Source: an optimization exercise on an open RTL-to-GDS flow (aim: small area). Production flows keep margins and buffers that such runs may drop.
Function was checked by simulation only, so behaviour that the tests miss may differ from the original.
The series may have gaps, and a smaller design here may also do less where the tests do not look.

===== run.sh =====
#!/bin/bash
# synth_recipe.tcl (not shown) runs the flow's synth.tcl, then flattens the netlist and writes it again
# the make line also repeats each setting of config.mk as NAME=value (left out here)
make -C /OpenROAD-flow-scripts/flow DESIGN_CONFIG=/design/flow/config.mk WORK_HOME=/design/flow/orfs CLKGATE_MAP_FILE= SYNTH_SCRIPT=/design/flow/synth_recipe.tcl finish

===== config.mk =====
export PLATFORM = sky130hd
export DESIGN_NAME = Loto
export DESIGN_NICKNAME = Loto
export VERILOG_FILES = /design/flow/design.v
export SDC_FILE = /design/flow/constraint.sdc
export NUM_CORES = 4
export LEC_CHECK = 0
export CAP_MARGIN = 20
export CORE_MARGIN = 2
export CORE_UTILIZATION = 40
export SLEW_MARGIN = 20

===== constraint.sdc =====
create_clock -name core_clock -period 15.0 [get_ports {Clk}]
set_input_delay 3.0000 -clock core_clock [delete_from_list [all_inputs] [get_ports {Clk}]]
set_output_delay 3.0000 -clock core_clock [all_outputs]
set_load 0.01 [all_outputs]

===== design.v =====
module Memory(clk, latch, RW, DataBusIn, DataBusOut, addIn);
parameter BUS_SIZE = 7;
parameter MEMORY_SIZE = 90;
parameter BLOCK_SIZE = 7;
parameter POL_LATCH = 1;
parameter POL_RW = 1;
input clk;
input latch, RW;
input [(BUS_SIZE-1):0] addIn;
input [(BLOCK_SIZE-1):0] DataBusIn;
wire ilatch, iRW;
output [(BLOCK_SIZE-1):0] DataBusOut;
reg [(BLOCK_SIZE-1):0] DataBusOut;
reg [(BLOCK_SIZE-1):0] memory[0:(MEMORY_SIZE-1)];
assign ilatch = (POL_LATCH == 1) ? latch : ~latch;
assign iRW = (POL_RW == 1) ? RW : ~RW;
always @(posedge clk)
begin
	if (ilatch)
	begin
		if (iRW)
		begin
			DataBusOut <= memory[addIn];
		end
		else
		begin
			memory[addIn] <= DataBusIn;
		end
	end
end
endmodule
module CmpModuloReglable(clk, S, nSet, nReset, modulo);
parameter MODULO = 90;
parameter BUS_SIZE = 7;
parameter POLARITY_NSET = 0;
parameter POLARITY_NRESET = 1;
input clk;
input nSet, nReset;
input [(BUS_SIZE-1):0] modulo;
output [(BUS_SIZE-1):0] S;
reg [(BUS_SIZE-1):0] S;
always @(posedge clk)
begin
	if (nReset == POLARITY_NRESET)
	begin
		S <= 0;
	end
	else
	begin
		if (nSet == POLARITY_NSET)
		begin
			S <= (MODULO - 1) - modulo;
		end
		else
		begin
			if (S >= (MODULO-1) - modulo)
			begin
				S <= 0;
			end
			else
			begin
				S <= S+1;
			end
		end
	end
end
endmodule
module ModuleTirage (Clk, CntModuloReg, TriggerTirage, NbrTire);
input Clk;
input [6:0] CntModuloReg;
input TriggerTirage;
output [6:0] NbrTire;
reg [6:0] NbrTire;
always @(posedge Clk)
begin
	if (TriggerTirage)
		NbrTire <= CntModuloReg;
end
endmodule
module GestionMemLibre (Clk, Reset, Go, AdModulo, AdMax, DataBusOut, DataOutTir,
                        DataBusIn, AdMem, RW, Latch, Done);
parameter ETAT_INIT = 0;
parameter ETAT_IDLE = 1;
parameter ETAT_RD_IDX = 2;
parameter ETAT_RD_LAST = 3;
parameter ETAT_WR = 4;
parameter SIZE_MEM = 90;
input Clk, Reset, Go;
input [6:0] AdModulo;
input [6:0] AdMax;
input [6:0] DataBusOut;
output [6:0] DataOutTir;
output [6:0] DataBusIn;
output [6:0] AdMem;
output RW;
output Latch;
output Done;
reg [6:0] DataOutTir;
reg [6:0] DataBusIn;
reg [6:0] AdMem;
reg RW, Latch;
reg [2:0] EtatActuel;
reg [6:0] i;
assign Done = (EtatActuel == ETAT_WR);
always @(posedge Clk)
begin
	if (Reset)
	begin
		EtatActuel <= ETAT_INIT;
		i <= 0;
		DataOutTir <= 0;
	end
	else
	begin
		case (EtatActuel)
			ETAT_INIT:
				begin
					i <= i + 1;
					if (i == SIZE_MEM - 1)
						EtatActuel <= ETAT_IDLE;
				end
			ETAT_IDLE:
				if (Go)
					EtatActuel <= ETAT_RD_IDX;
			ETAT_RD_IDX:
				EtatActuel <= ETAT_RD_LAST;
			ETAT_RD_LAST:
				begin
					DataOutTir <= DataBusOut;
					EtatActuel <= ETAT_WR;
				end
			ETAT_WR:
				EtatActuel <= ETAT_IDLE;
			default:
				EtatActuel <= ETAT_IDLE;
		endcase
	end
end
always @(*)
begin
	Latch = 0;
	RW = 1;
	AdMem = AdModulo;
	DataBusIn = DataBusOut;
	case (EtatActuel)
		ETAT_INIT:
			begin
				Latch = ~Reset;
				RW = 0;
				AdMem = i;
				DataBusIn = i + 1;
			end
		ETAT_RD_IDX:
			begin
				Latch = 1;
				RW = 1;
				AdMem = AdModulo;
			end
		ETAT_RD_LAST:
			begin
				Latch = 1;
				RW = 1;
				AdMem = SIZE_MEM - AdMax;
			end
		ETAT_WR:
			begin
				Latch = 1;
				RW = 0;
				AdMem = AdModulo;
				DataBusIn = DataBusOut;
			end
		default: ;
	endcase
end
endmodule
module GestionMemoirSauvegarde(Clk, Write, AddIn, DataIn, AddOut, DataOut);
input Clk, Write;
input [6:0] AddIn;
input [6:0] DataIn;
input [6:0] AddOut;
output [6:0] DataOut;
wire RW;
wire [6:0] AdMem;
assign RW = ~Write;
assign AdMem = Write ? AddIn : AddOut;
Memory #(.BUS_SIZE(7), .MEMORY_SIZE(90), .BLOCK_SIZE(7))
	MemSave(.clk(Clk), .latch(1'b1), .RW(RW), .DataBusIn(DataIn), .DataBusOut(DataOut), .addIn(AdMem));
endmodule
module GestionAd (Clk, Reset, RetourArriere, Mode, AdMax, AdOut1);
parameter MODE = 1;  
input Clk, Reset;
input RetourArriere;
input Mode;
input [6:0] AdMax;
output [6:0] AdOut1;
reg [6:0] AdOut1;
wire PolMode;
assign PolMode = (MODE == 1) ? Mode : ~Mode;
always @(posedge Clk)
begin
	if (Reset)
		AdOut1 <= 0;
	else if (PolMode == 1)
		AdOut1 <= AdMax;
	else if (RetourArriere && AdOut1 > 1)
		AdOut1 <= AdOut1 - 1;
end
endmodule
module ConvertisseurBCD(binaireIn,bcdOut);
    input [7:0] binaireIn;
    output [7:0] bcdOut;
    reg [7 : 0] bcdOut; 
    reg [3:0] i;   
     always @(binaireIn)
        begin
            bcdOut = 0; 
            for (i = 0; i < 8; i = i+1) 
            begin
                bcdOut = {bcdOut[7:0],binaireIn[7-i]}; 
                if(i < 7 && bcdOut[3:0] > 4) 
                    bcdOut[3:0] = bcdOut[3:0] + 3;
                if(i < 7 && bcdOut[7:4] > 4)
                    bcdOut[7:4] = bcdOut[7:4] + 3;
            end
        end     
endmodule
module Aff7SegHexa (Byte, Msq, Lsq);
parameter OUTPUT_POLARITY = 1;  
input [7:0] Byte;
output [0:6] Msq;
output [0:6] Lsq;
reg [0:6] iLsq;
reg [0:6] iMsq;
always @(Byte)
begin
	case (Byte[7:4])
		4'b0000 : iMsq[0:6] <= 7'b1111110;
		4'b0001 : iMsq[0:6] <= 7'b0110000;
		4'b0010 : iMsq[0:6] <= 7'b1101101;
		4'b0011 : iMsq[0:6] <= 7'b1111001;
		4'b0100 : iMsq[0:6] <= 7'b0110011;
		4'b0101 : iMsq[0:6] <= 7'b1011011;
		4'b0110 : iMsq[0:6] <= 7'b1011111;
		4'b0111 : iMsq[0:6] <= 7'b1110000;
		4'b1000 : iMsq[0:6] <= 7'b1111111;
		4'b1001 : iMsq[0:6] <= 7'b1111011;
		4'b1010 : iMsq[0:6] <= 7'b1110111;
		4'b1011 : iMsq[0:6] <= 7'b0011111;
		4'b1100 : iMsq[0:6] <= 7'b1001110;
		4'b1101 : iMsq[0:6] <= 7'b0111101;
		4'b1110 : iMsq[0:6] <= 7'b1001111;
		4'b1111 : iMsq[0:6] <= 7'b1000111;
	endcase
	case (Byte[3:0])
		4'b0000 : iLsq[0:6] <= 7'b1111110;
		4'b0001 : iLsq[0:6] <= 7'b0110000;
		4'b0010 : iLsq[0:6] <= 7'b1101101;
		4'b0011 : iLsq[0:6] <= 7'b1111001;
		4'b0100 : iLsq[0:6] <= 7'b0110011;
		4'b0101 : iLsq[0:6] <= 7'b1011011;
		4'b0110 : iLsq[0:6] <= 7'b1011111;
		4'b0111 : iLsq[0:6] <= 7'b1110000;
		4'b1000 : iLsq[0:6] <= 7'b1111111;
		4'b1001 : iLsq[0:6] <= 7'b1111011;
		4'b1010 : iLsq[0:6] <= 7'b1110111;
		4'b1011 : iLsq[0:6] <= 7'b0011111;
		4'b1100 : iLsq[0:6] <= 7'b1001110;
		4'b1101 : iLsq[0:6] <= 7'b0111101;
		4'b1110 : iLsq[0:6] <= 7'b1001111;
		4'b1111 : iLsq[0:6] <= 7'b1000111;
	endcase
end
assign Msq = (OUTPUT_POLARITY==1)?iMsq:~iMsq;
assign Lsq = (OUTPUT_POLARITY==1)?iLsq:~iLsq;
endmodule
module Loto (Clk, BPBack, BPReview, BPReset, BPTirage, A1, A2, A3, A4);
input Clk, BPBack, BPReview, BPReset, BPTirage;
output [6:0] A1;
output [6:0] A2;
output [6:0] A3;
output [6:0] A4;
reg PrevTirage, PrevBack;
reg [6:0] NbTirages;
reg Go;
wire [6:0] S;
wire [6:0] NbrTire;
wire [6:0] AdLibre, DataLibreIn, DataLibreOut, DataOutTir;
wire RWLibre, LatchLibre, Done;
wire [6:0] AdReview;
wire [6:0] DataSave;
wire [7:0] BCD12, BCD34;
wire EvTirage = BPTirage & ~PrevTirage & ~BPReset & ~BPReview & (NbTirages != 7'd90);
wire EvBack = BPBack & ~PrevBack & ~BPReset & BPReview;
always @(posedge Clk)
begin
	PrevTirage <= BPTirage;
	PrevBack <= BPBack;
	if (BPReset)
	begin
		NbTirages <= 0;
		Go <= 0;
	end
	else
	begin
		Go <= EvTirage;
		if (EvTirage)
			NbTirages <= NbTirages + 1;
	end
end
CmpModuloReglable #(.MODULO(90), .BUS_SIZE(7))
	CntModReg(.clk(Clk), .S(S), .nSet(1'b1), .nReset(BPReset), .modulo(NbTirages));
ModuleTirage
	ModTir(.Clk(Clk), .CntModuloReg(S), .TriggerTirage(EvTirage), .NbrTire(NbrTire));
GestionMemLibre #(.SIZE_MEM(90))
	GestionMemoireLibre(.Clk(Clk), .Reset(BPReset), .Go(Go), .AdModulo(NbrTire), .AdMax(NbTirages),
		.DataBusOut(DataLibreOut), .DataOutTir(DataOutTir), .DataBusIn(DataLibreIn), .AdMem(AdLibre),
		.RW(RWLibre), .Latch(LatchLibre), .Done(Done));
Memory #(.BUS_SIZE(7), .MEMORY_SIZE(90), .BLOCK_SIZE(7))
	MemLibre(.clk(Clk), .latch(LatchLibre), .RW(RWLibre), .DataBusIn(DataLibreIn),
		.DataBusOut(DataLibreOut), .addIn(AdLibre));
GestionAd #(.MODE(0))
	GestionAdresse(.Clk(Clk), .Reset(BPReset), .RetourArriere(EvBack), .Mode(BPReview),
		.AdMax(NbTirages), .AdOut1(AdReview));
GestionMemoirSauvegarde
	GestionMemSave(.Clk(Clk), .Write(Done), .AddIn(NbTirages - 7'd1), .DataIn(DataOutTir),
		.AddOut((AdReview == 0) ? 7'd0 : AdReview - 7'd1), .DataOut(DataSave));
wire [6:0] Nombre = BPReview ? ((AdReview == 0) ? 7'd0 : DataSave) : DataOutTir;
wire [6:0] Rang = BPReview ? AdReview : NbTirages;
ConvertisseurBCD
	ConvAff12(.binaireIn({1'b0, Nombre}), .bcdOut(BCD12));
ConvertisseurBCD
	ConvAff34(.binaireIn({1'b0, Rang}), .bcdOut(BCD34));
Aff7SegHexa #(.OUTPUT_POLARITY(1))
	Aff12(.Byte(BCD12), .Msq(A1), .Lsq(A2));
Aff7SegHexa #(.OUTPUT_POLARITY(1))
	Aff34(.Byte(BCD34), .Msq(A3), .Lsq(A4));
endmodule

run_1/congestion.png
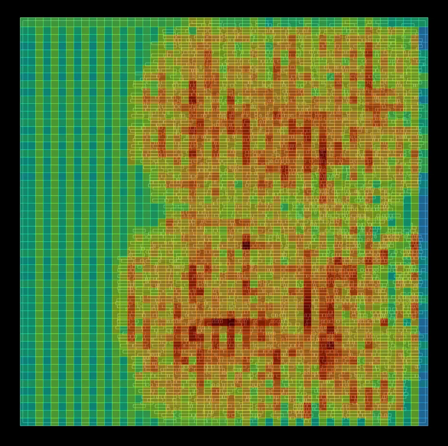
met1 usage in global routing: 29.80%
post-layout util: 45.07%
met3 Use GR: 3.058%

run_1/layer_met2.png
Cells faint in the background.
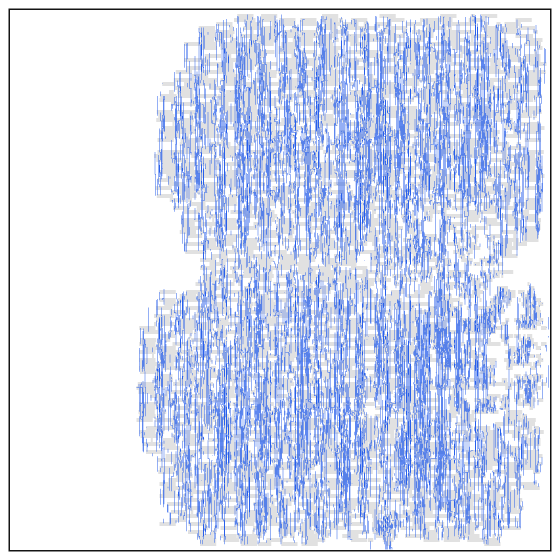
The layer holds 46% of the routed length. The longest straight run is 83.6 um. The layer carries 64.3 mm of wire.
met2 usage: 31.34%
Vias: 31870

run_1/layer_met3.png
The bar under the picture is 100 um long.
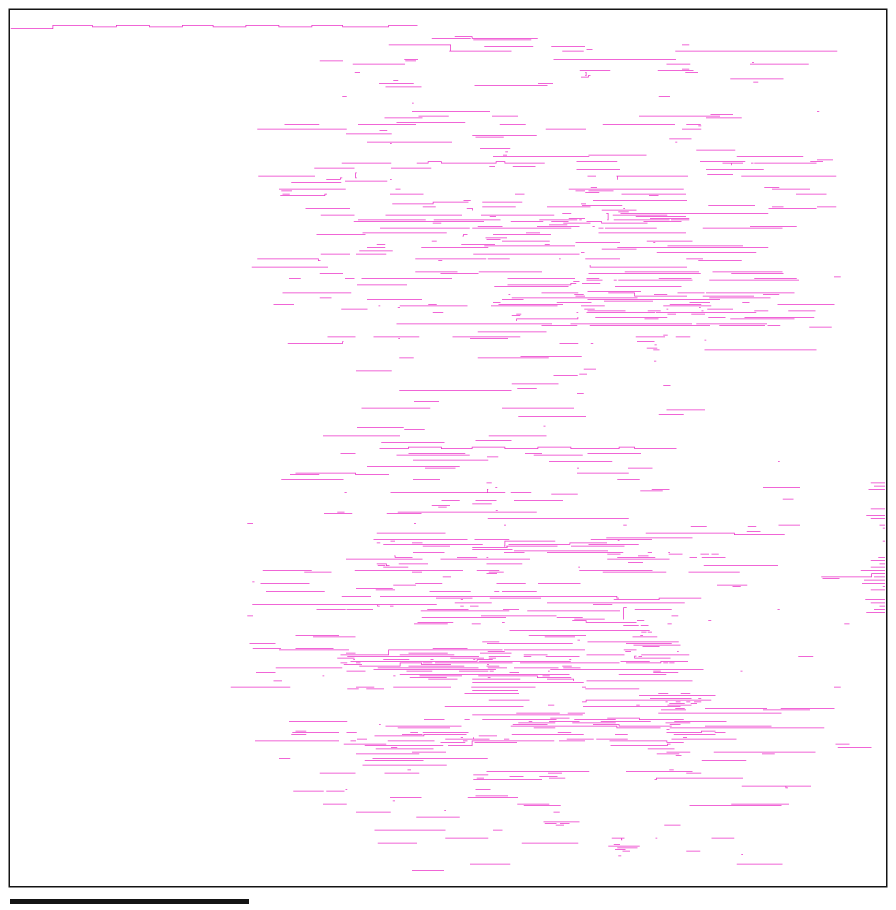
The wires run mostly horizontal. 341 nets have wire on it. The layer holds 9.0% of the routed length. The longest straight run is 99.1 um. The layer carries 12500 um of wire.

==> qor.yml, run 1 <==
final_layout:
  fill_cells: 11540
  n_all_inverters: 40
  clkbuf_count: 143
  final_cells: 5330
  mostFrequentLayoutCells: "1281 x edfxtp_1, 275 x nor2_1, 260 x nand2_1, 253 x a22oi_1, 138 x a21oi_1"
  multi_input_area_sq_um: 12620
  multi_input_gates: 1880
  final_common_cell: "edfxtp_1"
  clock_area_share_pct: 6.519
  regArea_sq_um: 39310
  finalNetCount: 3540
  seq_area_share_pct: 66.53
  layout-drive-gt1-share_pct: 9.231
  multi_input_area_share_pct: 21.35
  seq_cell_count: 1322
  largestClassByArea: "sequential cells"
  largestRegisters: "GestionMemSave.MemSave.memory: 630 flops, MemLibre.memory: 630 flops"
  fin_area_sq_um: 59100
  non_clock_buffer_count: 110
  area_growth_syn_to_layout_pct: 12.03
  antenna_cells: 0
  buffer_area_share_pct: 1.630
critical_path:
  cp_max_fo: 32
  r2r_cells: 9
  cp_top_family: "buffers and inverters"
  crit_top_cell: "ha_1"
  cp.depth: 28
  max_stage_delay_ns: 0.57
  cp-end-kind: "output pin"
  crit_arrival_ns: 9.37
  slowest_stage: "clkdlybuf4s50_1"
  r2r-start: "GestionMemoireLibre.EtatActuel[2]"
  r2r-end: "GestionMemSave.MemSave.memory[65][2]"
  cp-start-kind: "primary input"
  cp_num_buf_inv: 8
  critPathKind: "in2out"
  critical_path_required_ns: 12.00
  r2r_setup_slack_ns: 9.56
  crit_start: "BPReview"
  endpoint: "A4[5]"
min_path:
  worstHoldStart: "Go"
  worstHoldPathType: "reg2reg"
  whs_endpoint: "GestionMemoireLibre.EtatActuel[1]"
  hold_path_depth: 2
clocking:
  cts-resized-gates: 0
  cts_root_buf: "clkbuf_16"
  cts_tree: "done"
  worst_skew_pair.late_latency_ns: 0.72
  clk_path_buf_depth: 3
  clkTransAtPathRegs_ns: 0.07
  cts_setup_buffers: 0
  postCtsHoldBufs: 0
  cts_buffers: 118
  clkSinkCount: 1322
  h-tree-depth: 3
global_route:
  grt_use_total_pct: 20.25
  grt_remaining_overflow: 0
  antenna_found_initial: 1
  grt_pass1_wl_um: 206200
  grt_most_used_layer: "met2"
  grt_max_degree: 116
  grt_pass1_vias: 30240
placed_design:
  post-place-ws_ns: 2.714
  place_area_sq_um: 55210
  gp_congestion: 0.8643
  numPlacedInstances: 5106
  port_buffers: 32
  hpwl_um: 79810
synth:
  synth_warnings: 8
  synth-simple-area-share_pct: 6.464
  seq_area_frac_synth_pct: 74.48
  yosys_register_bits: 1322
  synth_compound_area_share_pct: 12.77
  synth_area_sq_um: 52750
  synth_edf_count: 1281
  synth-xor-area-share_pct: 0.9274
  avgSynthCellArea_sq_um: 15.21
  yosys.area.top_type_share_pct: 72.92
  syn_nets: 3535
  synth_commonest_cells: "1281 x edfxtp_1, 281 x nor2_1, 260 x nand2_1, 253 x a22oi_1, 141 x clkbuf_1"
  yosysMostFrequentCell: "edfxtp_1"
  yosysTopAreaCell: "edfxtp_1"
  syn_inst: 3467
  synthAdderAreaFrac_pct: 1.494
  synth_top_family_by_area: "compound AO/OA/AOI/OAI gates"
  synthArstFlopShare_pct: 0
  synth_area_leaders: "edfxtp_1 73%, a22oi_1 3.6%, nor2_1 2.0%"
  ys_types: 94
  synthMuxAreaShare_pct: 1.829
  synth_ff_type: "edfxtp_1"
floorplan:
  die_y_um: 367.1
  initial_core_util_pct: 40.23
  die_x_um: 367.1
  dieArea_sq_um: 134800
  placementRows: 133
  core_area_sq_um: 131100
  nWellTaps: 1755
  num_io_pins: 33
timing:
  period_share_pct: 82.49
  hold_slack_ns: 0.4784
  min_period_ns: 12.37
  fin_ws_ns: 2.627
  rsz0062_at_grt: "no"
  tns_ns: 0
  relSlewSlack_pct: 22.43
  final_max_slew_viol_count: 0
  clock_skew_ns: 0.02228
  finalHoldViolCount: 0
  setup_viol: 0
  max_freq_mhz: 80.82
  tightest_slew_ns: 1.161
drt:
  drc: 0
  top_layer: "met5"
  firstDrtPassIters: 8
  post_drt_wl_per_cell_um: 26.14
  drt-initial-drc-count: 4095
  postRouteWirelength_um: 139300
  wl_met1_um: 59330
  met3_length_um: 12530
  wl_met2_um: 64340
  ant_nets: 0
  vias_per_cell: 5.980
outcome:
  status: "complete, no violations"
job:
  maxCapViolations: 0
==> run 2: changes to the inputs <==
==> design.v (replaced) <==
module Loto (Clk, BPBack, BPReview, BPReset, BPTirage, A1, A2, A3, A4);
input Clk, BPBack, BPReview, BPReset, BPTirage;
output [6:0] A1;
output [6:0] A2;
output [6:0] A3;
output [6:0] A4;
reg [209:0] R0, R1, R2;    
reg [4:0] r;               
reg Fill;                  
reg PrevTirage, PrevBack;
reg [6:0] S;               
reg [6:0] M;               
reg [6:0] D;               
reg [6:0] A;               
reg [6:0] TA;              
reg [6:0] TB;              
reg Busy, First, Pass2, FA, FB;
function [6:0] inc;
	input [6:0] x;
	inc = (x[1:0] == 2'd2) ? {x[6:2] + 5'd1, 2'd0} : {x[6:2], x[1:0] + 2'd1};
endfunction
function [6:0] dec;
	input [6:0] x;
	dec = (x[1:0] == 2'd0) ? {x[6:2] - 5'd1, 2'd2} : {x[6:2], x[1:0] - 2'd1};
endfunction
wire CLt90 = (M[6:2] != 5'd31);
wire EvTirage = BPTirage & ~PrevTirage & ~BPReset & ~BPReview & CLt90;
wire EvBack = BPBack & ~PrevBack & ~BPReset & BPReview;
wire [6:0] H0 = R0[6:0];
wire [6:0] H1 = R1[6:0];
wire [6:0] H2 = R2[6:0];
wire HitAg = (A[6:2] == r);
wire HitDg = (D[6:2] == r);
wire [2:0] HitA = {HitAg & (A[1:0] == 2'd2), HitAg & (A[1:0] == 2'd1), HitAg & (A[1:0] == 2'd0)};
wire [2:0] HitD = {HitDg & (D[1:0] == 2'd2), HitDg & (D[1:0] == 2'd1), HitDg & (D[1:0] == 2'd0)};
wire [1:0] SelT = Busy ? A[1:0] : D[1:0];
wire [6:0] HT = (SelT == 2'd0) ? H0 : (SelT == 2'd1) ? H1 : H2;
wire [6:0] HD = (D[1:0] == 2'd0) ? H0 : (D[1:0] == 2'd1) ? H1 : H2;
wire Pass1 = Busy & ~First & ~Pass2;
wire Wr = Busy & Pass2;
wire [6:0] In0 = Fill ? {r, 2'd0} : (Wr & HitA[0]) ? TB : (Wr & HitD[0]) ? TA : H0;
wire [6:0] In1 = Fill ? {r, 2'd1} : (Wr & HitA[1]) ? TB : (Wr & HitD[1]) ? TA : H1;
wire [6:0] In2 = Fill ? {r, 2'd2} : (Wr & HitA[2]) ? TB : (Wr & HitD[2]) ? TA : H2;
always @(posedge Clk)
begin
	R0 <= {In0, R0[209:7]};
	R1 <= {In1, R1[209:7]};
	R2 <= {In2, R2[209:7]};
	PrevTirage <= BPTirage;
	PrevBack <= BPBack;
	if (BPReset)
	begin
		r <= 0;
		Fill <= 1;
		S <= 0;
		M <= {5'd29, 2'd2};
		D <= {5'd30, 2'd0};
		Busy <= 0;
	end
	else
	begin
		r <= (r == 5'd29) ? 5'd0 : r + 5'd1;
		if (r == 5'd29)
			Fill <= 0;
		if (CLt90)
			S <= (S >= M) ? 7'd0 : inc(S);
		if (EvTirage)
			M <= dec(M);
		if (~BPReview)
			D <= inc(M);
		else if (EvBack && D < {5'd29, 2'd2})
			D <= inc(D);
		if (EvTirage)
		begin
			A <= S;
			Busy <= 1;
			First <= 1;
			Pass2 <= 0;
			FA <= 0;
			FB <= 0;
		end
		else if (First)
			First <= 0;
		else if (Busy)
		begin
			if ((FA | HitAg) & (FB | HitDg))
			begin
				FA <= 0;
				FB <= 0;
				Pass2 <= 1;
				if (Pass2)
					Busy <= 0;
			end
			else
			begin
				FA <= FA | HitAg;
				FB <= FB | HitDg;
			end
		end
	end
	if (Busy ? (Pass1 & HitAg) : HitDg)
		TA <= HT;
	if (Pass1 & HitDg)
		TB <= HD;
end
wire [6:0] Nombre = (D[6:2] == 5'd30) ? 7'd0 : {TA[6:2], 1'b0} + {2'b0, TA[6:2]} + {5'd0, TA[1:0]} + 7'd1;
wire [6:0] Rang = 7'd90 - ({D[6:2], 1'b0} + {2'b0, D[6:2]} + {5'd0, D[1:0]});
function [6:0] seg;
	input [3:0] d;
	case (d)
		4'd0: seg = 7'b1111110;
		4'd1: seg = 7'b0110000;
		4'd2: seg = 7'b1101101;
		4'd3: seg = 7'b1111001;
		4'd4: seg = 7'b0110011;
		4'd5: seg = 7'b1011011;
		4'd6: seg = 7'b1011111;
		4'd7: seg = 7'b1110000;
		4'd8: seg = 7'b1111111;
		default: seg = 7'b1111011;
	endcase
endfunction
assign A1 = seg(Nombre / 7'd10);
assign A2 = seg(Nombre % 7'd10);
assign A3 = seg(Rang / 7'd10);
assign A4 = seg(Rang % 7'd10);
endmodule
--- a/config.mk
+++ b/config.mk
@@ -7,5 +7,8 @@
 export LEC_CHECK = 0
+export ABC_AREA = 1
 export CAP_MARGIN = 20
 export CORE_MARGIN = 2
-export CORE_UTILIZATION = 40
+export CORE_UTILIZATION = 60
+export CTS_BUF_LIST = sky130_fd_sc_hd__clkbuf_8
+export CTS_CLUSTER_SIZE = 50
 export SLEW_MARGIN = 20
==> run 2 against run 1 <==
Net effect: critical endpoint is now A4[6]; still clean; non-clock buffer count shrank 77; sequential share of layout area shrank 0.050 points; clock skew grew 0.0097 ns; critical path type is now reg2out; highest routed layer unchanged; largest cell class unchanged; die area shrank 76%; register-to-register slack gained 2.4 ns; core utilization grew 24 points.
==> qor.yml, run 2 <==
outcome:
  status: "complete, no violations"  # unchanged
drt:
  drc: 0  # unchanged
  drt-initial-drc-count: 464  # was 4095
  met3_length_um: 1352  # was 12530 um
  top_layer: "met5"  # unchanged
  wl_met2_um: 11120  # was 64340 um
  wl_met1_um: 12960  # was 59330 um
  vias_per_cell: 4.712  # was 5.980
  firstDrtPassIters: 5  # was 8
  ant_nets: 0  # unchanged
  post_drt_wl_per_cell_um: 12.79  # was 26.14 um
synth:
  synth_commonest_cells: "660 x dfxtp_1, 194 x nand2_1, 140 x inv_1, 69 x ha_1, 66 x nand3_1"  # was 1281 x edfxtp_1, 281 x nor2_1, 260 x nand2_1, 253 x a22oi_1, 141 x clkbuf_1
  synth-xor-area-share_pct: 1.047  # was 0.9274%
  ys_types: 42  # was 94
  synth_warnings: 1  # was 8
  yosys.area.top_type_share_pct: 71.80  # was 72.92%
  synth_area_sq_um: 18400  # was 52750 sq um
  seq_area_frac_synth_pct: 75.88  # was 74.48%
  avgSynthCellArea_sq_um: 12.57  # was 15.21 sq um
  synthMuxAreaShare_pct: 0  # was 1.829%
  yosys_register_bits: 685  # was 1322
  synth-simple-area-share_pct: 10.02  # was 6.464%
  yosysTopAreaCell: "dfxtp_1"  # was edfxtp_1
  synth_edf_count: 25  # was 1281
  synth_compound_area_share_pct: 4.358  # was 12.77%
  syn_inst: 1464  # was 3467
  synth_area_leaders: "dfxtp_1 72%, ha_1 4.7%, edfxtp_1 4.1%"  # was edfxtp_1 73%, a22oi_1 3.6%, nor2_1 2.0%
  synth_ff_type: "dfxtp_1"  # was edfxtp_1
  yosysMostFrequentCell: "dfxtp_1"  # was edfxtp_1
  synthAdderAreaFrac_pct: 5.344  # was 1.494%
  syn_nets: 1544  # was 3535
  synthArstFlopShare_pct: 0  # unchanged
placed_design:
  numPlacedInstances: 1877  # was 5106
  place_area_sq_um: 19170  # was 55210 sq um
  gp_congestion: 0.8719  # was 0.8643
  port_buffers: 32  # unchanged
  post-place-ws_ns: 6.189  # was 2.714 ns
  hpwl_um: 16660  # was 79810 um
timing:
  period_share_pct: 63.29  # was 82.49%
  finalHoldViolCount: 0  # unchanged
  tns_ns: 0  # unchanged
  tightest_slew_ns: 1.104  # was 1.161 ns
  relSlewSlack_pct: 25.80  # was 22.43%
  rsz0062_at_grt: "no"  # unchanged
  setup_viol: 0  # unchanged
  max_freq_mhz: 105.3  # was 80.82 MHz
  fin_ws_ns: 5.507  # was 2.627 ns
  final_max_slew_viol_count: 0  # unchanged
  clock_skew_ns: 0.03196  # was 0.02228 ns
  hold_slack_ns: 0.3023  # was 0.4784 ns
  min_period_ns: 9.493  # was 12.37 ns
floorplan:
  placementRows: 64  # was 133
  initial_core_util_pct: 60.48  # was 40.23%
  dieArea_sq_um: 32090  # was 134800 sq um
  nWellTaps: 396  # was 1755
  num_io_pins: 33  # unchanged
  die_y_um: 179.1  # was 367.1 um
  core_area_sq_um: 30430  # was 131100 sq um
  die_x_um: 179.1  # was 367.1 um
final_layout:
  finalNetCount: 1657  # was 3540
  clkbuf_count: 112  # was 143
  area_growth_syn_to_layout_pct: 14.14  # was 12.03%
  mostFrequentLayoutCells: "660 x dfxtp_1, 194 x nand2_1, 171 x inv_1, 112 x clkbuf_8, 69 x ha_1"  # was 1281 x edfxtp_1, 275 x nor2_1, 260 x nand2_1, 253 x a22oi_1, 138 x a21oi_1
  seq_cell_count: 685  # was 1322
  fin_area_sq_um: 21010  # was 59100 sq um
  multi_input_gates: 616  # was 1880
  seq_area_share_pct: 66.48  # was 66.53%
  n_all_inverters: 147  # was 40
  largestRegisters: "R0: 210 flops, R1: 210 flops, R2: 210 flops"  # was GestionMemSave.MemSave.memory: 630 flops, MemLibre.memory: 630 flops
  clock_area_share_pct: 8.726  # was 6.519%
  fill_cells: 2214  # was 11540
  multi_input_area_sq_um: 3829  # was 12620 sq um
  largestClassByArea: "sequential cells"  # unchanged
  buffer_area_share_pct: 1.561  # was 1.630%
  multi_input_area_share_pct: 18.23  # was 21.35%
  regArea_sq_um: 13960  # was 39310 sq um
  layout-drive-gt1-share_pct: 11.47  # was 9.231%
  antenna_cells: 0  # unchanged
  final_common_cell: "dfxtp_1"  # was edfxtp_1
  non_clock_buffer_count: 33  # was 110
min_path:
  worstHoldStart: "R0[85]"  # was Go
  whs_endpoint: "R0[78]"  # was GestionMemoireLibre.EtatActuel[1]
  worstHoldPathType: "reg2reg"  # unchanged
  hold_path_depth: 0  # was 2
critical_path:
  endpoint: "A4[6]"  # was A4[5]
  critPathKind: "reg2out"  # was in2out
  crit_top_cell: "inv_1"  # was ha_1
  slowest_stage: "clkdlybuf4s50_1"  # unchanged
  crit_start: "D[1]"  # was BPReview
  critical_path_required_ns: 12.00  # about the same
  cp_max_fo: 10  # was 32
  cp_num_buf_inv: 8  # unchanged
  r2r-end: "R2[209]"  # was GestionMemSave.MemSave.memory[65][2]
  cp_top_family: "adder cells"  # was buffers and inverters
  r2r-start: "D[6]"  # was GestionMemoireLibre.EtatActuel[2]
  cp.depth: 31  # was 28
  max_stage_delay_ns: 0.56  # was 0.57 ns
  cp-start-kind: "flop"  # was primary input
  r2r_setup_slack_ns: 11.98  # was 9.56 ns
  crit_arrival_ns: 6.49  # was 9.37 ns
  cp-end-kind: "output pin"  # unchanged
clocking:
  postCtsHoldBufs: 0  # unchanged
  h-tree-depth: 3  # unchanged
  cts_buffers: 94  # was 118
  cts-resized-gates: 0  # unchanged
  cts_setup_buffers: 0  # unchanged
  worst_skew_pair.late_latency_ns: 0.63  # was 0.72 ns
  clkSinkCount: 685  # was 1322
  cts_root_buf: "clkbuf_8"  # was clkbuf_16
  clk_path_buf_depth: 3  # unchanged
  clkTransAtPathRegs_ns: 0.07  # about the same
  cts_tree: "done"  # unchanged
global_route:
  grt_pass1_wl_um: 43020  # was 206200 um
  grt_max_degree: 22  # was 116
  grt_pass1_vias: 9081  # was 30240
  grt_use_met1_pct: 23.50  # was 29.80%
  antenna_found_initial: 1  # unchanged
  grt_remaining_overflow: 0  # unchanged
  grt_util_met3_pct: 4.474  # was 3.058%
run_2/logic_types.png
The bar under the picture is 50 um long.
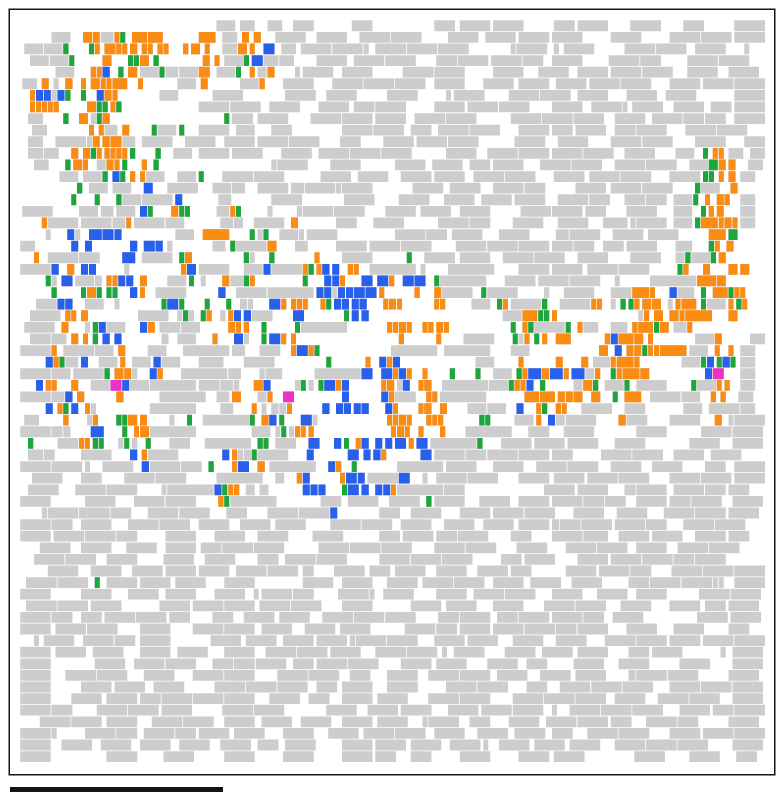
AND-OR and OR-AND gates: marked magenta, cells 3. NAND gates: marked orange, cells 317. inverters: marked green, cells 147. inverting AOI/OAI gates: marked blue, cells 136.

run_2/congestion.png
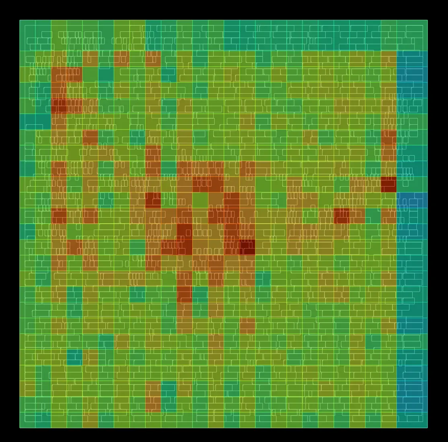
GRT Total Usage: 16.87%
met2 usage: 25.02%
gr busiest metal: met2
post-layout util: 69.03%

run_2/layer_met2.png
Cells faint in the background.
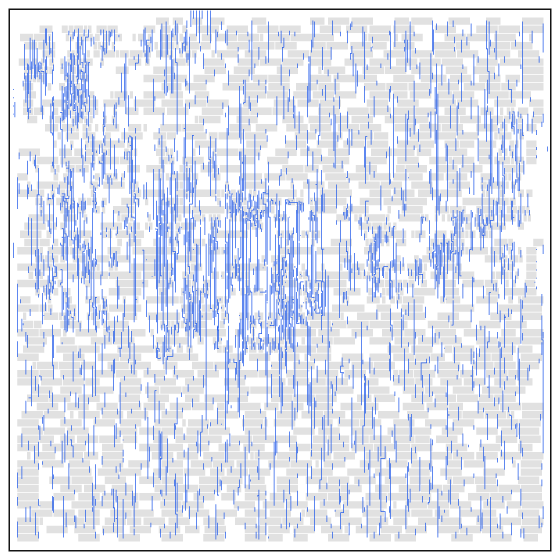
1364 nets have wire on it. The longest straight run is 58.5 um. The wires run mostly vertical. The layer holds 43% of the routed length. The layer carries 11100 um of wire.
Vias: 9589
final wirelength: 26030 um

run_2/clk_routes.png
The bar under the picture is 50 um long.
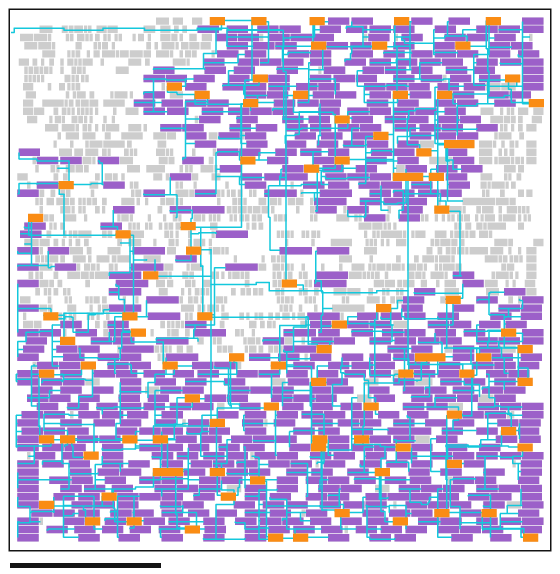
clock wires: marked cyan, length 6610 um. clock drivers: marked orange, count 94. flip-flops: marked purple, count 685.
Position of the flops: widely spread. There are 95 routed clock nets.

==> run 3: changes to the inputs <==
--- a/config.mk
+++ b/config.mk
@@ -7,8 +7,5 @@
 export LEC_CHECK = 0
-export ABC_AREA = 1
 export CAP_MARGIN = 20
 export CORE_MARGIN = 2
-export CORE_UTILIZATION = 60
-export CTS_BUF_LIST = sky130_fd_sc_hd__clkbuf_8
-export CTS_CLUSTER_SIZE = 50
+export CORE_UTILIZATION = 40
 export SLEW_MARGIN = 20
run_3/logic_types.png
The bar under the picture is 50 um long.
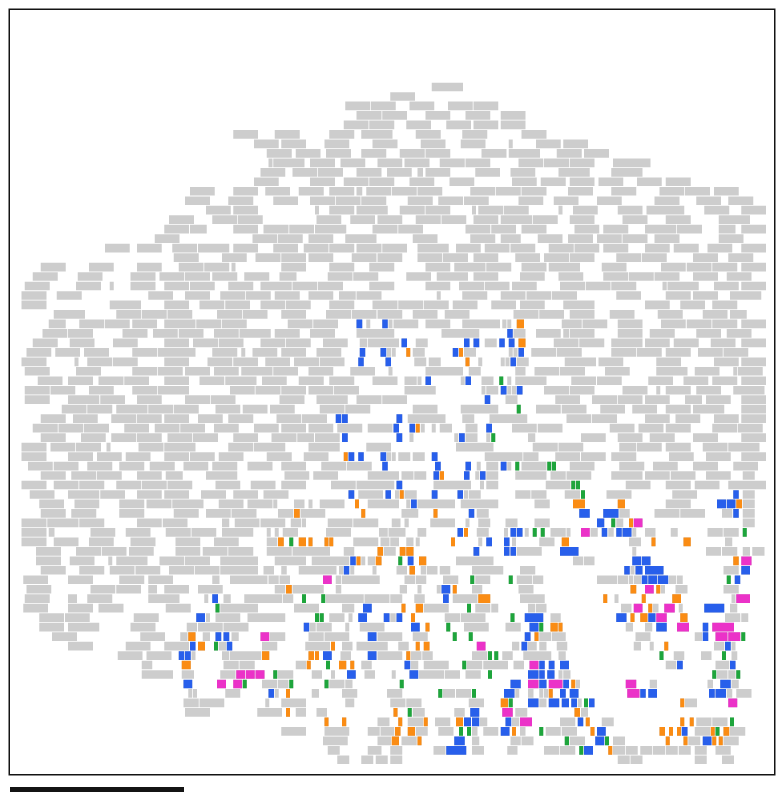
inverters: marked green, cells 58. NAND gates: marked orange, cells 100. inverting AOI/OAI gates: marked blue, cells 151. AND-OR and OR-AND gates: marked magenta, cells 28.
Final Non-Filler Cells: 2074
fraction of area in multi-input gates: 19.69%

run_3/congestion.png
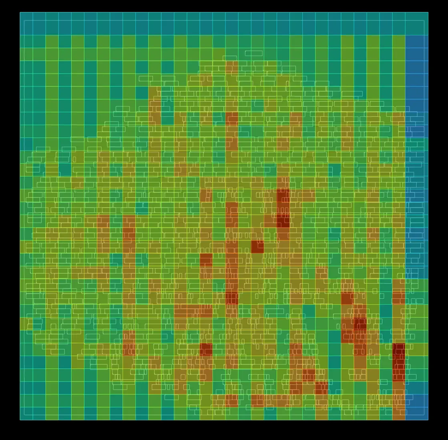
DR WL/cell: 13.14 um
met2 usage: 17.84%

==> run 3 against run 2 <==
Net effect: die area rose by 50%; highest routed layer is now met4; setup slack got worse by 1.4 ns; critical path depth fell by 3; hold slack improved by 0.0093 ns; still clean; synthesized cell count fell by 7.0%; register-to-register slack got worse by 0.03 ns; clock skew fell by 0.012 ns; maximum frequency fell by 13%; sequential share of layout area fell by 1.5 points; routed wire length rose by 4.7%.
==> qor.yml, run 3 <==
outcome:
  status: "complete, no violations"  # unchanged
placed_design:
  hpwl_um: 17250  # was 16660 um
  numPlacedInstances: 1966  # was 1877
  place_area_sq_um: 19500  # was 19170 sq um
  port_buffers: 32  # unchanged
  gp_congestion: 0.8052  # was 0.8719
  post-place-ws_ns: 4.703  # was 6.189 ns
floorplan:
  placementRows: 78  # was 64
  die_x_um: 219.3  # was 179.1 um
  core_area_sq_um: 45580  # was 30430 sq um
  dieArea_sq_um: 48090  # was 32090 sq um
  nWellTaps: 600  # was 396
  initial_core_util_pct: 40.69  # was 60.48%
  num_io_pins: 33  # unchanged
  die_y_um: 219.3  # was 179.1 um
critical_path:
  r2r_cells: 10  # was 11
  cp_top_family: "adder cells"  # unchanged
  cp.depth: 28  # was 31
  cp_num_buf_inv: 7  # was 8
  crit_arrival_ns: 7.93  # was 6.49 ns
  slowest_stage: "o311ai_2"  # was clkdlybuf4s50_1
  endpoint: "A2[2]"  # was A4[6]
  r2r-start: "r[3]"  # was D[6]
  r2r_setup_slack_ns: 11.95  # was 11.98 ns
  cp-start-kind: "flop"  # unchanged
  crit_start: "TA[2]"  # was D[1]
  r2r-end: "R2[208]"  # was R2[209]
  critPathKind: "reg2out"  # unchanged
  max_stage_delay_ns: 0.48  # was 0.56 ns
  cp_max_fo: 8  # was 10
  critical_path_required_ns: 12.00  # about the same
  crit_top_cell: "inv_1"  # unchanged
  cp-end-kind: "output pin"  # unchanged
final_layout:
  n_all_inverters: 58  # was 147
  regArea_sq_um: 13960  # unchanged
  multi_input_gates: 588  # was 616
  finalNetCount: 1507  # was 1657
  non_clock_buffer_count: 35  # was 33
  fin_area_sq_um: 21500  # was 21010 sq um
  largestClassByArea: "sequential cells"  # unchanged
  fill_cells: 3999  # was 2214
  buffer_area_share_pct: 1.595  # was 1.561%
  finalCoreUtilization_pct: 47.17  # was 69.03%
  clkbuf_count: 86  # was 112
  seq_cell_count: 685  # unchanged
  antenna_cells: 1  # was 0
  mostFrequentLayoutCells: "660 x dfxtp_1, 78 x nor2_1, 69 x ha_1, 61 x clkbuf_16, 60 x nand2_1"  # was 660 x dfxtp_1, 194 x nand2_1, 171 x inv_1, 112 x clkbuf_8, 69 x ha_1
  layout-drive-gt1-share_pct: 8.350  # was 11.47%
  largestRegisters: "R0: 210 flops, R1: 210 flops, R2: 210 flops"  # unchanged
  seq_area_share_pct: 64.95  # was 66.48%
  final_common_cell: "dfxtp_1"  # unchanged
  multi_input_area_sq_um: 4233  # was 3829 sq um
  clock_area_share_pct: 9.248  # was 8.726%
  area_growth_syn_to_layout_pct: 15.94  # was 14.14%
clocking:
  clkTransAtPathRegs_ns: 0.06  # was 0.07 ns
  cts_buffers: 59  # was 94
  cts_root_buf: "clkbuf_16"  # was clkbuf_8
  clk_path_buf_depth: 3  # unchanged
  cts_setup_buffers: 0  # unchanged
  clkSinkCount: 685  # unchanged
  cts_tree: "done"  # unchanged
  h-tree-depth: 2  # was 3
  cts-resized-gates: 0  # unchanged
  postCtsHoldBufs: 0  # unchanged
timing:
  min_period_ns: 10.93  # was 9.493 ns
  setup_viol: 0  # unchanged
  max_freq_mhz: 91.48  # was 105.3 MHz
  relSlewSlack_pct: 27.74  # was 25.80%
  final_max_slew_viol_count: 0  # unchanged
  tightest_slew_ns: 1.078  # was 1.104 ns
  finalHoldViolCount: 0  # unchanged
  fin_ws_ns: 4.069  # was 5.507 ns
  period_share_pct: 72.88  # was 63.29%
  tns_ns: 0  # unchanged
  rsz0062_at_grt: "no"  # unchanged
  hold_slack_ns: 0.3116  # was 0.3023 ns
drt:
  wl_met1_um: 14230  # was 12960 um
  ant_nets: 0  # unchanged
  met3_length_um: 1031  # was 1352 um
  vias: 9161  # was 9589
  drt-initial-drc-count: 482  # was 464
  drc: 0  # unchanged
  vias_per_cell: 4.417  # was 4.712
  postRouteWirelength_um: 27240  # was 26030 um
  top_layer: "met4"  # was met5
  wl_met2_um: 11490  # was 11120 um
  firstDrtPassIters: 5  # unchanged
global_route:
  grt_util_met3_pct: 2.467  # was 4.474%
  grt_pass1_wl_um: 45480  # was 43020 um
  grt_use_total_pct: 11.68  # was 16.87%
  antenna_found_initial: 0  # was 1
  grt_remaining_overflow: 0  # unchanged
  grt_max_degree: 28  # was 22
  grt_most_used_layer: "met2"  # unchanged
  grt_pass1_vias: 9008  # was 9081
  grt_use_met1_pct: 16.49  # was 23.50%
synth:
  synth-simple-area-share_pct: 6.491  # was 10.02%
  yosys.area.top_type_share_pct: 71.26  # was 71.80%
  yosysTopAreaCell: "dfxtp_1"  # unchanged
  syn_nets: 1441  # was 1544
  synth_compound_area_share_pct: 6.410  # was 4.358%
  seq_area_frac_synth_pct: 75.30  # was 75.88%
  ys_types: 82  # was 42
  synthAdderAreaFrac_pct: 5.304  # was 5.344%
  synth_commonest_cells: "660 x dfxtp_1, 78 x nor2_1, 69 x ha_1, 60 x nand2_1, 56 x inv_1"  # was 660 x dfxtp_1, 194 x nand2_1, 140 x inv_1, 69 x ha_1, 66 x nand3_1
  yosysMostFrequentCell: "dfxtp_1"  # unchanged
  synth_area_sq_um: 18540  # was 18400 sq um
  yosys_register_bits: 685  # unchanged
  synth_warnings: 1  # unchanged
  synth_ff_type: "dfxtp_1"  # unchanged
  synthArstFlopShare_pct: 0  # unchanged
  syn_inst: 1361  # was 1464
  avgSynthCellArea_sq_um: 13.62  # was 12.57 sq um
  synth-xor-area-share_pct: 2.099  # was 1.047%
  synth_edf_count: 25  # unchanged
  synth_top_family_by_area: "simple AND/OR/NAND/NOR gates"  # unchanged
  synthMuxAreaShare_pct: 2.456  # was 0%
  synth_area_leaders: "dfxtp_1 71%, ha_1 4.7%, edfxtp_1 4.0%"  # was dfxtp_1 72%, ha_1 4.7%, edfxtp_1 4.1%
job:
  maxCapViolations: 0  # unchanged
min_path:
  worstHoldPathType: "reg2reg"  # unchanged
  worstHoldStart: "R2[74]"  # was R0[85]
  hold_path_depth: 0  # unchanged
  whs_endpoint: "R2[67]"  # was R0[78]
run_3/clk_routes.png
The bar under the picture is 50 um long.
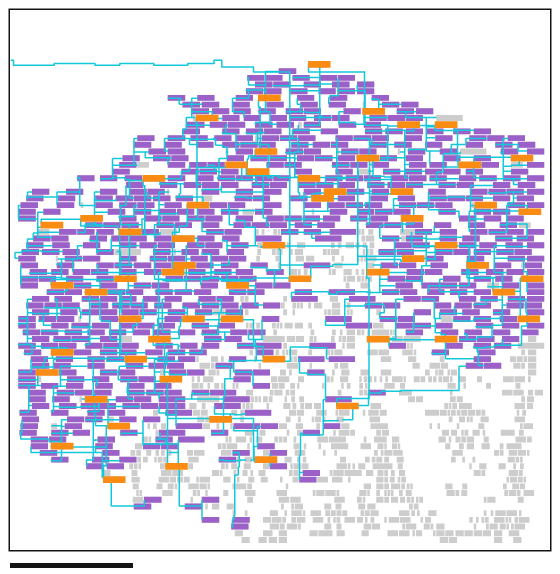
flip-flops: marked purple, count 685. clock wires: marked cyan, length 6540 um. clock drivers: marked orange, count 59.
There are 60 routed clock nets.
skew final: 0.01972 ns
Clk Latency, worst-skew pair: 0.59 ns

run_3/layer_met2.png
Cells faint in the background.
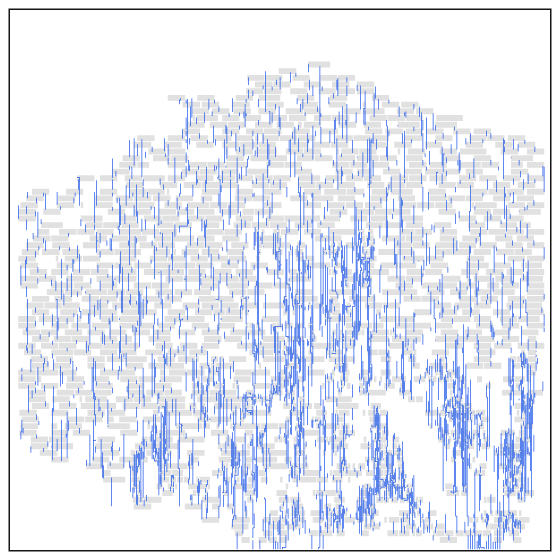
The longest straight run is 56.4 um. 1257 nets have wire on it. The layer carries 11500 um of wire.

run_3/layer_met3.png
The bar under the picture is 50 um long.
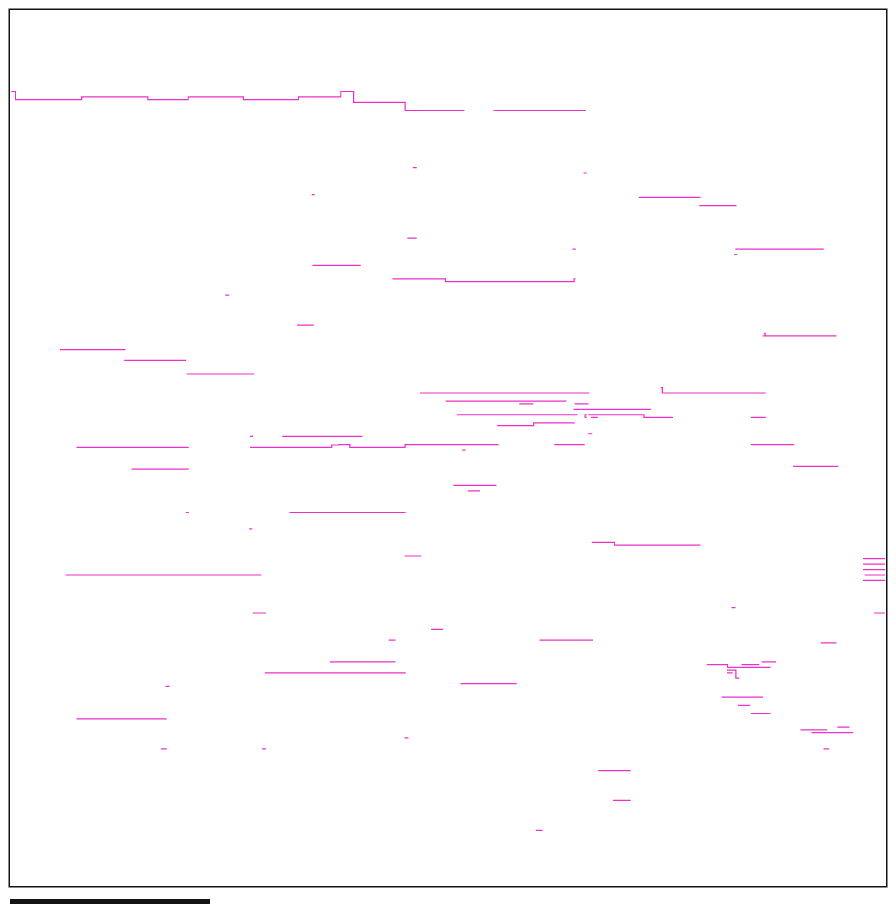

==> run 4: changes to the inputs <==
--- a/config.mk
+++ b/config.mk
@@ -10,2 +10,4 @@
 export CORE_UTILIZATION = 40
+export CTS_BUF_LIST = sky130_fd_sc_hd__clkbuf_4
+export CTS_CLUSTER_SIZE = 30
 export SLEW_MARGIN = 20
run_4/layer_met3.png
The bar under the picture is 50 um long.
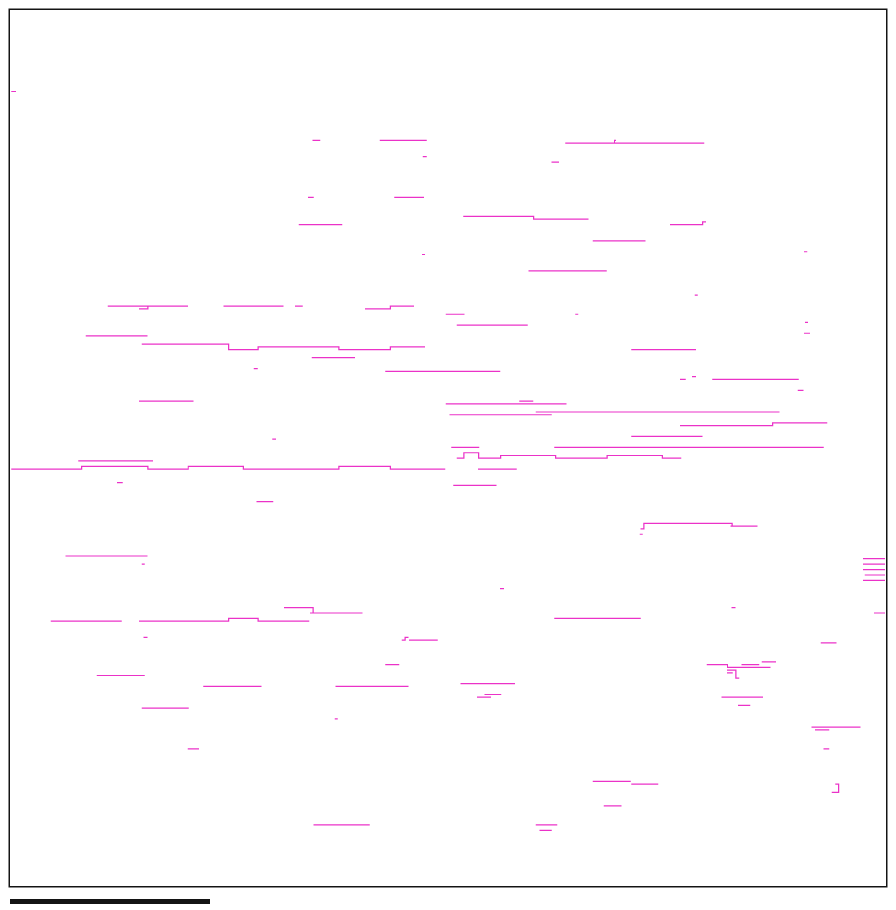
The layer carries 1250 um of wire. The wires run mostly horizontal. The layer holds 4.5% of the routed length. The longest straight run is 67.2 um.
Vias: 9717
final wirelength: 27950 um

run_4/congestion.png
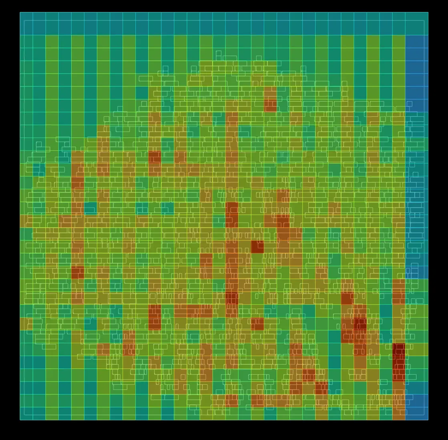
GRT Total Usage: 12.39%
post-layout util: 47.15%

==> run 4 against run 3 <==
Net effect: clock-buffer cell count increased by 134; critical path depth increased by 1; core utilization about the same; setup slack got worse by 0.23 ns; hold slack got worse by 0.018 ns; sequential share of layout area about the same; global-route usage increased by 0.70 points; via count increased by 6.1%; routed wire length increased by 2.6%; critical path type unchanged; highest routed layer unchanged.
==> qor.yml, run 4 <==
outcome:
  status: "complete, no violations"  # unchanged
final_layout:
  largestRegisters: "R0: 210 flops, R1: 210 flops, R2: 210 flops"  # unchanged
  clock_area_share_pct: 9.193  # was 9.248%
  buffer_area_share_pct: 1.595  # about the same
  multi_input_gates: 588  # unchanged
  non_clock_buffer_count: 35  # unchanged
  area_growth_syn_to_layout_pct: 15.90  # was 15.94%
  finalNetCount: 1602  # was 1507
  final_common_cell: "dfxtp_1"  # unchanged
  n_all_inverters: 58  # unchanged
  antenna_cells: 3  # was 1
  seq_area_share_pct: 64.97  # was 64.95%
  mostFrequentLayoutCells: "660 x dfxtp_1, 220 x clkbuf_4, 78 x nor2_1, 69 x ha_1, 60 x nand2_1"  # was 660 x dfxtp_1, 78 x nor2_1, 69 x ha_1, 61 x clkbuf_16, 60 x nand2_1
  regArea_sq_um: 13960  # unchanged
  fin_area_sq_um: 21490  # was 21500 sq um
  layout-drive-gt1-share_pct: 16.47  # was 8.350%
  fill_cells: 4067  # was 3999
  largestClassByArea: "sequential cells"  # unchanged
  clkbuf_count: 220  # was 86
  multi_input_area_sq_um: 4233  # unchanged
  seq_cell_count: 685  # unchanged
clocking:
  cts_root_buf: "clkbuf_4"  # was clkbuf_16
  h-tree-depth: 4  # was 2
  cts_tree: "done"  # unchanged
  cts_buffers: 154  # was 59
  cts-resized-gates: 0  # unchanged
  clkTransAtPathRegs_ns: 0.06  # about the same
  clkSinkCount: 685  # unchanged
  postCtsHoldBufs: 0  # unchanged
job:
  maxCapViolations: 0  # unchanged
synth:
  synth_warnings: 1  # unchanged
  synth_top_family_by_area: "simple AND/OR/NAND/NOR gates"  # unchanged
  synthAdderAreaFrac_pct: 5.304  # unchanged
  synth_ff_type: "dfxtp_1"  # unchanged
  avgSynthCellArea_sq_um: 13.62  # unchanged
  synth_edf_count: 25  # unchanged
  syn_nets: 1441  # unchanged
  synth_area_leaders: "dfxtp_1 71%, ha_1 4.7%, edfxtp_1 4.0%"  # unchanged
  synth-xor-area-share_pct: 2.099  # unchanged
  yosysMostFrequentCell: "dfxtp_1"  # unchanged
  synthMuxAreaShare_pct: 2.456  # unchanged
  yosys.area.top_type_share_pct: 71.26  # unchanged
  synthArstFlopShare_pct: 0  # unchanged
  ys_types: 82  # unchanged
  syn_inst: 1361  # unchanged
  synth-simple-area-share_pct: 6.491  # unchanged
  seq_area_frac_synth_pct: 75.30  # unchanged
critical_path:
  cp-end-kind: "output pin"  # unchanged
  cp_top_family: "compound AO/OA/AOI/OAI gates"  # was adder cells
  critical_path_required_ns: 12.00  # about the same
  crit_top_cell: "inv_1"  # unchanged
  crit_start: "TA[2]"  # unchanged
  crit_arrival_ns: 8.16  # was 7.93 ns
  r2r_cells: 10  # unchanged
  cp_max_fo: 8  # unchanged
  slowest_stage: "clkdlybuf4s50_1"  # was o311ai_2
  r2r_setup_slack_ns: 11.98  # was 11.95 ns
  cp-start-kind: "flop"  # unchanged
  r2r-start: "r[3]"  # unchanged
  cp.depth: 29  # was 28
  r2r-end: "R2[208]"  # unchanged
  cp_num_buf_inv: 7  # unchanged
  max_stage_delay_ns: 0.47  # was 0.48 ns
global_route:
  antenna_found_initial: 1  # was 0
  grt_use_met1_pct: 16.32  # was 16.49%
  grt_max_degree: 28  # unchanged
  grt_pass1_wl_um: 47400  # was 45480 um
  grt_remaining_overflow: 0  # unchanged
  grt_util_met3_pct: 3.978  # was 2.467%
  grt_pass1_vias: 9909  # was 9008
  grt_most_used_layer: "met2"  # unchanged
placed_design:
  hpwl_um: 17250  # unchanged
  place_area_sq_um: 19500  # unchanged
  gp_congestion: 0.8052  # unchanged
  port_buffers: 32  # unchanged
drt:
  vias_per_cell: 4.369  # was 4.417
  drt-initial-drc-count: 430  # was 482
  met3_length_um: 1251  # was 1031 um
  drc: 0  # unchanged
  wl_met2_um: 11990  # was 11490 um
  post_drt_wl_per_cell_um: 12.57  # was 13.14 um
  firstDrtPassIters: 5  # unchanged
  top_layer: "met4"  # unchanged
  ant_nets: 0  # unchanged
  wl_met1_um: 14080  # was 14230 um
min_path:
  worstHoldStart: "R1[24]"  # was R2[74]
  worstHoldPathType: "reg2reg"  # unchanged
  whs_endpoint: "R1[17]"  # was R2[67]
timing:
  tightest_slew_ns: 1.106  # was 1.078 ns
  setup_viol: 0  # unchanged
  rsz0062_at_grt: "no"  # unchanged
  min_period_ns: 11.16  # was 10.93 ns
  final_max_slew_viol_count: 0  # unchanged
  relSlewSlack_pct: 25.88  # was 27.74%
  fin_ws_ns: 3.841  # was 4.069 ns
  max_freq_mhz: 89.62  # was 91.48 MHz
  period_share_pct: 74.39  # was 72.88%
  finalHoldViolCount: 0  # unchanged
floorplan:
  core_area_sq_um: 45580  # unchanged
  die_y_um: 219.3  # unchanged
  die_x_um: 219.3  # unchanged
  placementRows: 78  # unchanged
  initial_core_util_pct: 40.69  # unchanged
  nWellTaps: 600  # unchanged
  num_io_pins: 33  # unchanged
run_4/clk_routes.png
The bar under the picture is 50 um long.
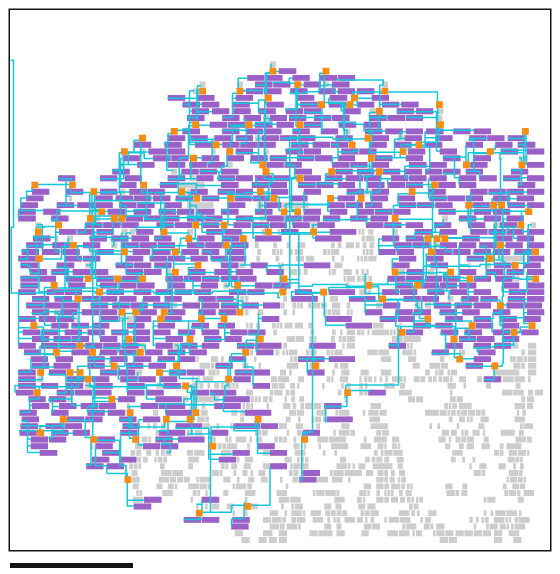
clock wires: marked cyan, length 7460 um. clock drivers: marked orange, count 154. flip-flops: marked purple, count 685.
There are 155 routed clock nets.
skew final: 0.04549 ns
Clk Latency, worst-skew pair: 0.83 ns

run_4/logic_types.png
The bar under the picture is 50 um long.
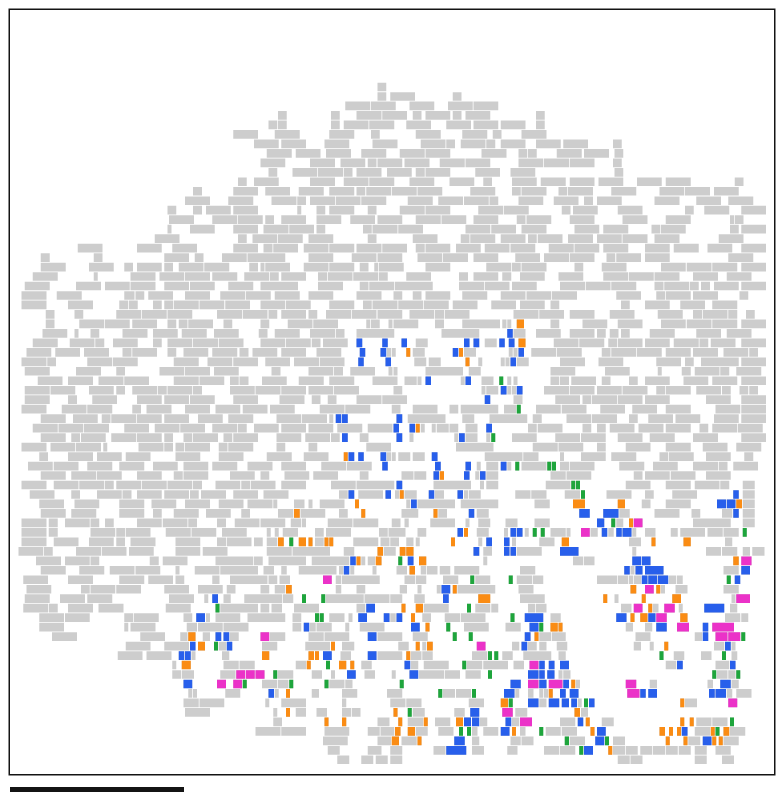
AND-OR and OR-AND gates: marked magenta, cells 28. inverting AOI/OAI gates: marked blue, cells 151. inverters: marked green, cells 58. NAND gates: marked orange, cells 100.
Final Non-Filler Cells: 2224
fraction of area in multi-input gates: 19.70%

--- run 5 (changed files replaced; the others as in run 4) ---
==> design.v <==
module Loto (Clk, BPBack, BPReview, BPReset, BPTirage, A1, A2, A3, A4);
input Clk, BPBack, BPReview, BPReset, BPTirage;
output [6:0] A1;
output [6:0] A2;
output [6:0] A3;
output [6:0] A4;
reg [209:0] R0, R1, R2;    
reg [4:0] r;               
reg Fill;                  
reg PrevTirage, PrevBack;
reg [6:0] S;               
reg [6:0] M;               
reg [6:0] D;               
reg [6:0] A;               
reg [6:0] TA;              
reg [6:0] TB;              
reg Busy, First, Pass2, FA, FB;
function [6:0] inc;
	input [6:0] x;
	inc = (x[4:0] == 5'd29) ? {x[6:5] + 2'd1, 5'd0} : {x[6:5], x[4:0] + 5'd1};
endfunction
function [6:0] dec;
	input [6:0] x;
	dec = (x[4:0] == 5'd0) ? {x[6:5] - 2'd1, 5'd29} : {x[6:5], x[4:0] - 5'd1};
endfunction
wire CLt90 = (M[6:5] != 2'd3);
wire EvTirage = BPTirage & ~PrevTirage & ~BPReset & ~BPReview & CLt90;
wire EvBack = BPBack & ~PrevBack & ~BPReset & BPReview;
wire [6:0] H0 = R0[6:0];
wire [6:0] H1 = R1[6:0];
wire [6:0] H2 = R2[6:0];
wire HitAg = (A[4:0] == r);
wire HitDg = (D[4:0] == r);
wire [2:0] HitA = {HitAg & (A[6:5] == 2'd2), HitAg & (A[6:5] == 2'd1), HitAg & (A[6:5] == 2'd0)};
wire [2:0] HitD = {HitDg & (D[6:5] == 2'd2), HitDg & (D[6:5] == 2'd1), HitDg & (D[6:5] == 2'd0)};
wire [1:0] SelT = Busy ? A[6:5] : D[6:5];
wire [6:0] HT = (SelT == 2'd0) ? H0 : (SelT == 2'd1) ? H1 : H2;
wire [6:0] HD = (D[6:5] == 2'd0) ? H0 : (D[6:5] == 2'd1) ? H1 : H2;
wire Pass1 = Busy & ~First & ~Pass2;
wire Wr = Busy & Pass2;
wire [6:0] In0 = Fill ? {2'd0, r} : (Wr & HitA[0]) ? TB : (Wr & HitD[0]) ? TA : H0;
wire [6:0] In1 = Fill ? {2'd1, r} : (Wr & HitA[1]) ? TB : (Wr & HitD[1]) ? TA : H1;
wire [6:0] In2 = Fill ? {2'd2, r} : (Wr & HitA[2]) ? TB : (Wr & HitD[2]) ? TA : H2;
always @(posedge Clk)
begin
	R0 <= {In0, R0[209:7]};
	R1 <= {In1, R1[209:7]};
	R2 <= {In2, R2[209:7]};
	PrevTirage <= BPTirage;
	PrevBack <= BPBack;
	if (BPReset)
	begin
		r <= 0;
		Fill <= 1;
		S <= 0;
		M <= {2'd2, 5'd29};
		D <= {2'd3, 5'd0};
		Busy <= 0;
	end
	else
	begin
		r <= (r == 5'd29) ? 5'd0 : r + 5'd1;
		if (r == 5'd29)
			Fill <= 0;
		if (CLt90)
			S <= (S >= M) ? 7'd0 : inc(S);
		if (EvTirage)
			M <= dec(M);
		if (~BPReview)
			D <= inc(M);
		else if (EvBack && D < {2'd2, 5'd29})
			D <= inc(D);
		if (EvTirage)
		begin
			A <= S;
			Busy <= 1;
			First <= 1;
			Pass2 <= 0;
			FA <= 0;
			FB <= 0;
		end
		else if (First)
			First <= 0;
		else if (Busy)
		begin
			if ((FA | HitAg) & (FB | HitDg))
			begin
				FA <= 0;
				FB <= 0;
				Pass2 <= 1;
				if (Pass2)
					Busy <= 0;
			end
			else
			begin
				FA <= FA | HitAg;
				FB <= FB | HitDg;
			end
		end
	end
	if (Busy ? (Pass1 & HitAg) : HitDg)
		TA <= HT;
	if (Pass1 & HitDg)
		TB <= HD;
end
wire [7:0] NumIn = {D[6:5] == 2'd3, TA};
wire [13:0] NumSeg, RankSeg;
assign A1 = NumSeg[13:7];
assign A2 = NumSeg[6:0];
assign A3 = RankSeg[13:7];
assign A4 = RankSeg[6:0];
  wire dn_000;
  wire dn_001;
  wire dn_002;
  wire dn_003;
  wire dn_004;
  wire dn_005;
  wire dn_006;
  wire dn_007;
  wire dn_008;
  wire dn_009;
  wire dn_010;
  wire dn_011;
  wire dn_012;
  wire dn_013;
  wire dn_014;
  wire dn_015;
  wire dn_016;
  wire dn_017;
  wire dn_018;
  wire dn_019;
  wire dn_020;
  wire dn_021;
  wire dn_022;
  wire dn_023;
  wire dn_024;
  wire dn_025;
  wire dn_026;
  wire dn_027;
  wire dn_028;
  wire dn_029;
  wire dn_030;
  wire dn_031;
  wire dn_032;
  wire dn_033;
  wire dn_034;
  wire dn_035;
  wire dn_036;
  wire dn_037;
  wire dn_038;
  wire dn_039;
  wire dn_040;
  wire dn_041;
  wire dn_042;
  wire dn_043;
  wire dn_044;
  wire dn_045;
  wire dn_046;
  wire dn_047;
  wire dn_048;
  wire dn_049;
  wire dn_050;
  wire dn_051;
  wire dn_052;
  wire dn_053;
  wire dn_054;
  wire dn_055;
  wire dn_056;
  wire dn_057;
  wire dn_058;
  wire dn_059;
  wire dn_060;
  wire dn_061;
  wire dn_062;
  wire dn_063;
  wire dn_064;
  wire dn_065;
  wire dn_066;
  wire dn_067;
  wire dn_068;
  wire dn_069;
  wire dn_070;
  wire dn_071;
  wire dn_072;
  wire dn_073;
  wire dn_074;
  wire dn_075;
  wire dn_076;
  wire dn_077;
  wire dn_078;
  wire dn_079;
  wire dn_080;
  wire dn_081;
  wire dn_082;
  wire dn_083;
  assign dn_017 = ~(NumIn[1] & NumIn[0]);
  assign dn_018 = ~(NumIn[2] | NumIn[3]);
  assign dn_019 = ~(dn_017 & dn_018);
  assign dn_020 = NumIn[4] & dn_019;
  assign dn_021 = ~(NumIn[6] | dn_020);
  assign dn_022 = NumIn[5] & ~(NumIn[6]);
  assign dn_023 = ~(NumIn[1] | NumIn[0]);
  assign dn_024 = NumIn[2] | ~(dn_023);
  assign dn_025 = NumIn[3] & dn_024;
  assign dn_026 = ~(NumIn[4] | dn_025);
  assign dn_027 = dn_022 | dn_026;
  assign dn_028 = NumIn[6] ? dn_026 : NumIn[5];
  assign dn_029 = NumIn[7] | ~(dn_028);
  assign NumSeg[12] = dn_021 | dn_029;
  assign dn_030 = NumIn[7] | ~(dn_020);
  assign dn_031 = NumIn[2] & NumIn[0];
  assign dn_032 = ~(NumIn[3] & dn_031);
  assign dn_033 = dn_020 & dn_032;
  assign dn_034 = ~(NumIn[7] | NumIn[5]);
  assign dn_035 = dn_034 & ~(NumIn[6]);
  assign NumSeg[11] = ~(dn_033 & dn_035);
  assign dn_036 = NumIn[7] | dn_020;
  assign NumSeg[10] = dn_026 | dn_036;
  assign dn_037 = NumIn[4] & ~(dn_032);
  assign dn_038 = dn_037 | ~(dn_022);
  assign dn_039 = dn_027 | dn_033;
  assign dn_040 = dn_038 & dn_039;
  assign NumSeg[9] = NumIn[7] | dn_040;
  assign dn_041 = ~(dn_022 ^ dn_026);
  assign dn_042 = NumIn[6] & dn_020;
  assign dn_043 = ~(NumIn[7] | dn_042);
  assign NumSeg[8] = ~(dn_041 & dn_043);
  assign NumSeg[7] = ~(dn_029 & dn_030);
  assign dn_044 = NumIn[1] & ~(NumIn[0]);
  assign dn_045 = ~(NumIn[1] ^ NumIn[0]);
  assign dn_046 = ~(dn_018 & dn_045);
  assign dn_047 = NumIn[3] & ~(NumIn[1]);
  assign dn_048 = ~(dn_031 & dn_047);
  assign dn_049 = NumIn[3] & ~(NumIn[2]);
  assign dn_050 = ~(dn_044 & dn_049);
  assign dn_051 = dn_046 & dn_050;
  assign dn_052 = ~(dn_048 & dn_051);
  assign dn_053 = NumIn[4] | dn_052;
  assign dn_054 = NumIn[2] & ~(NumIn[3]);
  assign dn_055 = ~(dn_045 & dn_054);
  assign dn_056 = NumIn[4] & dn_055;
  assign dn_057 = ~(NumIn[7] | dn_056);
  assign dn_058 = NumIn[4] & ~(NumIn[3]);
  assign NumSeg[6] = ~(dn_053 & dn_057);
  assign dn_059 = NumIn[1] & ~(NumIn[3]);
  assign dn_060 = ~(dn_047 | dn_059);
  assign dn_061 = NumIn[2] & ~(NumIn[4]);
  assign dn_062 = ~(dn_060 & dn_061);
  assign dn_063 = NumIn[4] & ~(NumIn[2]);
  assign dn_064 = ~(dn_047 & dn_063);
  assign dn_065 = dn_062 & dn_064;
  assign NumSeg[5] = NumIn[7] | dn_065;
  assign dn_066 = dn_060 & ~(NumIn[2]);
  assign dn_067 = ~(dn_031 & dn_058);
  assign dn_068 = NumIn[1] | dn_067;
  assign dn_069 = NumIn[0] & ~(NumIn[4]);
  assign dn_070 = ~(dn_066 & dn_069);
  assign dn_071 = dn_068 & dn_070;
  assign NumSeg[4] = NumIn[7] | dn_071;
  assign dn_072 = NumIn[4] & dn_050;
  assign dn_073 = ~(dn_018 & dn_023);
  assign dn_074 = dn_055 & dn_073;
  assign dn_075 = dn_072 & dn_074;
  assign dn_076 = dn_044 & dn_054;
  assign dn_077 = ~(NumIn[4] | dn_076);
  assign dn_078 = dn_052 | ~(dn_077);
  assign dn_079 = ~(NumIn[7] | dn_075);
  assign NumSeg[3] = ~(dn_078 & dn_079);
  assign dn_080 = ~(dn_061 | dn_063);
  assign dn_081 = ~(dn_059 & dn_080);
  assign dn_082 = ~(dn_047 & dn_061);
  assign dn_083 = NumIn[0] & dn_082;
  assign dn_000 = dn_081 & dn_083;
  assign NumSeg[2] = NumIn[7] | dn_000;
  assign dn_001 = NumIn[0] | dn_049;
  assign dn_002 = dn_060 ? NumIn[2] : dn_001;
  assign dn_003 = NumIn[4] | ~(dn_002);
  assign dn_004 = ~(NumIn[2] | dn_023);
  assign dn_005 = NumIn[3] | ~(dn_017);
  assign dn_006 = dn_004 | dn_005;
  assign dn_007 = dn_072 & dn_006;
  assign dn_008 = ~(NumIn[7] | dn_007);
  assign NumSeg[1] = ~(dn_003 & dn_008);
  assign dn_009 = dn_045 | ~(dn_049);
  assign dn_010 = dn_073 & dn_077;
  assign dn_011 = ~(dn_009 & dn_010);
  assign dn_012 = ~(NumIn[3] | dn_031);
  assign dn_013 = ~(dn_045 & dn_012);
  assign dn_014 = dn_032 & dn_072;
  assign dn_015 = ~(dn_013 & dn_014);
  assign dn_016 = dn_011 & dn_015;
  assign NumSeg[0] = ~(NumIn[7] | dn_016);
  assign NumSeg[13] = NumIn[6] | NumSeg[10];
  wire dr_000;
  wire dr_001;
  wire dr_002;
  wire dr_003;
  wire dr_004;
  wire dr_005;
  wire dr_006;
  wire dr_007;
  wire dr_008;
  wire dr_009;
  wire dr_010;
  wire dr_011;
  wire dr_012;
  wire dr_013;
  wire dr_014;
  wire dr_015;
  wire dr_016;
  wire dr_017;
  wire dr_018;
  wire dr_019;
  wire dr_020;
  wire dr_021;
  wire dr_022;
  wire dr_023;
  wire dr_024;
  wire dr_025;
  wire dr_026;
  wire dr_027;
  wire dr_028;
  wire dr_029;
  wire dr_030;
  wire dr_031;
  wire dr_032;
  wire dr_033;
  wire dr_034;
  wire dr_035;
  wire dr_036;
  wire dr_037;
  wire dr_038;
  wire dr_039;
  wire dr_040;
  wire dr_041;
  wire dr_042;
  wire dr_043;
  wire dr_044;
  wire dr_045;
  wire dr_046;
  wire dr_047;
  wire dr_048;
  wire dr_049;
  wire dr_050;
  wire dr_051;
  wire dr_052;
  wire dr_053;
  wire dr_054;
  wire dr_055;
  wire dr_056;
  wire dr_057;
  wire dr_058;
  wire dr_059;
  wire dr_060;
  wire dr_061;
  wire dr_062;
  wire dr_063;
  wire dr_064;
  wire dr_065;
  wire dr_066;
  wire dr_067;
  wire dr_068;
  wire dr_069;
  wire dr_070;
  wire dr_071;
  wire dr_072;
  wire dr_073;
  wire dr_074;
  wire dr_075;
  wire dr_076;
  wire dr_077;
  wire dr_078;
  wire dr_079;
  wire dr_080;
  wire dr_081;
  wire dr_082;
  wire dr_083;
  wire dr_084;
  wire dr_085;
  wire dr_086;
  wire dr_087;
  wire dr_088;
  assign dr_020 = ~D[3];
  assign dr_021 = D[1] & D[0];
  assign dr_022 = D[2] | dr_021;
  assign dr_023 = D[3] & dr_022;
  assign dr_024 = ~(D[4] | dr_023);
  assign dr_025 = D[5] & ~(dr_024);
  assign dr_026 = ~(D[1] | D[0]);
  assign dr_027 = dr_020 & dr_026;
  assign dr_028 = ~(D[2] | D[3]);
  assign dr_029 = dr_027 | dr_028;
  assign dr_030 = D[4] & ~(dr_029);
  assign dr_031 = D[5] | dr_030;
  assign dr_032 = ~(D[6] | dr_025);
  assign RankSeg[12] = ~(dr_031 & dr_032);
  assign dr_033 = ~(dr_026 & dr_028);
  assign dr_034 = D[6] & ~(D[5]);
  assign dr_035 = dr_024 & dr_034;
  assign RankSeg[11] = ~(dr_033 & dr_035);
  assign dr_036 = D[4] ? dr_029 : dr_023;
  assign dr_037 = ~(D[5] & D[6]);
  assign RankSeg[10] = ~(dr_036 & dr_037);
  assign dr_038 = ~(D[4] | dr_033);
  assign dr_039 = D[6] | dr_038;
  assign dr_040 = ~(D[5] & dr_039);
  assign dr_041 = D[5] | dr_038;
  assign dr_042 = dr_036 | dr_041;
  assign RankSeg[9] = ~(dr_040 & dr_042);
  assign dr_043 = dr_036 & ~(D[5]);
  assign dr_044 = ~(D[6] | dr_043);
  assign dr_045 = ~(D[5] & dr_030);
  assign dr_046 = ~(dr_044 & dr_045);
  assign dr_047 = ~(D[6] & dr_031);
  assign RankSeg[8] = ~(dr_046 & dr_047);
  assign RankSeg[7] = dr_035 | dr_044;
  assign dr_048 = D[0] | ~(D[2]);
  assign dr_049 = D[3] & dr_048;
  assign dr_050 = D[1] & ~(D[0]);
  assign dr_051 = D[2] | dr_050;
  assign dr_052 = ~(dr_049 & dr_051);
  assign dr_053 = dr_021 | dr_026;
  assign dr_054 = ~(dr_028 & dr_053);
  assign dr_055 = ~(dr_052 & dr_054);
  assign dr_056 = ~(D[4] & dr_055);
  assign dr_057 = D[3] & ~(D[1]);
  assign dr_058 = ~(D[0] & dr_057);
  assign dr_059 = D[1] & ~(D[3]);
  assign dr_060 = ~(D[2] & dr_059);
  assign dr_061 = ~(dr_058 & dr_060);
  assign dr_062 = D[0] & D[2];
  assign dr_063 = ~(D[4] | dr_062);
  assign dr_064 = ~(dr_061 & dr_063);
  assign dr_065 = ~(dr_056 & dr_064);
  assign RankSeg[6] = ~(dr_037 & dr_065);
  assign dr_066 = D[4] & ~(D[2]);
  assign dr_067 = ~(dr_057 & dr_066);
  assign dr_068 = ~(dr_057 | dr_059);
  assign dr_069 = D[2] & ~(D[4]);
  assign dr_070 = ~(dr_068 & dr_069);
  assign dr_071 = ~(dr_067 & dr_070);
  assign RankSeg[5] = ~(dr_037 & dr_071);
  assign dr_072 = ~(dr_028 & dr_050);
  assign dr_073 = ~(D[4] & dr_048);
  assign dr_074 = ~(D[3] & dr_073);
  assign dr_075 = ~(dr_072 & dr_074);
  assign dr_076 = D[3] & dr_026;
  assign dr_077 = D[4] | dr_076;
  assign dr_078 = dr_037 & ~(dr_069);
  assign dr_079 = dr_077 & dr_078;
  assign RankSeg[4] = ~(dr_075 & dr_079);
  assign dr_080 = ~(D[0] & dr_059);
  assign dr_081 = D[4] & dr_080;
  assign dr_082 = dr_052 & dr_081;
  assign dr_083 = ~(dr_033 & dr_082);
  assign dr_084 = dr_020 & dr_022;
  assign dr_085 = dr_050 | ~(D[2]);
  assign dr_086 = dr_084 & dr_085;
  assign dr_087 = D[4] | ~(dr_058);
  assign dr_088 = dr_086 | dr_087;
  assign dr_000 = dr_037 & dr_083;
  assign RankSeg[3] = ~(dr_088 & dr_000);
  assign dr_001 = ~(dr_066 & dr_068);
  assign dr_002 = dr_059 & dr_069;
  assign dr_003 = ~(D[0] | dr_002);
  assign dr_004 = ~(dr_001 & dr_003);
  assign RankSeg[2] = ~(dr_037 & dr_004);
  assign dr_005 = dr_028 & ~(dr_026);
  assign dr_006 = dr_023 | dr_005;
  assign dr_007 = ~(D[4] & dr_006);
  assign dr_008 = ~(dr_048 & dr_057);
  assign dr_009 = dr_080 & dr_008;
  assign dr_010 = dr_081 | dr_009;
  assign dr_011 = ~(dr_007 & dr_010);
  assign RankSeg[1] = ~(dr_037 & dr_011);
  assign dr_012 = ~(dr_053 & dr_084);
  assign dr_013 = ~(D[3] & dr_062);
  assign dr_014 = ~(dr_012 & dr_013);
  assign dr_015 = ~(D[4] & dr_014);
  assign dr_016 = dr_053 ? dr_028 : dr_049;
  assign dr_017 = D[4] | ~(dr_016);
  assign dr_018 = dr_037 & dr_017;
  assign RankSeg[0] = dr_015 & dr_018;
  assign dr_019 = ~(D[5] | D[6]);
  assign RankSeg[13] = RankSeg[10] | dr_019;
endmodule
==> config.mk <==
export PLATFORM = sky130hd
export DESIGN_NAME = Loto
export DESIGN_NICKNAME = Loto
export VERILOG_FILES = /design/flow/design.v
export SDC_FILE = /design/flow/constraint.sdc
export NUM_CORES = 4
export LEC_CHECK = 0
export CAP_MARGIN = 20
export CORE_MARGIN = 2
export CORE_UTILIZATION = 40
export SLEW_MARGIN = 20
==> run 5 against run 4 <==
Net effect: critical path depth is 22 lower; still clean on timing, DRC and antenna; highest routed layer unchanged; global-route usage fell by 1.2 points.
==> qor.yml, run 5 <==
outcome:
  status: "complete, no violations"  # unchanged
critical_path:
  critPathKind: "reg2out"  # unchanged
  cp_max_fo: 17  # was 8
  critical_path_required_ns: 12.00  # about the same
  cp_num_buf_inv: 3  # was 7
  cp-end-kind: "output pin"  # unchanged
  crit_arrival_ns: 3.03  # was 8.16 ns
  crit_start: "D[2]"  # was TA[2]
  r2r-end: "TA[6]"  # was R2[208]
synth:
  synth_edf_count: 25  # unchanged
  synth_commonest_cells: "660 x dfxtp_1, 53 x nand2_1, 51 x nor2_1, 40 x mux2i_1, 35 x a21oi_1"  # was 660 x dfxtp_1, 78 x nor2_1, 69 x ha_1, 60 x nand2_1, 56 x inv_1
  avgSynthCellArea_sq_um: 14.76  # was 13.62 sq um
  yosys_register_bits: 685  # unchanged
  synthArstFlopShare_pct: 0  # unchanged
  synth_area_sq_um: 17020  # was 18540 sq um
  yosysMostFrequentCell: "dfxtp_1"  # unchanged
  synth-simple-area-share_pct: 5.367  # was 6.491%
  synth_warnings: 1  # unchanged
  synthMuxAreaShare_pct: 2.433  # was 2.456%
  synthAdderAreaFrac_pct: 2.500  # was 5.304%
  ys_types: 60  # was 82
clocking:
  cts_setup_buffers: 0  # unchanged
  clkSinkCount: 685  # unchanged
  cts_root_buf: "clkbuf_16"  # was clkbuf_4
  postCtsHoldBufs: 0  # unchanged
  clkTransAtPathRegs_ns: 0.07  # was 0.06 ns
  cts-resized-gates: 0  # unchanged
  cts_tree: "done"  # unchanged
  clk_path_buf_depth: 3  # unchanged
  h-tree-depth: 2  # was 4
placed_design:
  post-place-ws_ns: 9.601  # was 4.703 ns
  hpwl_um: 14590  # was 17250 um
  gp_congestion: 0.7919  # was 0.8052
  numPlacedInstances: 1698  # was 1966
  place_area_sq_um: 17890  # was 19500 sq um
global_route:
  grt_use_total_pct: 11.21  # was 12.39%
  grt_most_used_layer: "met2"  # unchanged
  grt_max_degree: 24  # was 28
  grt_remaining_overflow: 0  # unchanged
final_layout:
  layout-drive-gt1-share_pct: 8.998  # was 16.47%
  mostFrequentLayoutCells: "660 x dfxtp_1, 58 x clkbuf_16, 53 x nand2_1, 51 x nor2_1, 40 x mux2i_1"  # was 660 x dfxtp_1, 220 x clkbuf_4, 78 x nor2_1, 69 x ha_1, 60 x nand2_1
  fill_cells: 3576  # was 4067
  final_cells: 1806  # was 2224
  n_all_inverters: 29  # was 58
  largestRegisters: "R0: 210 flops, R1: 210 flops, R2: 210 flops"  # unchanged
  seq_area_share_pct: 70.60  # was 64.97%
  area_growth_syn_to_layout_pct: 16.22  # was 15.90%
  multi_input_area_sq_um: 2814  # was 4233 sq um
  non_clock_buffer_count: 33  # was 35
  seq_cell_count: 685  # unchanged
  clock_area_share_pct: 9.552  # was 9.193%
  multi_input_gates: 412  # was 588
  multi_input_area_share_pct: 14.23  # was 19.70%
  final_common_cell: "dfxtp_1"  # unchanged
  fin_area_sq_um: 19780  # was 21490 sq um
floorplan:
  placementRows: 75  # was 78
  nWellTaps: 539  # was 600
  initial_core_util_pct: 40.57  # was 40.69%
  core_area_sq_um: 41950  # was 45580 sq um
  dieArea_sq_um: 44210  # was 48090 sq um
  die_y_um: 210.3  # was 219.3 um
timing:
  finalHoldViolCount: 0  # unchanged
  tns_ns: 0  # unchanged
  tightest_slew_ns: 0.9270  # was 1.106 ns
  max_freq_mhz: 166.0  # was 89.62 MHz
  fin_ws_ns: 8.974  # was 3.841 ns
drt:
  drt-initial-drc-count: 422  # was 430
  firstDrtPassIters: 5  # unchanged
  ant_nets: 0  # unchanged
  top_layer: "met4"  # unchanged
  wl_met2_um: 10360  # was 11990 um
min_path:
  worstHoldStart: "R0[23]"  # was R1[24]
  whs_endpoint: "R0[16]"  # was R1[17]
  hold_path_depth: 0  # unchanged
  worstHoldPathType: "reg2reg"  # unchanged
job:
  maxCapViolations: 0  # unchanged
run_5/clk_routes.png
The bar under the picture is 50 um long.
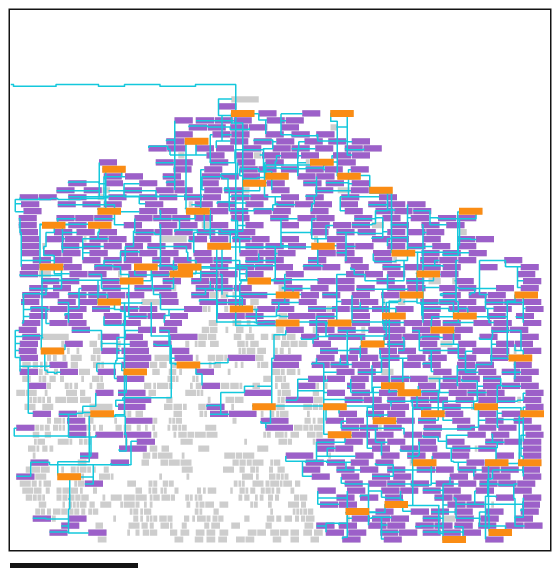
clock wires: marked cyan, length 6300 um. clock drivers: marked orange, count 57. flip-flops: marked purple, count 685.
There are 58 routed clock nets.
Clk Latency, worst-skew pair: 0.58 ns
skew final: 0.01749 ns

run_5/logic_types.png
The bar under the picture is 50 um long.
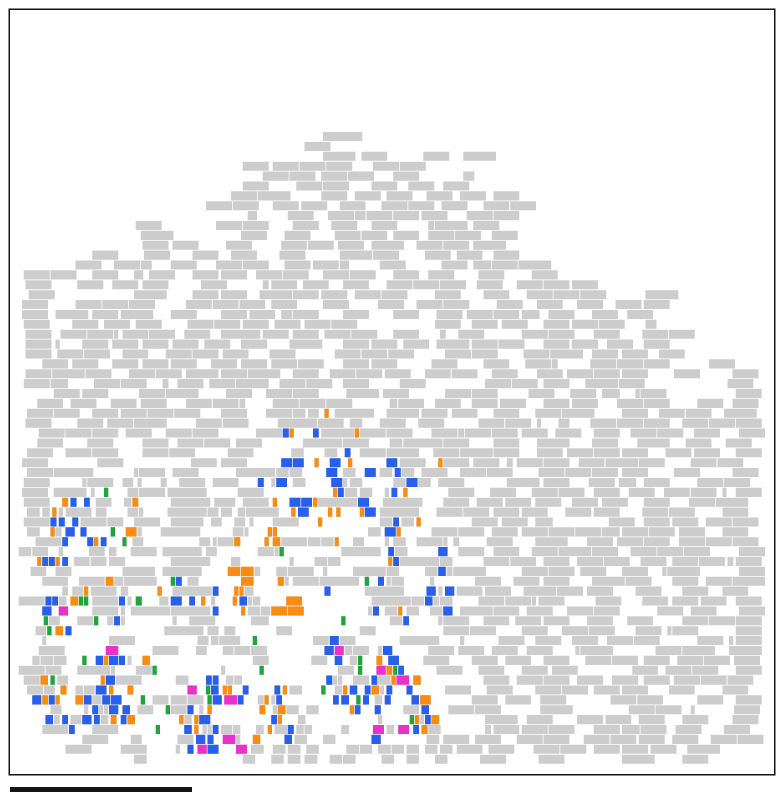
AND-OR and OR-AND gates: marked magenta, cells 12. inverting AOI/OAI gates: marked blue, cells 121. NAND gates: marked orange, cells 86. inverters: marked green, cells 29, where lower left.

run_5/layer_met2.png
Cells faint in the background.
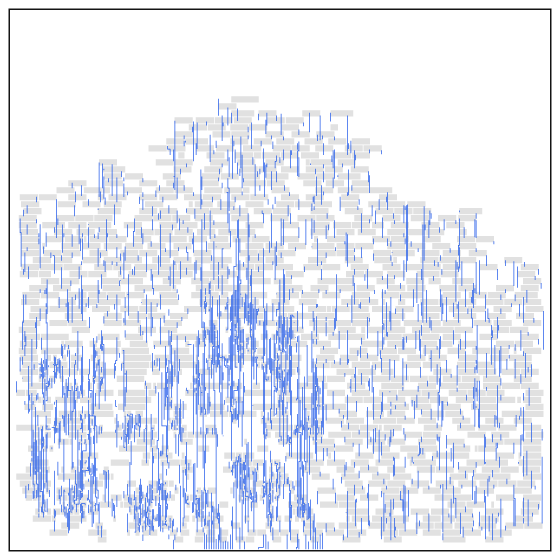
The longest straight run is 51.0 um. The layer holds 43% of the routed length. The wires run mostly vertical. 1089 nets have wire on it. The layer carries 10400 um of wire.
Vias: 7997
final wirelength: 24320 um

run_5/congestion.png
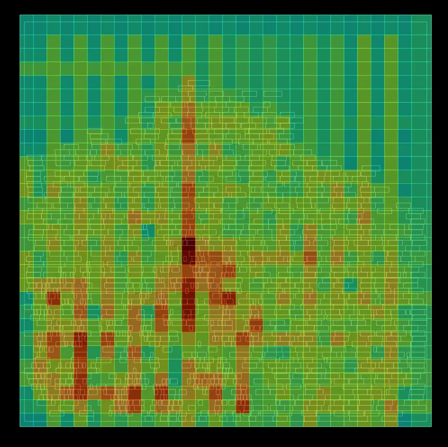
DR WL/cell: 13.47 um
post-layout util: 47.15%
met1 usage in global routing: 16.12%

==> run 6: changes to the inputs <==
==> flow/run.sh (new file) <==
#!/bin/bash
# The standard layout (standard.sh), with clock tree synthesis told to use small
# clock buffers, larger sink clusters and no dummy loads.
set -euo pipefail
export CTS_ARGS="-sink_clustering_enable -repair_clock_nets -dont_use_dummy_load -buf_list {sky130_fd_sc_hd__clkbuf_4 sky130_fd_sc_hd__clkbuf_8} -sink_clustering_size 20 -sink_clustering_max_diameter 60"
bash standard.sh > standard.log 2>&1
==> standard.sh (new file) <==
#!/bin/bash
# synth_recipe.tcl (not shown) runs the flow's synth.tcl, then flattens the netlist and writes it again
# the make line also repeats each setting of config.mk as NAME=value (left out here)
make -C /OpenROAD-flow-scripts/flow DESIGN_CONFIG=/design/flow/config.mk WORK_HOME=/design/flow/orfs CLKGATE_MAP_FILE= SYNTH_SCRIPT=/design/flow/synth_recipe.tcl "${@:-finish}"
removed: run.sh
==> run 6 against run 5 <==
Net effect: still clean on timing, DRC and antenna; routed wire length decreased by 3.7%; design area decreased by 6.6%; setup slack improved by 0.067 ns; non-clock buffer count unchanged; via count decreased by 2.4%; sequential cell count unchanged; die area unchanged; register-to-register slack about the same; first-iteration DRC count decreased by 6.2%; final cell count decreased by 3.6%; largest cell class unchanged.
==> qor.yml, run 6 <==
outcome:
  status: "complete, no violations"  # unchanged
critical_path:
  slowest_stage: "edfxtp_1"  # was dfxtp_1
  crit_start: "TA[0]"  # was D[2]
  r2r_setup_slack_ns: 12.49  # was 12.48 ns
  r2r_cells: 4  # unchanged
  r2r-end: "TA[4]"  # was TA[6]
  cp.depth: 8  # was 7
  crit_arrival_ns: 2.96  # was 3.03 ns
  cp_num_buf_inv: 3  # unchanged
  cp-start-kind: "flop"  # unchanged
  endpoint: "A1[1]"  # was A3[6]
  r2r-start: "D[4]"  # unchanged
  cp-end-kind: "output pin"  # unchanged
  max_stage_delay_ns: 0.57  # was 0.70 ns
synth:
  synth_area_sq_um: 17020  # unchanged
  yosysTopAreaCell: "dfxtp_1"  # unchanged
  avgSynthCellArea_sq_um: 14.76  # unchanged
  synth_commonest_cells: "660 x dfxtp_1, 53 x nand2_1, 51 x nor2_1, 40 x mux2i_1, 35 x a21oi_1"  # unchanged
  synth_warnings: 1  # unchanged
  syn_inst: 1153  # unchanged
  seq_area_frac_synth_pct: 82.05  # unchanged
  synth-simple-area-share_pct: 5.367  # unchanged
  yosys.area.top_type_share_pct: 77.64  # unchanged
  synth_top_family_by_area: "simple AND/OR/NAND/NOR gates"  # unchanged
  synthAdderAreaFrac_pct: 2.500  # unchanged
  synth_edf_count: 25  # unchanged
  yosys_register_bits: 685  # unchanged
  synth_compound_area_share_pct: 4.999  # unchanged
  synthMuxAreaShare_pct: 2.433  # unchanged
final_layout:
  clock_area_share_pct: 3.202  # was 9.552%
  antenna_cells: 0  # unchanged
  fill_cells: 3710  # was 3576
  multi_input_area_share_pct: 15.23  # was 14.23%
  n_all_inverters: 29  # unchanged
  final_common_cell: "dfxtp_1"  # unchanged
  multi_input_gates: 412  # unchanged
  regArea_sq_um: 13960  # unchanged
  area_growth_syn_to_layout_pct: 8.594  # was 16.22%
  finalCoreUtilization_pct: 44.06  # was 47.15%
  finalNetCount: 1243  # was 1257
  largestClassByArea: "sequential cells"  # unchanged
  final_cells: 1741  # was 1806
  largestRegisters: "R0: 210 flops, R1: 210 flops, R2: 210 flops"  # unchanged
  multi_input_area_sq_um: 2814  # unchanged
  seq_area_share_pct: 75.55  # was 70.60%
  non_clock_buffer_count: 33  # unchanged
  layout-drive-gt1-share_pct: 5.075  # was 8.998%
  buffer_area_share_pct: 1.774  # was 1.657%
  clkbuf_count: 43  # was 78
clocking:
  cts_setup_buffers: 0  # unchanged
  clkSinkCount: 685  # unchanged
  clkTransAtPathRegs_ns: 0.11  # was 0.07 ns
  cts_tree: "done"  # unchanged
  worst_skew_pair.late_latency_ns: 0.58  # about the same
  cts_root_buf: "clkbuf_8"  # was clkbuf_16
  clk_path_buf_depth: 3  # unchanged
  cts-resized-gates: 0  # unchanged
  cts_buffers: 43  # was 57
timing:
  hold_slack_ns: 0.2842  # was 0.3178 ns
  final_max_slew_viol_count: 0  # unchanged
  rsz0062_at_grt: "no"  # unchanged
  finalHoldViolCount: 0  # unchanged
  relSlewSlack_pct: 38.60  # was 38.20%
  fin_ws_ns: 9.042  # was 8.974 ns
  period_share_pct: 39.72  # was 40.17%
  tightest_slew_ns: 0.9211  # was 0.9270 ns
  tns_ns: 0  # unchanged
drt:
  met3_length_um: 1113  # was 1076 um
  vias_per_cell: 4.484  # was 4.428
  wl_met1_um: 12110  # was 12320 um
  drt-initial-drc-count: 396  # was 422
  drc: 0  # unchanged
  wl_met2_um: 9754  # was 10360 um
  firstDrtPassIters: 4  # was 5
  post_drt_wl_per_cell_um: 13.45  # was 13.47 um
global_route:
  use_met2_pct: 15.62  # was 16.45%
  grt_use_total_pct: 10.72  # was 11.21%
  grt_most_used_layer: "met1"  # was met2
  grt_use_met1_pct: 15.67  # was 16.12%
  grt_pass1_wl_um: 37940  # was 39740 um
  grt_max_degree: 24  # unchanged
  grt_remaining_overflow: 0  # unchanged
job:
  maxCapViolations: 0  # unchanged
min_path:
  hold_path_depth: 0  # unchanged
  whs_endpoint: "R1[64]"  # was R0[16]
  worstHoldStart: "R1[71]"  # was R0[23]
  worstHoldPathType: "reg2reg"  # unchanged
placed_design:
  gp_congestion: 0.7919  # unchanged
  post-place-ws_ns: 9.601  # unchanged
  port_buffers: 32  # unchanged
  place_area_sq_um: 17890  # unchanged
floorplan:
  core_area_sq_um: 41950  # unchanged
  initial_core_util_pct: 40.57  # unchanged
  num_io_pins: 33  # unchanged
  nWellTaps: 539  # unchanged
  die_x_um: 210.3  # unchanged
run_6/layer_met2.png
Cells faint in the background.
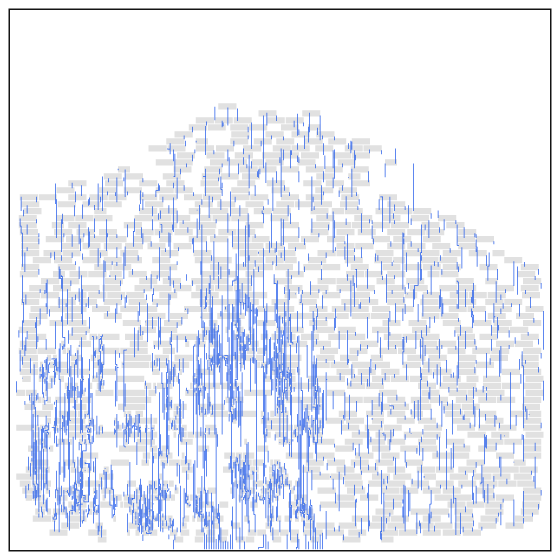
The layer carries 9750 um of wire. 1075 nets have wire on it.

run_6/logic_types.png
The bar under the picture is 50 um long.
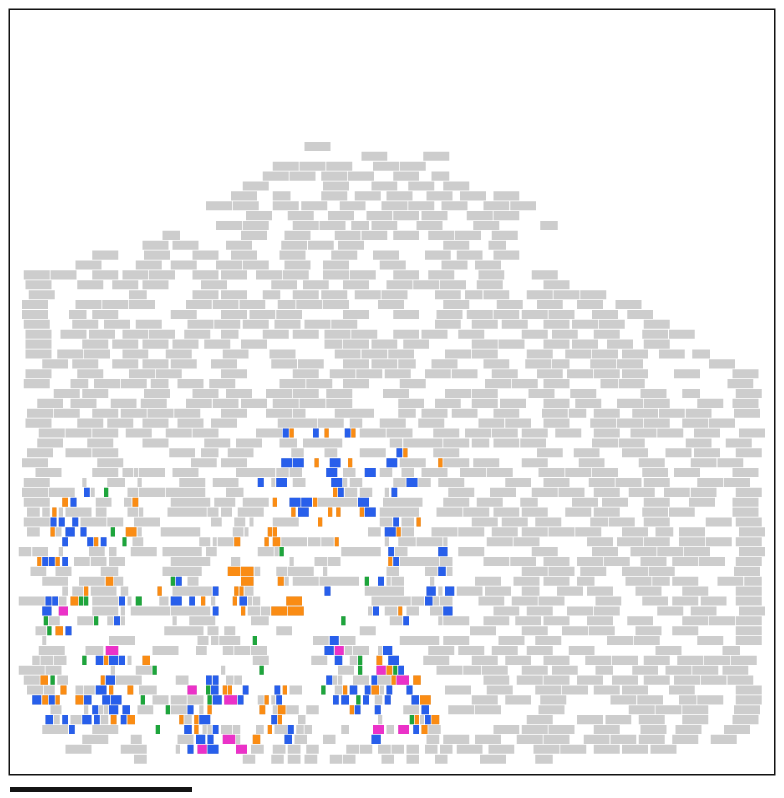
NAND gates: marked orange, cells 86. inverters: marked green, cells 29, where lower left. inverting AOI/OAI gates: marked blue, cells 121. AND-OR and OR-AND gates: marked magenta, cells 12.

run_6/clk_routes.png
The bar under the picture is 50 um long.
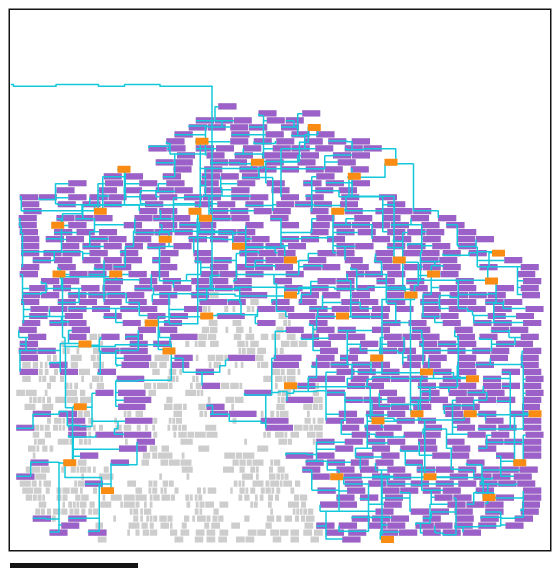
clock drivers: marked orange, count 43. clock wires: marked cyan, length 6020 um. flip-flops: marked purple, count 685.
There are 44 routed clock nets.
skew final: 0.07649 ns

run_6/layer_met3.png
The bar under the picture is 50 um long.
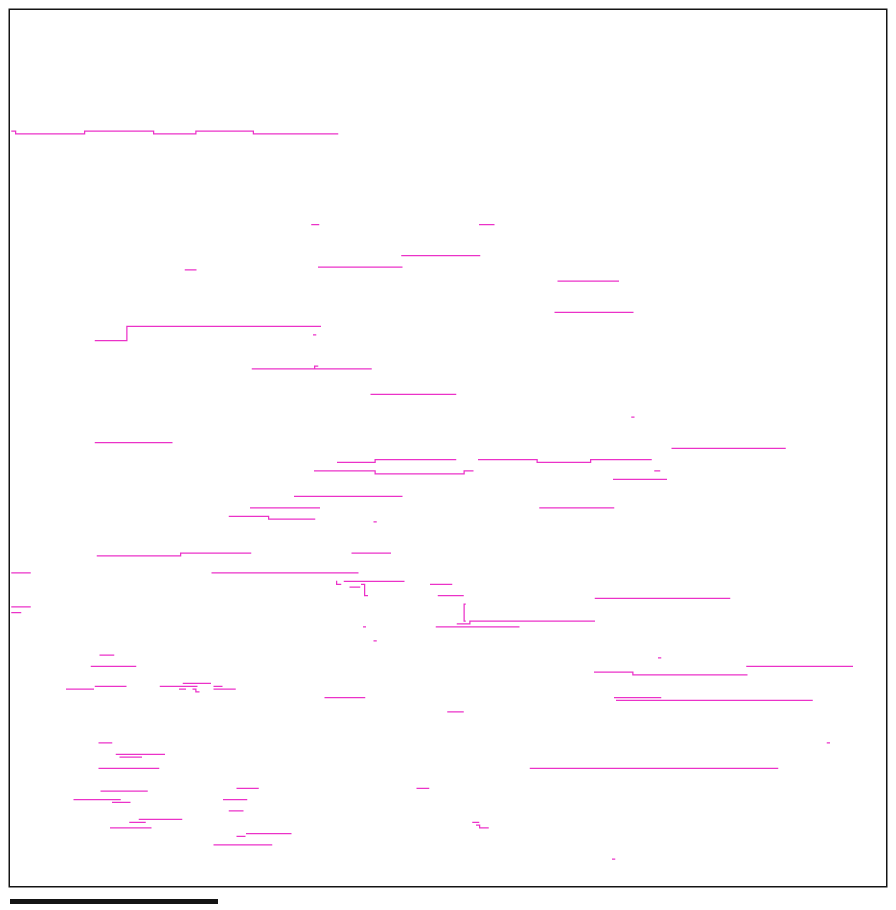
The wires run mostly horizontal. The layer carries 1110 um of wire. The layer holds 4.8% of the routed length. 50 nets have wire on it.
final wirelength: 23420 um
Vias: 7807
met3 Use GR: 2.488%

run_6/congestion.png
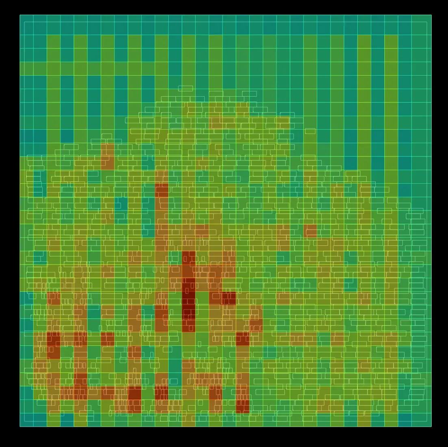

==> run 7: changes to the inputs <==
--- a/design.v
+++ b/design.v
@@ -6,3 +6,3 @@
 output [6:0] A4;
-reg [209:0] R0, R1, R2;    
+reg [149:0] R0, R1, R2, RJ;   
 reg [4:0] r;               
@@ -11,3 +11,3 @@
 reg [6:0] S;               
-reg [6:0] M;               
+reg [6:0] K;               
 reg [6:0] D;               
@@ -25,8 +25,17 @@
 endfunction
-wire CLt90 = (M[6:5] != 2'd3);
-wire EvTirage = BPTirage & ~PrevTirage & ~BPReset & ~BPReview & CLt90;
+function [4:0] jpack;
+	input [1:0] j0, j1, j2;
+	jpack = ~j2[1] ? {j0, j1, j2[0]} : ~j1[1] ? {j0, 2'b11, j1[0]} : {2'b11, j0, 1'b0};
+endfunction
+function [5:0] junpack;
+	input [4:0] c;
+	junpack = (c[4:3] == 2'b11) ? {c[2:1], 2'd2, 2'd2} :
+		(c[2:1] == 2'b11) ? {c[4:3], 1'b0, c[0], 2'd2} : {c[4:1], 1'b0, c[0]};
+endfunction
+wire EvTirage = BPTirage & ~PrevTirage & ~BPReset & ~BPReview & (K != 7'd0);
 wire EvBack = BPBack & ~PrevBack & ~BPReset & BPReview;
-wire [6:0] H0 = R0[6:0];
-wire [6:0] H1 = R1[6:0];
-wire [6:0] H2 = R2[6:0];
+wire [5:0] J = junpack(RJ[4:0]);
+wire [6:0] H0 = {J[5:4], R0[4:0]};
+wire [6:0] H1 = {J[3:2], R1[4:0]};
+wire [6:0] H2 = {J[1:0], R2[4:0]};
 wire HitAg = (A[4:0] == r);
@@ -43,7 +52,9 @@
 wire [6:0] In2 = Fill ? {2'd2, r} : (Wr & HitA[2]) ? TB : (Wr & HitD[2]) ? TA : H2;
+wire [6:0] IncS = inc(S);
 always @(posedge Clk)
 begin
-	R0 <= {In0, R0[209:7]};
-	R1 <= {In1, R1[209:7]};
-	R2 <= {In2, R2[209:7]};
+	R0 <= {In0[4:0], R0[149:5]};
+	R1 <= {In1[4:0], R1[149:5]};
+	R2 <= {In2[4:0], R2[149:5]};
+	RJ <= {jpack(In0[6:5], In1[6:5], In2[6:5]), RJ[149:5]};
 	PrevTirage <= BPTirage;
@@ -55,3 +66,3 @@
 		S <= 0;
-		M <= {2'd2, 5'd29};
+		K <= {2'd3, 5'd0};
 		D <= {2'd3, 5'd0};
@@ -64,8 +75,8 @@
 			Fill <= 0;
-		if (CLt90)
-			S <= (S >= M) ? 7'd0 : inc(S);
+		if (K != 7'd0)
+			S <= (IncS == K || S == K) ? 7'd0 : IncS;
 		if (EvTirage)
-			M <= dec(M);
+			K <= dec(K);
 		if (~BPReview)
-			D <= inc(M);
+			D <= K;
 		else if (EvBack && D < {2'd2, 5'd29})
==> flow/run.sh (replaced) <==
#!/bin/bash
# The standard layout (standard.sh) with three changes that save cell area:
# clock tree synthesis uses small clock buffers, larger sink clusters and no
# dummy loads; ports get the smallest buffer; and after global routing the
# resizer's power recovery downsizes gates that have timing slack to spare.
set -euo pipefail
export CTS_ARGS="-sink_clustering_enable -repair_clock_nets -dont_use_dummy_load -buf_list {sky130_fd_sc_hd__clkbuf_4 sky130_fd_sc_hd__clkbuf_8} -sink_clustering_size 20 -sink_clustering_max_diameter 60"
export BUFFER_PORTS_ARGS="-buffer_cell sky130_fd_sc_hd__buf_1"
export RECOVER_POWER=100
bash standard.sh > standard.log 2>&1
run_7/congestion.png
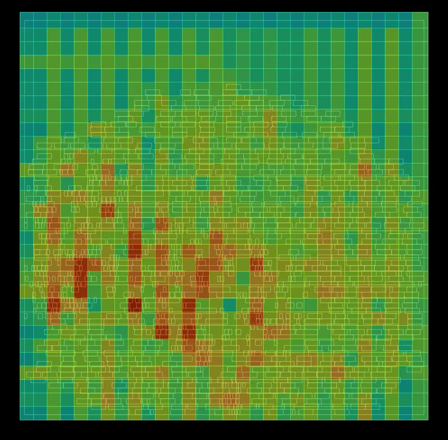
gr busiest metal: met1
GRT Total Usage: 11.59%

run_7/layer_met2.png
Cells faint in the background.
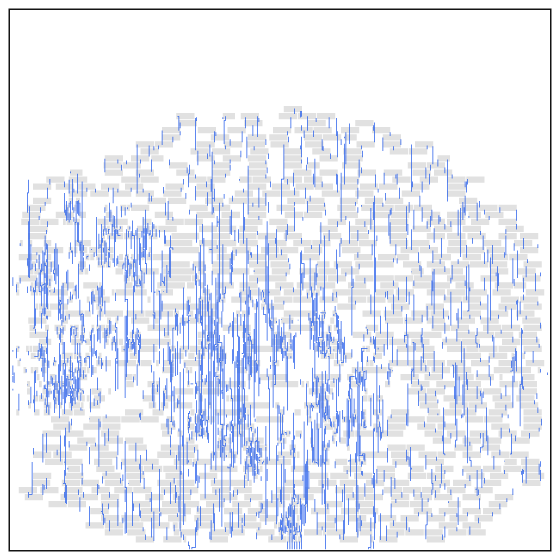
The longest straight run is 61.2 um. 1076 nets have wire on it. The wires run mostly vertical.

==> run 7 against run 6 <==
Net effect: clock skew grew 0.0036 ns; hold slack got worse by 0.024 ns; clock-buffer cell count fell by 2; largest cell class unchanged; still clean; critical path depth stayed put; critical endpoint is now A1[2]; routed wire length up 5.2%.
==> qor.yml, run 7 <==
critical_path:
  r2r-end: "RJ[147]"  # was TA[4]
  critical_path_required_ns: 12.00  # about the same
  critPathKind: "reg2out"  # unchanged
  slowest_stage: "edfxtp_1"  # unchanged
  cp_max_fo: 16  # was 11
  cp_top_family: "flip-flops"  # was buffers and inverters
  cp-end-kind: "output pin"  # unchanged
  r2r_setup_slack_ns: 11.38  # was 12.49 ns
  endpoint: "A1[2]"  # was A1[1]
  cp-start-kind: "flop"  # unchanged
  crit_start: "TA[2]"  # was TA[0]
  cp_num_buf_inv: 3  # unchanged
  r2r-start: "D[4]"  # unchanged
  cp.depth: 8  # unchanged
  max_stage_delay_ns: 0.66  # was 0.57 ns
  crit_arrival_ns: 2.68  # was 2.96 ns
  cp_cell_sequence: "clkinv_1 -> a21oi_1 -> nor2_1 -> inv_1 -> ha_1 -> nand2_1 -> a211o_1 -> buf_1"  # was inv_1 -> ha_1 -> nand2b_1 -> a21oi_1 -> inv_1 -> ha_1 -> a211o_1 -> clkdlybuf4s50_1
  r2r_cells: 7  # was 4
final_layout:
  finalCoreUtilization_pct: 43.43  # was 44.06%
  buffer_area_share_pct: 0.7797  # was 1.774%
  clkbuf_count: 41  # was 43
  fill_cells: 3775  # was 3710
  layout-drive-gt1-share_pct: 4.674  # was 5.075%
  seq_area_share_pct: 75.02  # was 75.55%
  final_cells: 1773  # was 1741
  multi_input_area_sq_um: 2977  # was 2814 sq um
  area_growth_syn_to_layout_pct: 6.820  # was 8.594%
  seq_cell_count: 655  # was 685
  finalNetCount: 1273  # was 1243
  clock_area_share_pct: 3.168  # was 3.202%
  mostFrequentLayoutCells: "630 x dfxtp_1, 81 x nand2_1, 65 x o21ai_0, 57 x nor2_1, 41 x clkbuf_8"  # was 660 x dfxtp_1, 53 x nand2_1, 51 x nor2_1, 43 x clkbuf_8, 40 x mux2i_1
  multi_input_area_share_pct: 16.71  # was 15.23%
  regArea_sq_um: 13360  # was 13960 sq um
  final_common_cell: "dfxtp_1"  # unchanged
  multi_input_gates: 481  # was 412
  fin_area_sq_um: 17810  # was 18480 sq um
  non_clock_buffer_count: 36  # was 33
  largestClassByArea: "sequential cells"  # unchanged
  antenna_cells: 0  # unchanged
  n_all_inverters: 28  # was 29
synth:
  synth_edf_count: 25  # unchanged
  yosys_register_bits: 655  # was 685
  yosysTopAreaCell: "dfxtp_1"  # unchanged
  synth_area_sq_um: 16680  # was 17020 sq um
  synth_compound_area_share_pct: 6.505  # was 4.999%
  seq_area_frac_synth_pct: 80.13  # was 82.05%
  synthAdderAreaFrac_pct: 1.876  # was 2.500%
  ys_types: 62  # was 60
  synth_top_family_by_area: "simple AND/OR/NAND/NOR gates"  # unchanged
  synth_area_leaders: "dfxtp_1 76%, edfxtp_1 4.5%, ha_1 1.9%"  # was dfxtp_1 78%, edfxtp_1 4.4%, ha_1 2.5%
  synth_ff_type: "dfxtp_1"  # unchanged
  syn_inst: 1210  # was 1153
  synthMuxAreaShare_pct: 1.508  # was 2.433%
  yosys.area.top_type_share_pct: 75.63  # was 77.64%
  syn_nets: 1240  # was 1192
  yosysMostFrequentCell: "dfxtp_1"  # unchanged
  avgSynthCellArea_sq_um: 13.78  # was 14.76 sq um
  synth_commonest_cells: "630 x dfxtp_1, 81 x nand2_1, 60 x o21ai_0, 57 x nor2_1, 37 x a21oi_1"  # was 660 x dfxtp_1, 53 x nand2_1, 51 x nor2_1, 40 x mux2i_1, 35 x a21oi_1
  synth-xor-area-share_pct: 1.366  # was 1.235%
  synth_warnings: 1  # unchanged
  synthArstFlopShare_pct: 0  # unchanged
  synth-simple-area-share_pct: 6.775  # was 5.367%
clocking:
  clkSinkCount: 655  # was 685
  cts_setup_buffers: 0  # unchanged
  postCtsHoldBufs: 0  # unchanged
  worst_skew_pair.late_latency_ns: 0.59  # was 0.58 ns
  h-tree-depth: 2  # unchanged
  clkTransAtPathRegs_ns: 0.10  # was 0.11 ns
  cts_tree: "done"  # unchanged
  cts_buffers: 41  # was 43
  clk_path_buf_depth: 3  # unchanged
  cts_root_buf: "clkbuf_8"  # unchanged
  cts-resized-gates: 0  # unchanged
global_route:
  grt_use_met1_pct: 17.31  # was 15.67%
  antenna_found_initial: 0  # unchanged
  grt_remaining_overflow: 0  # unchanged
  grt_max_degree: 28  # was 24
  grt_util_met3_pct: 2.551  # was 2.488%
  grt_pass1_wl_um: 40700  # was 37940 um
  use_met2_pct: 16.54  # was 15.62%
  grt_pass1_vias: 7858  # was 7365
floorplan:
  num_io_pins: 33  # unchanged
  die_y_um: 208.2  # was 210.3 um
  dieArea_sq_um: 43340  # was 44210 sq um
  nWellTaps: 532  # was 539
  placementRows: 74  # was 75
  die_x_um: 208.2  # was 210.3 um
  core_area_sq_um: 41020  # was 41950 sq um
  initial_core_util_pct: 40.66  # was 40.57%
drt:
  wl_met1_um: 12990  # was 12110 um
  vias: 8069  # was 7807
  drt-initial-drc-count: 522  # was 396
  top_layer: "met4"  # unchanged
  firstDrtPassIters: 5  # was 4
  met3_length_um: 1129  # was 1113 um
  drc: 0  # unchanged
  ant_nets: 0  # unchanged
  vias_per_cell: 4.551  # was 4.484
  post_drt_wl_per_cell_um: 13.90  # was 13.45 um
  postRouteWirelength_um: 24640  # was 23420 um
  wl_met2_um: 9918  # was 9754 um
timing:
  fin_ws_ns: 9.320  # was 9.042 ns
  tns_ns: 0  # unchanged
  min_period_ns: 5.680  # was 5.958 ns
  finalHoldViolCount: 0  # unchanged
  period_share_pct: 37.87  # was 39.72%
  rsz0062_at_grt: "no"  # unchanged
  setup_viol: 0  # unchanged
  relSlewSlack_pct: 26.62  # was 38.60%
  max_freq_mhz: 176.1  # was 167.8 MHz
  hold_slack_ns: 0.2602  # was 0.2842 ns
  final_max_slew_viol_count: 0  # unchanged
  clock_skew_ns: 0.08013  # was 0.07649 ns
  tightest_slew_ns: 1.092  # was 0.9211 ns
job:
  maxCapViolations: 0  # unchanged
placed_design:
  gp_congestion: 0.8294  # was 0.7919
  port_buffers: 32  # unchanged
  post-place-ws_ns: 9.910  # was 9.601 ns
  numPlacedInstances: 1732  # was 1698
  hpwl_um: 15230  # was 14590 um
  place_area_sq_um: 17290  # was 17890 sq um
min_path:
  whs_endpoint: "RJ[137]"  # was R1[64]
  worstHoldStart: "RJ[142]"  # was R1[71]
  worstHoldPathType: "reg2reg"  # unchanged
  hold_path_depth: 0  # unchanged
outcome:
  status: "complete, no violations"  # unchanged
run_7/layer_met3.png
The bar under the picture is 50 um long.
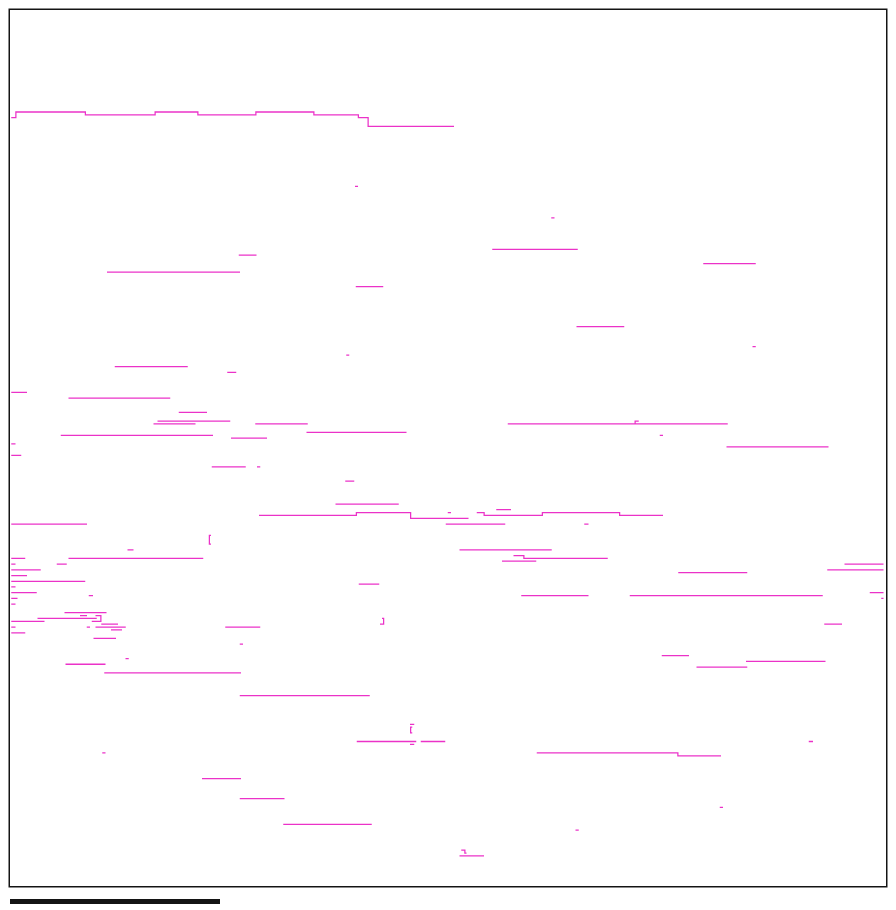
The longest straight run is 52.0 um. The layer holds 4.6% of the routed length. The wires run mostly horizontal. The layer carries 1130 um of wire. 58 nets have wire on it.

run_7/logic_types.png
The bar under the picture is 50 um long.
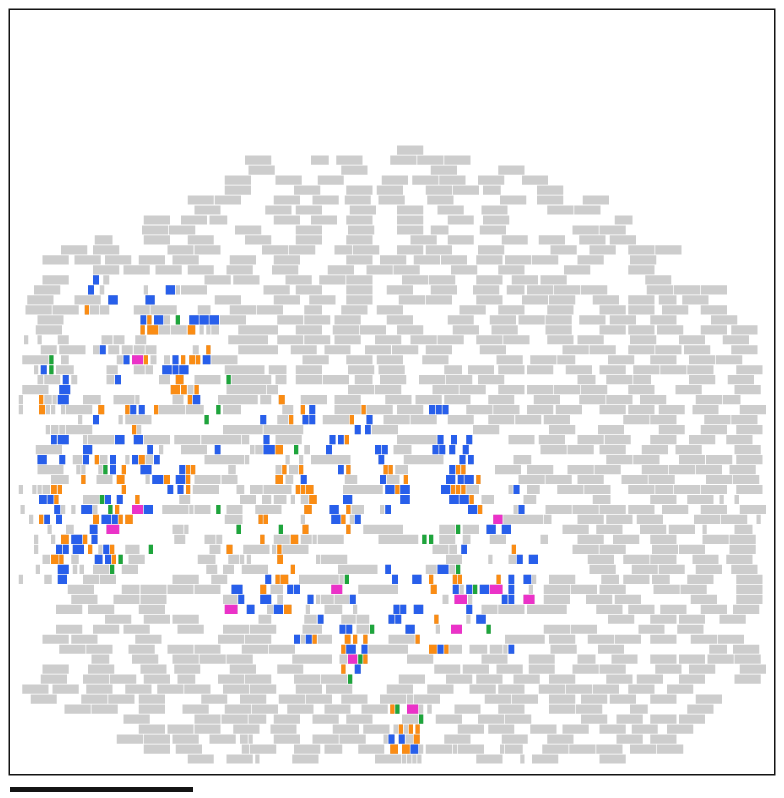
NAND gates: marked orange, cells 116. inverting AOI/OAI gates: marked blue, cells 164. inverters: marked green, cells 28. AND-OR and OR-AND gates: marked magenta, cells 12.

[separate check: timing with driven ports]
How much do the figures lean on ideal ports? The routed layouts below were timed once more, with nothing changed but the port constraints. Step 1 sets driving cells, clkbuf_16 on the clock port and buf_2 on the other inputs (assumed; they add their load-dependent delay and slew). Step 2 times the ports against the registers' clock, not the clock port: input delays grow and output delays shrink by t, the midpoint of the rising clock arrivals with the driver on. Slacks: ideal ports / drivers / drivers and shift; pairs: ideal ports / drivers.
| run | t, ns | slack for setup (ns) | clock arrival spread, ns | cell pins on the clock port's net |
|---|---|---|---|---|
| run 1 | 0.798 | 2.627 / 2.601 / 2.601 | 0.024 / 0.023 | 1 |
| run 2 | 0.658 | 5.507 / 5.460 / 6.118 | 0.038 / 0.038 | 1 |
| run 3 | 0.633 | 4.069 / 4.016 / 4.649 | 0.023 / 0.022 | 1 |
| run 4 | 0.850 | 3.841 / 3.795 / 4.645 | 0.051 / 0.052 | 1 |
| run 5 | 0.625 | 8.974 / 8.920 / 9.546 | 0.019 / 0.019 | 1 |
| run 6 | 0.591 | 9.042 / 8.997 / 9.588 | 0.077 / 0.076 | 1 |
| run 7 | 0.597 | 9.320 / 9.274 / 9.519 | 0.080 / 0.080 | 1 |
After both steps every run listed still meets setup and hold. The setup slack of run 1, which loses most, moves by -0.026 ns with the drivers and by -0.026 ns with both steps.
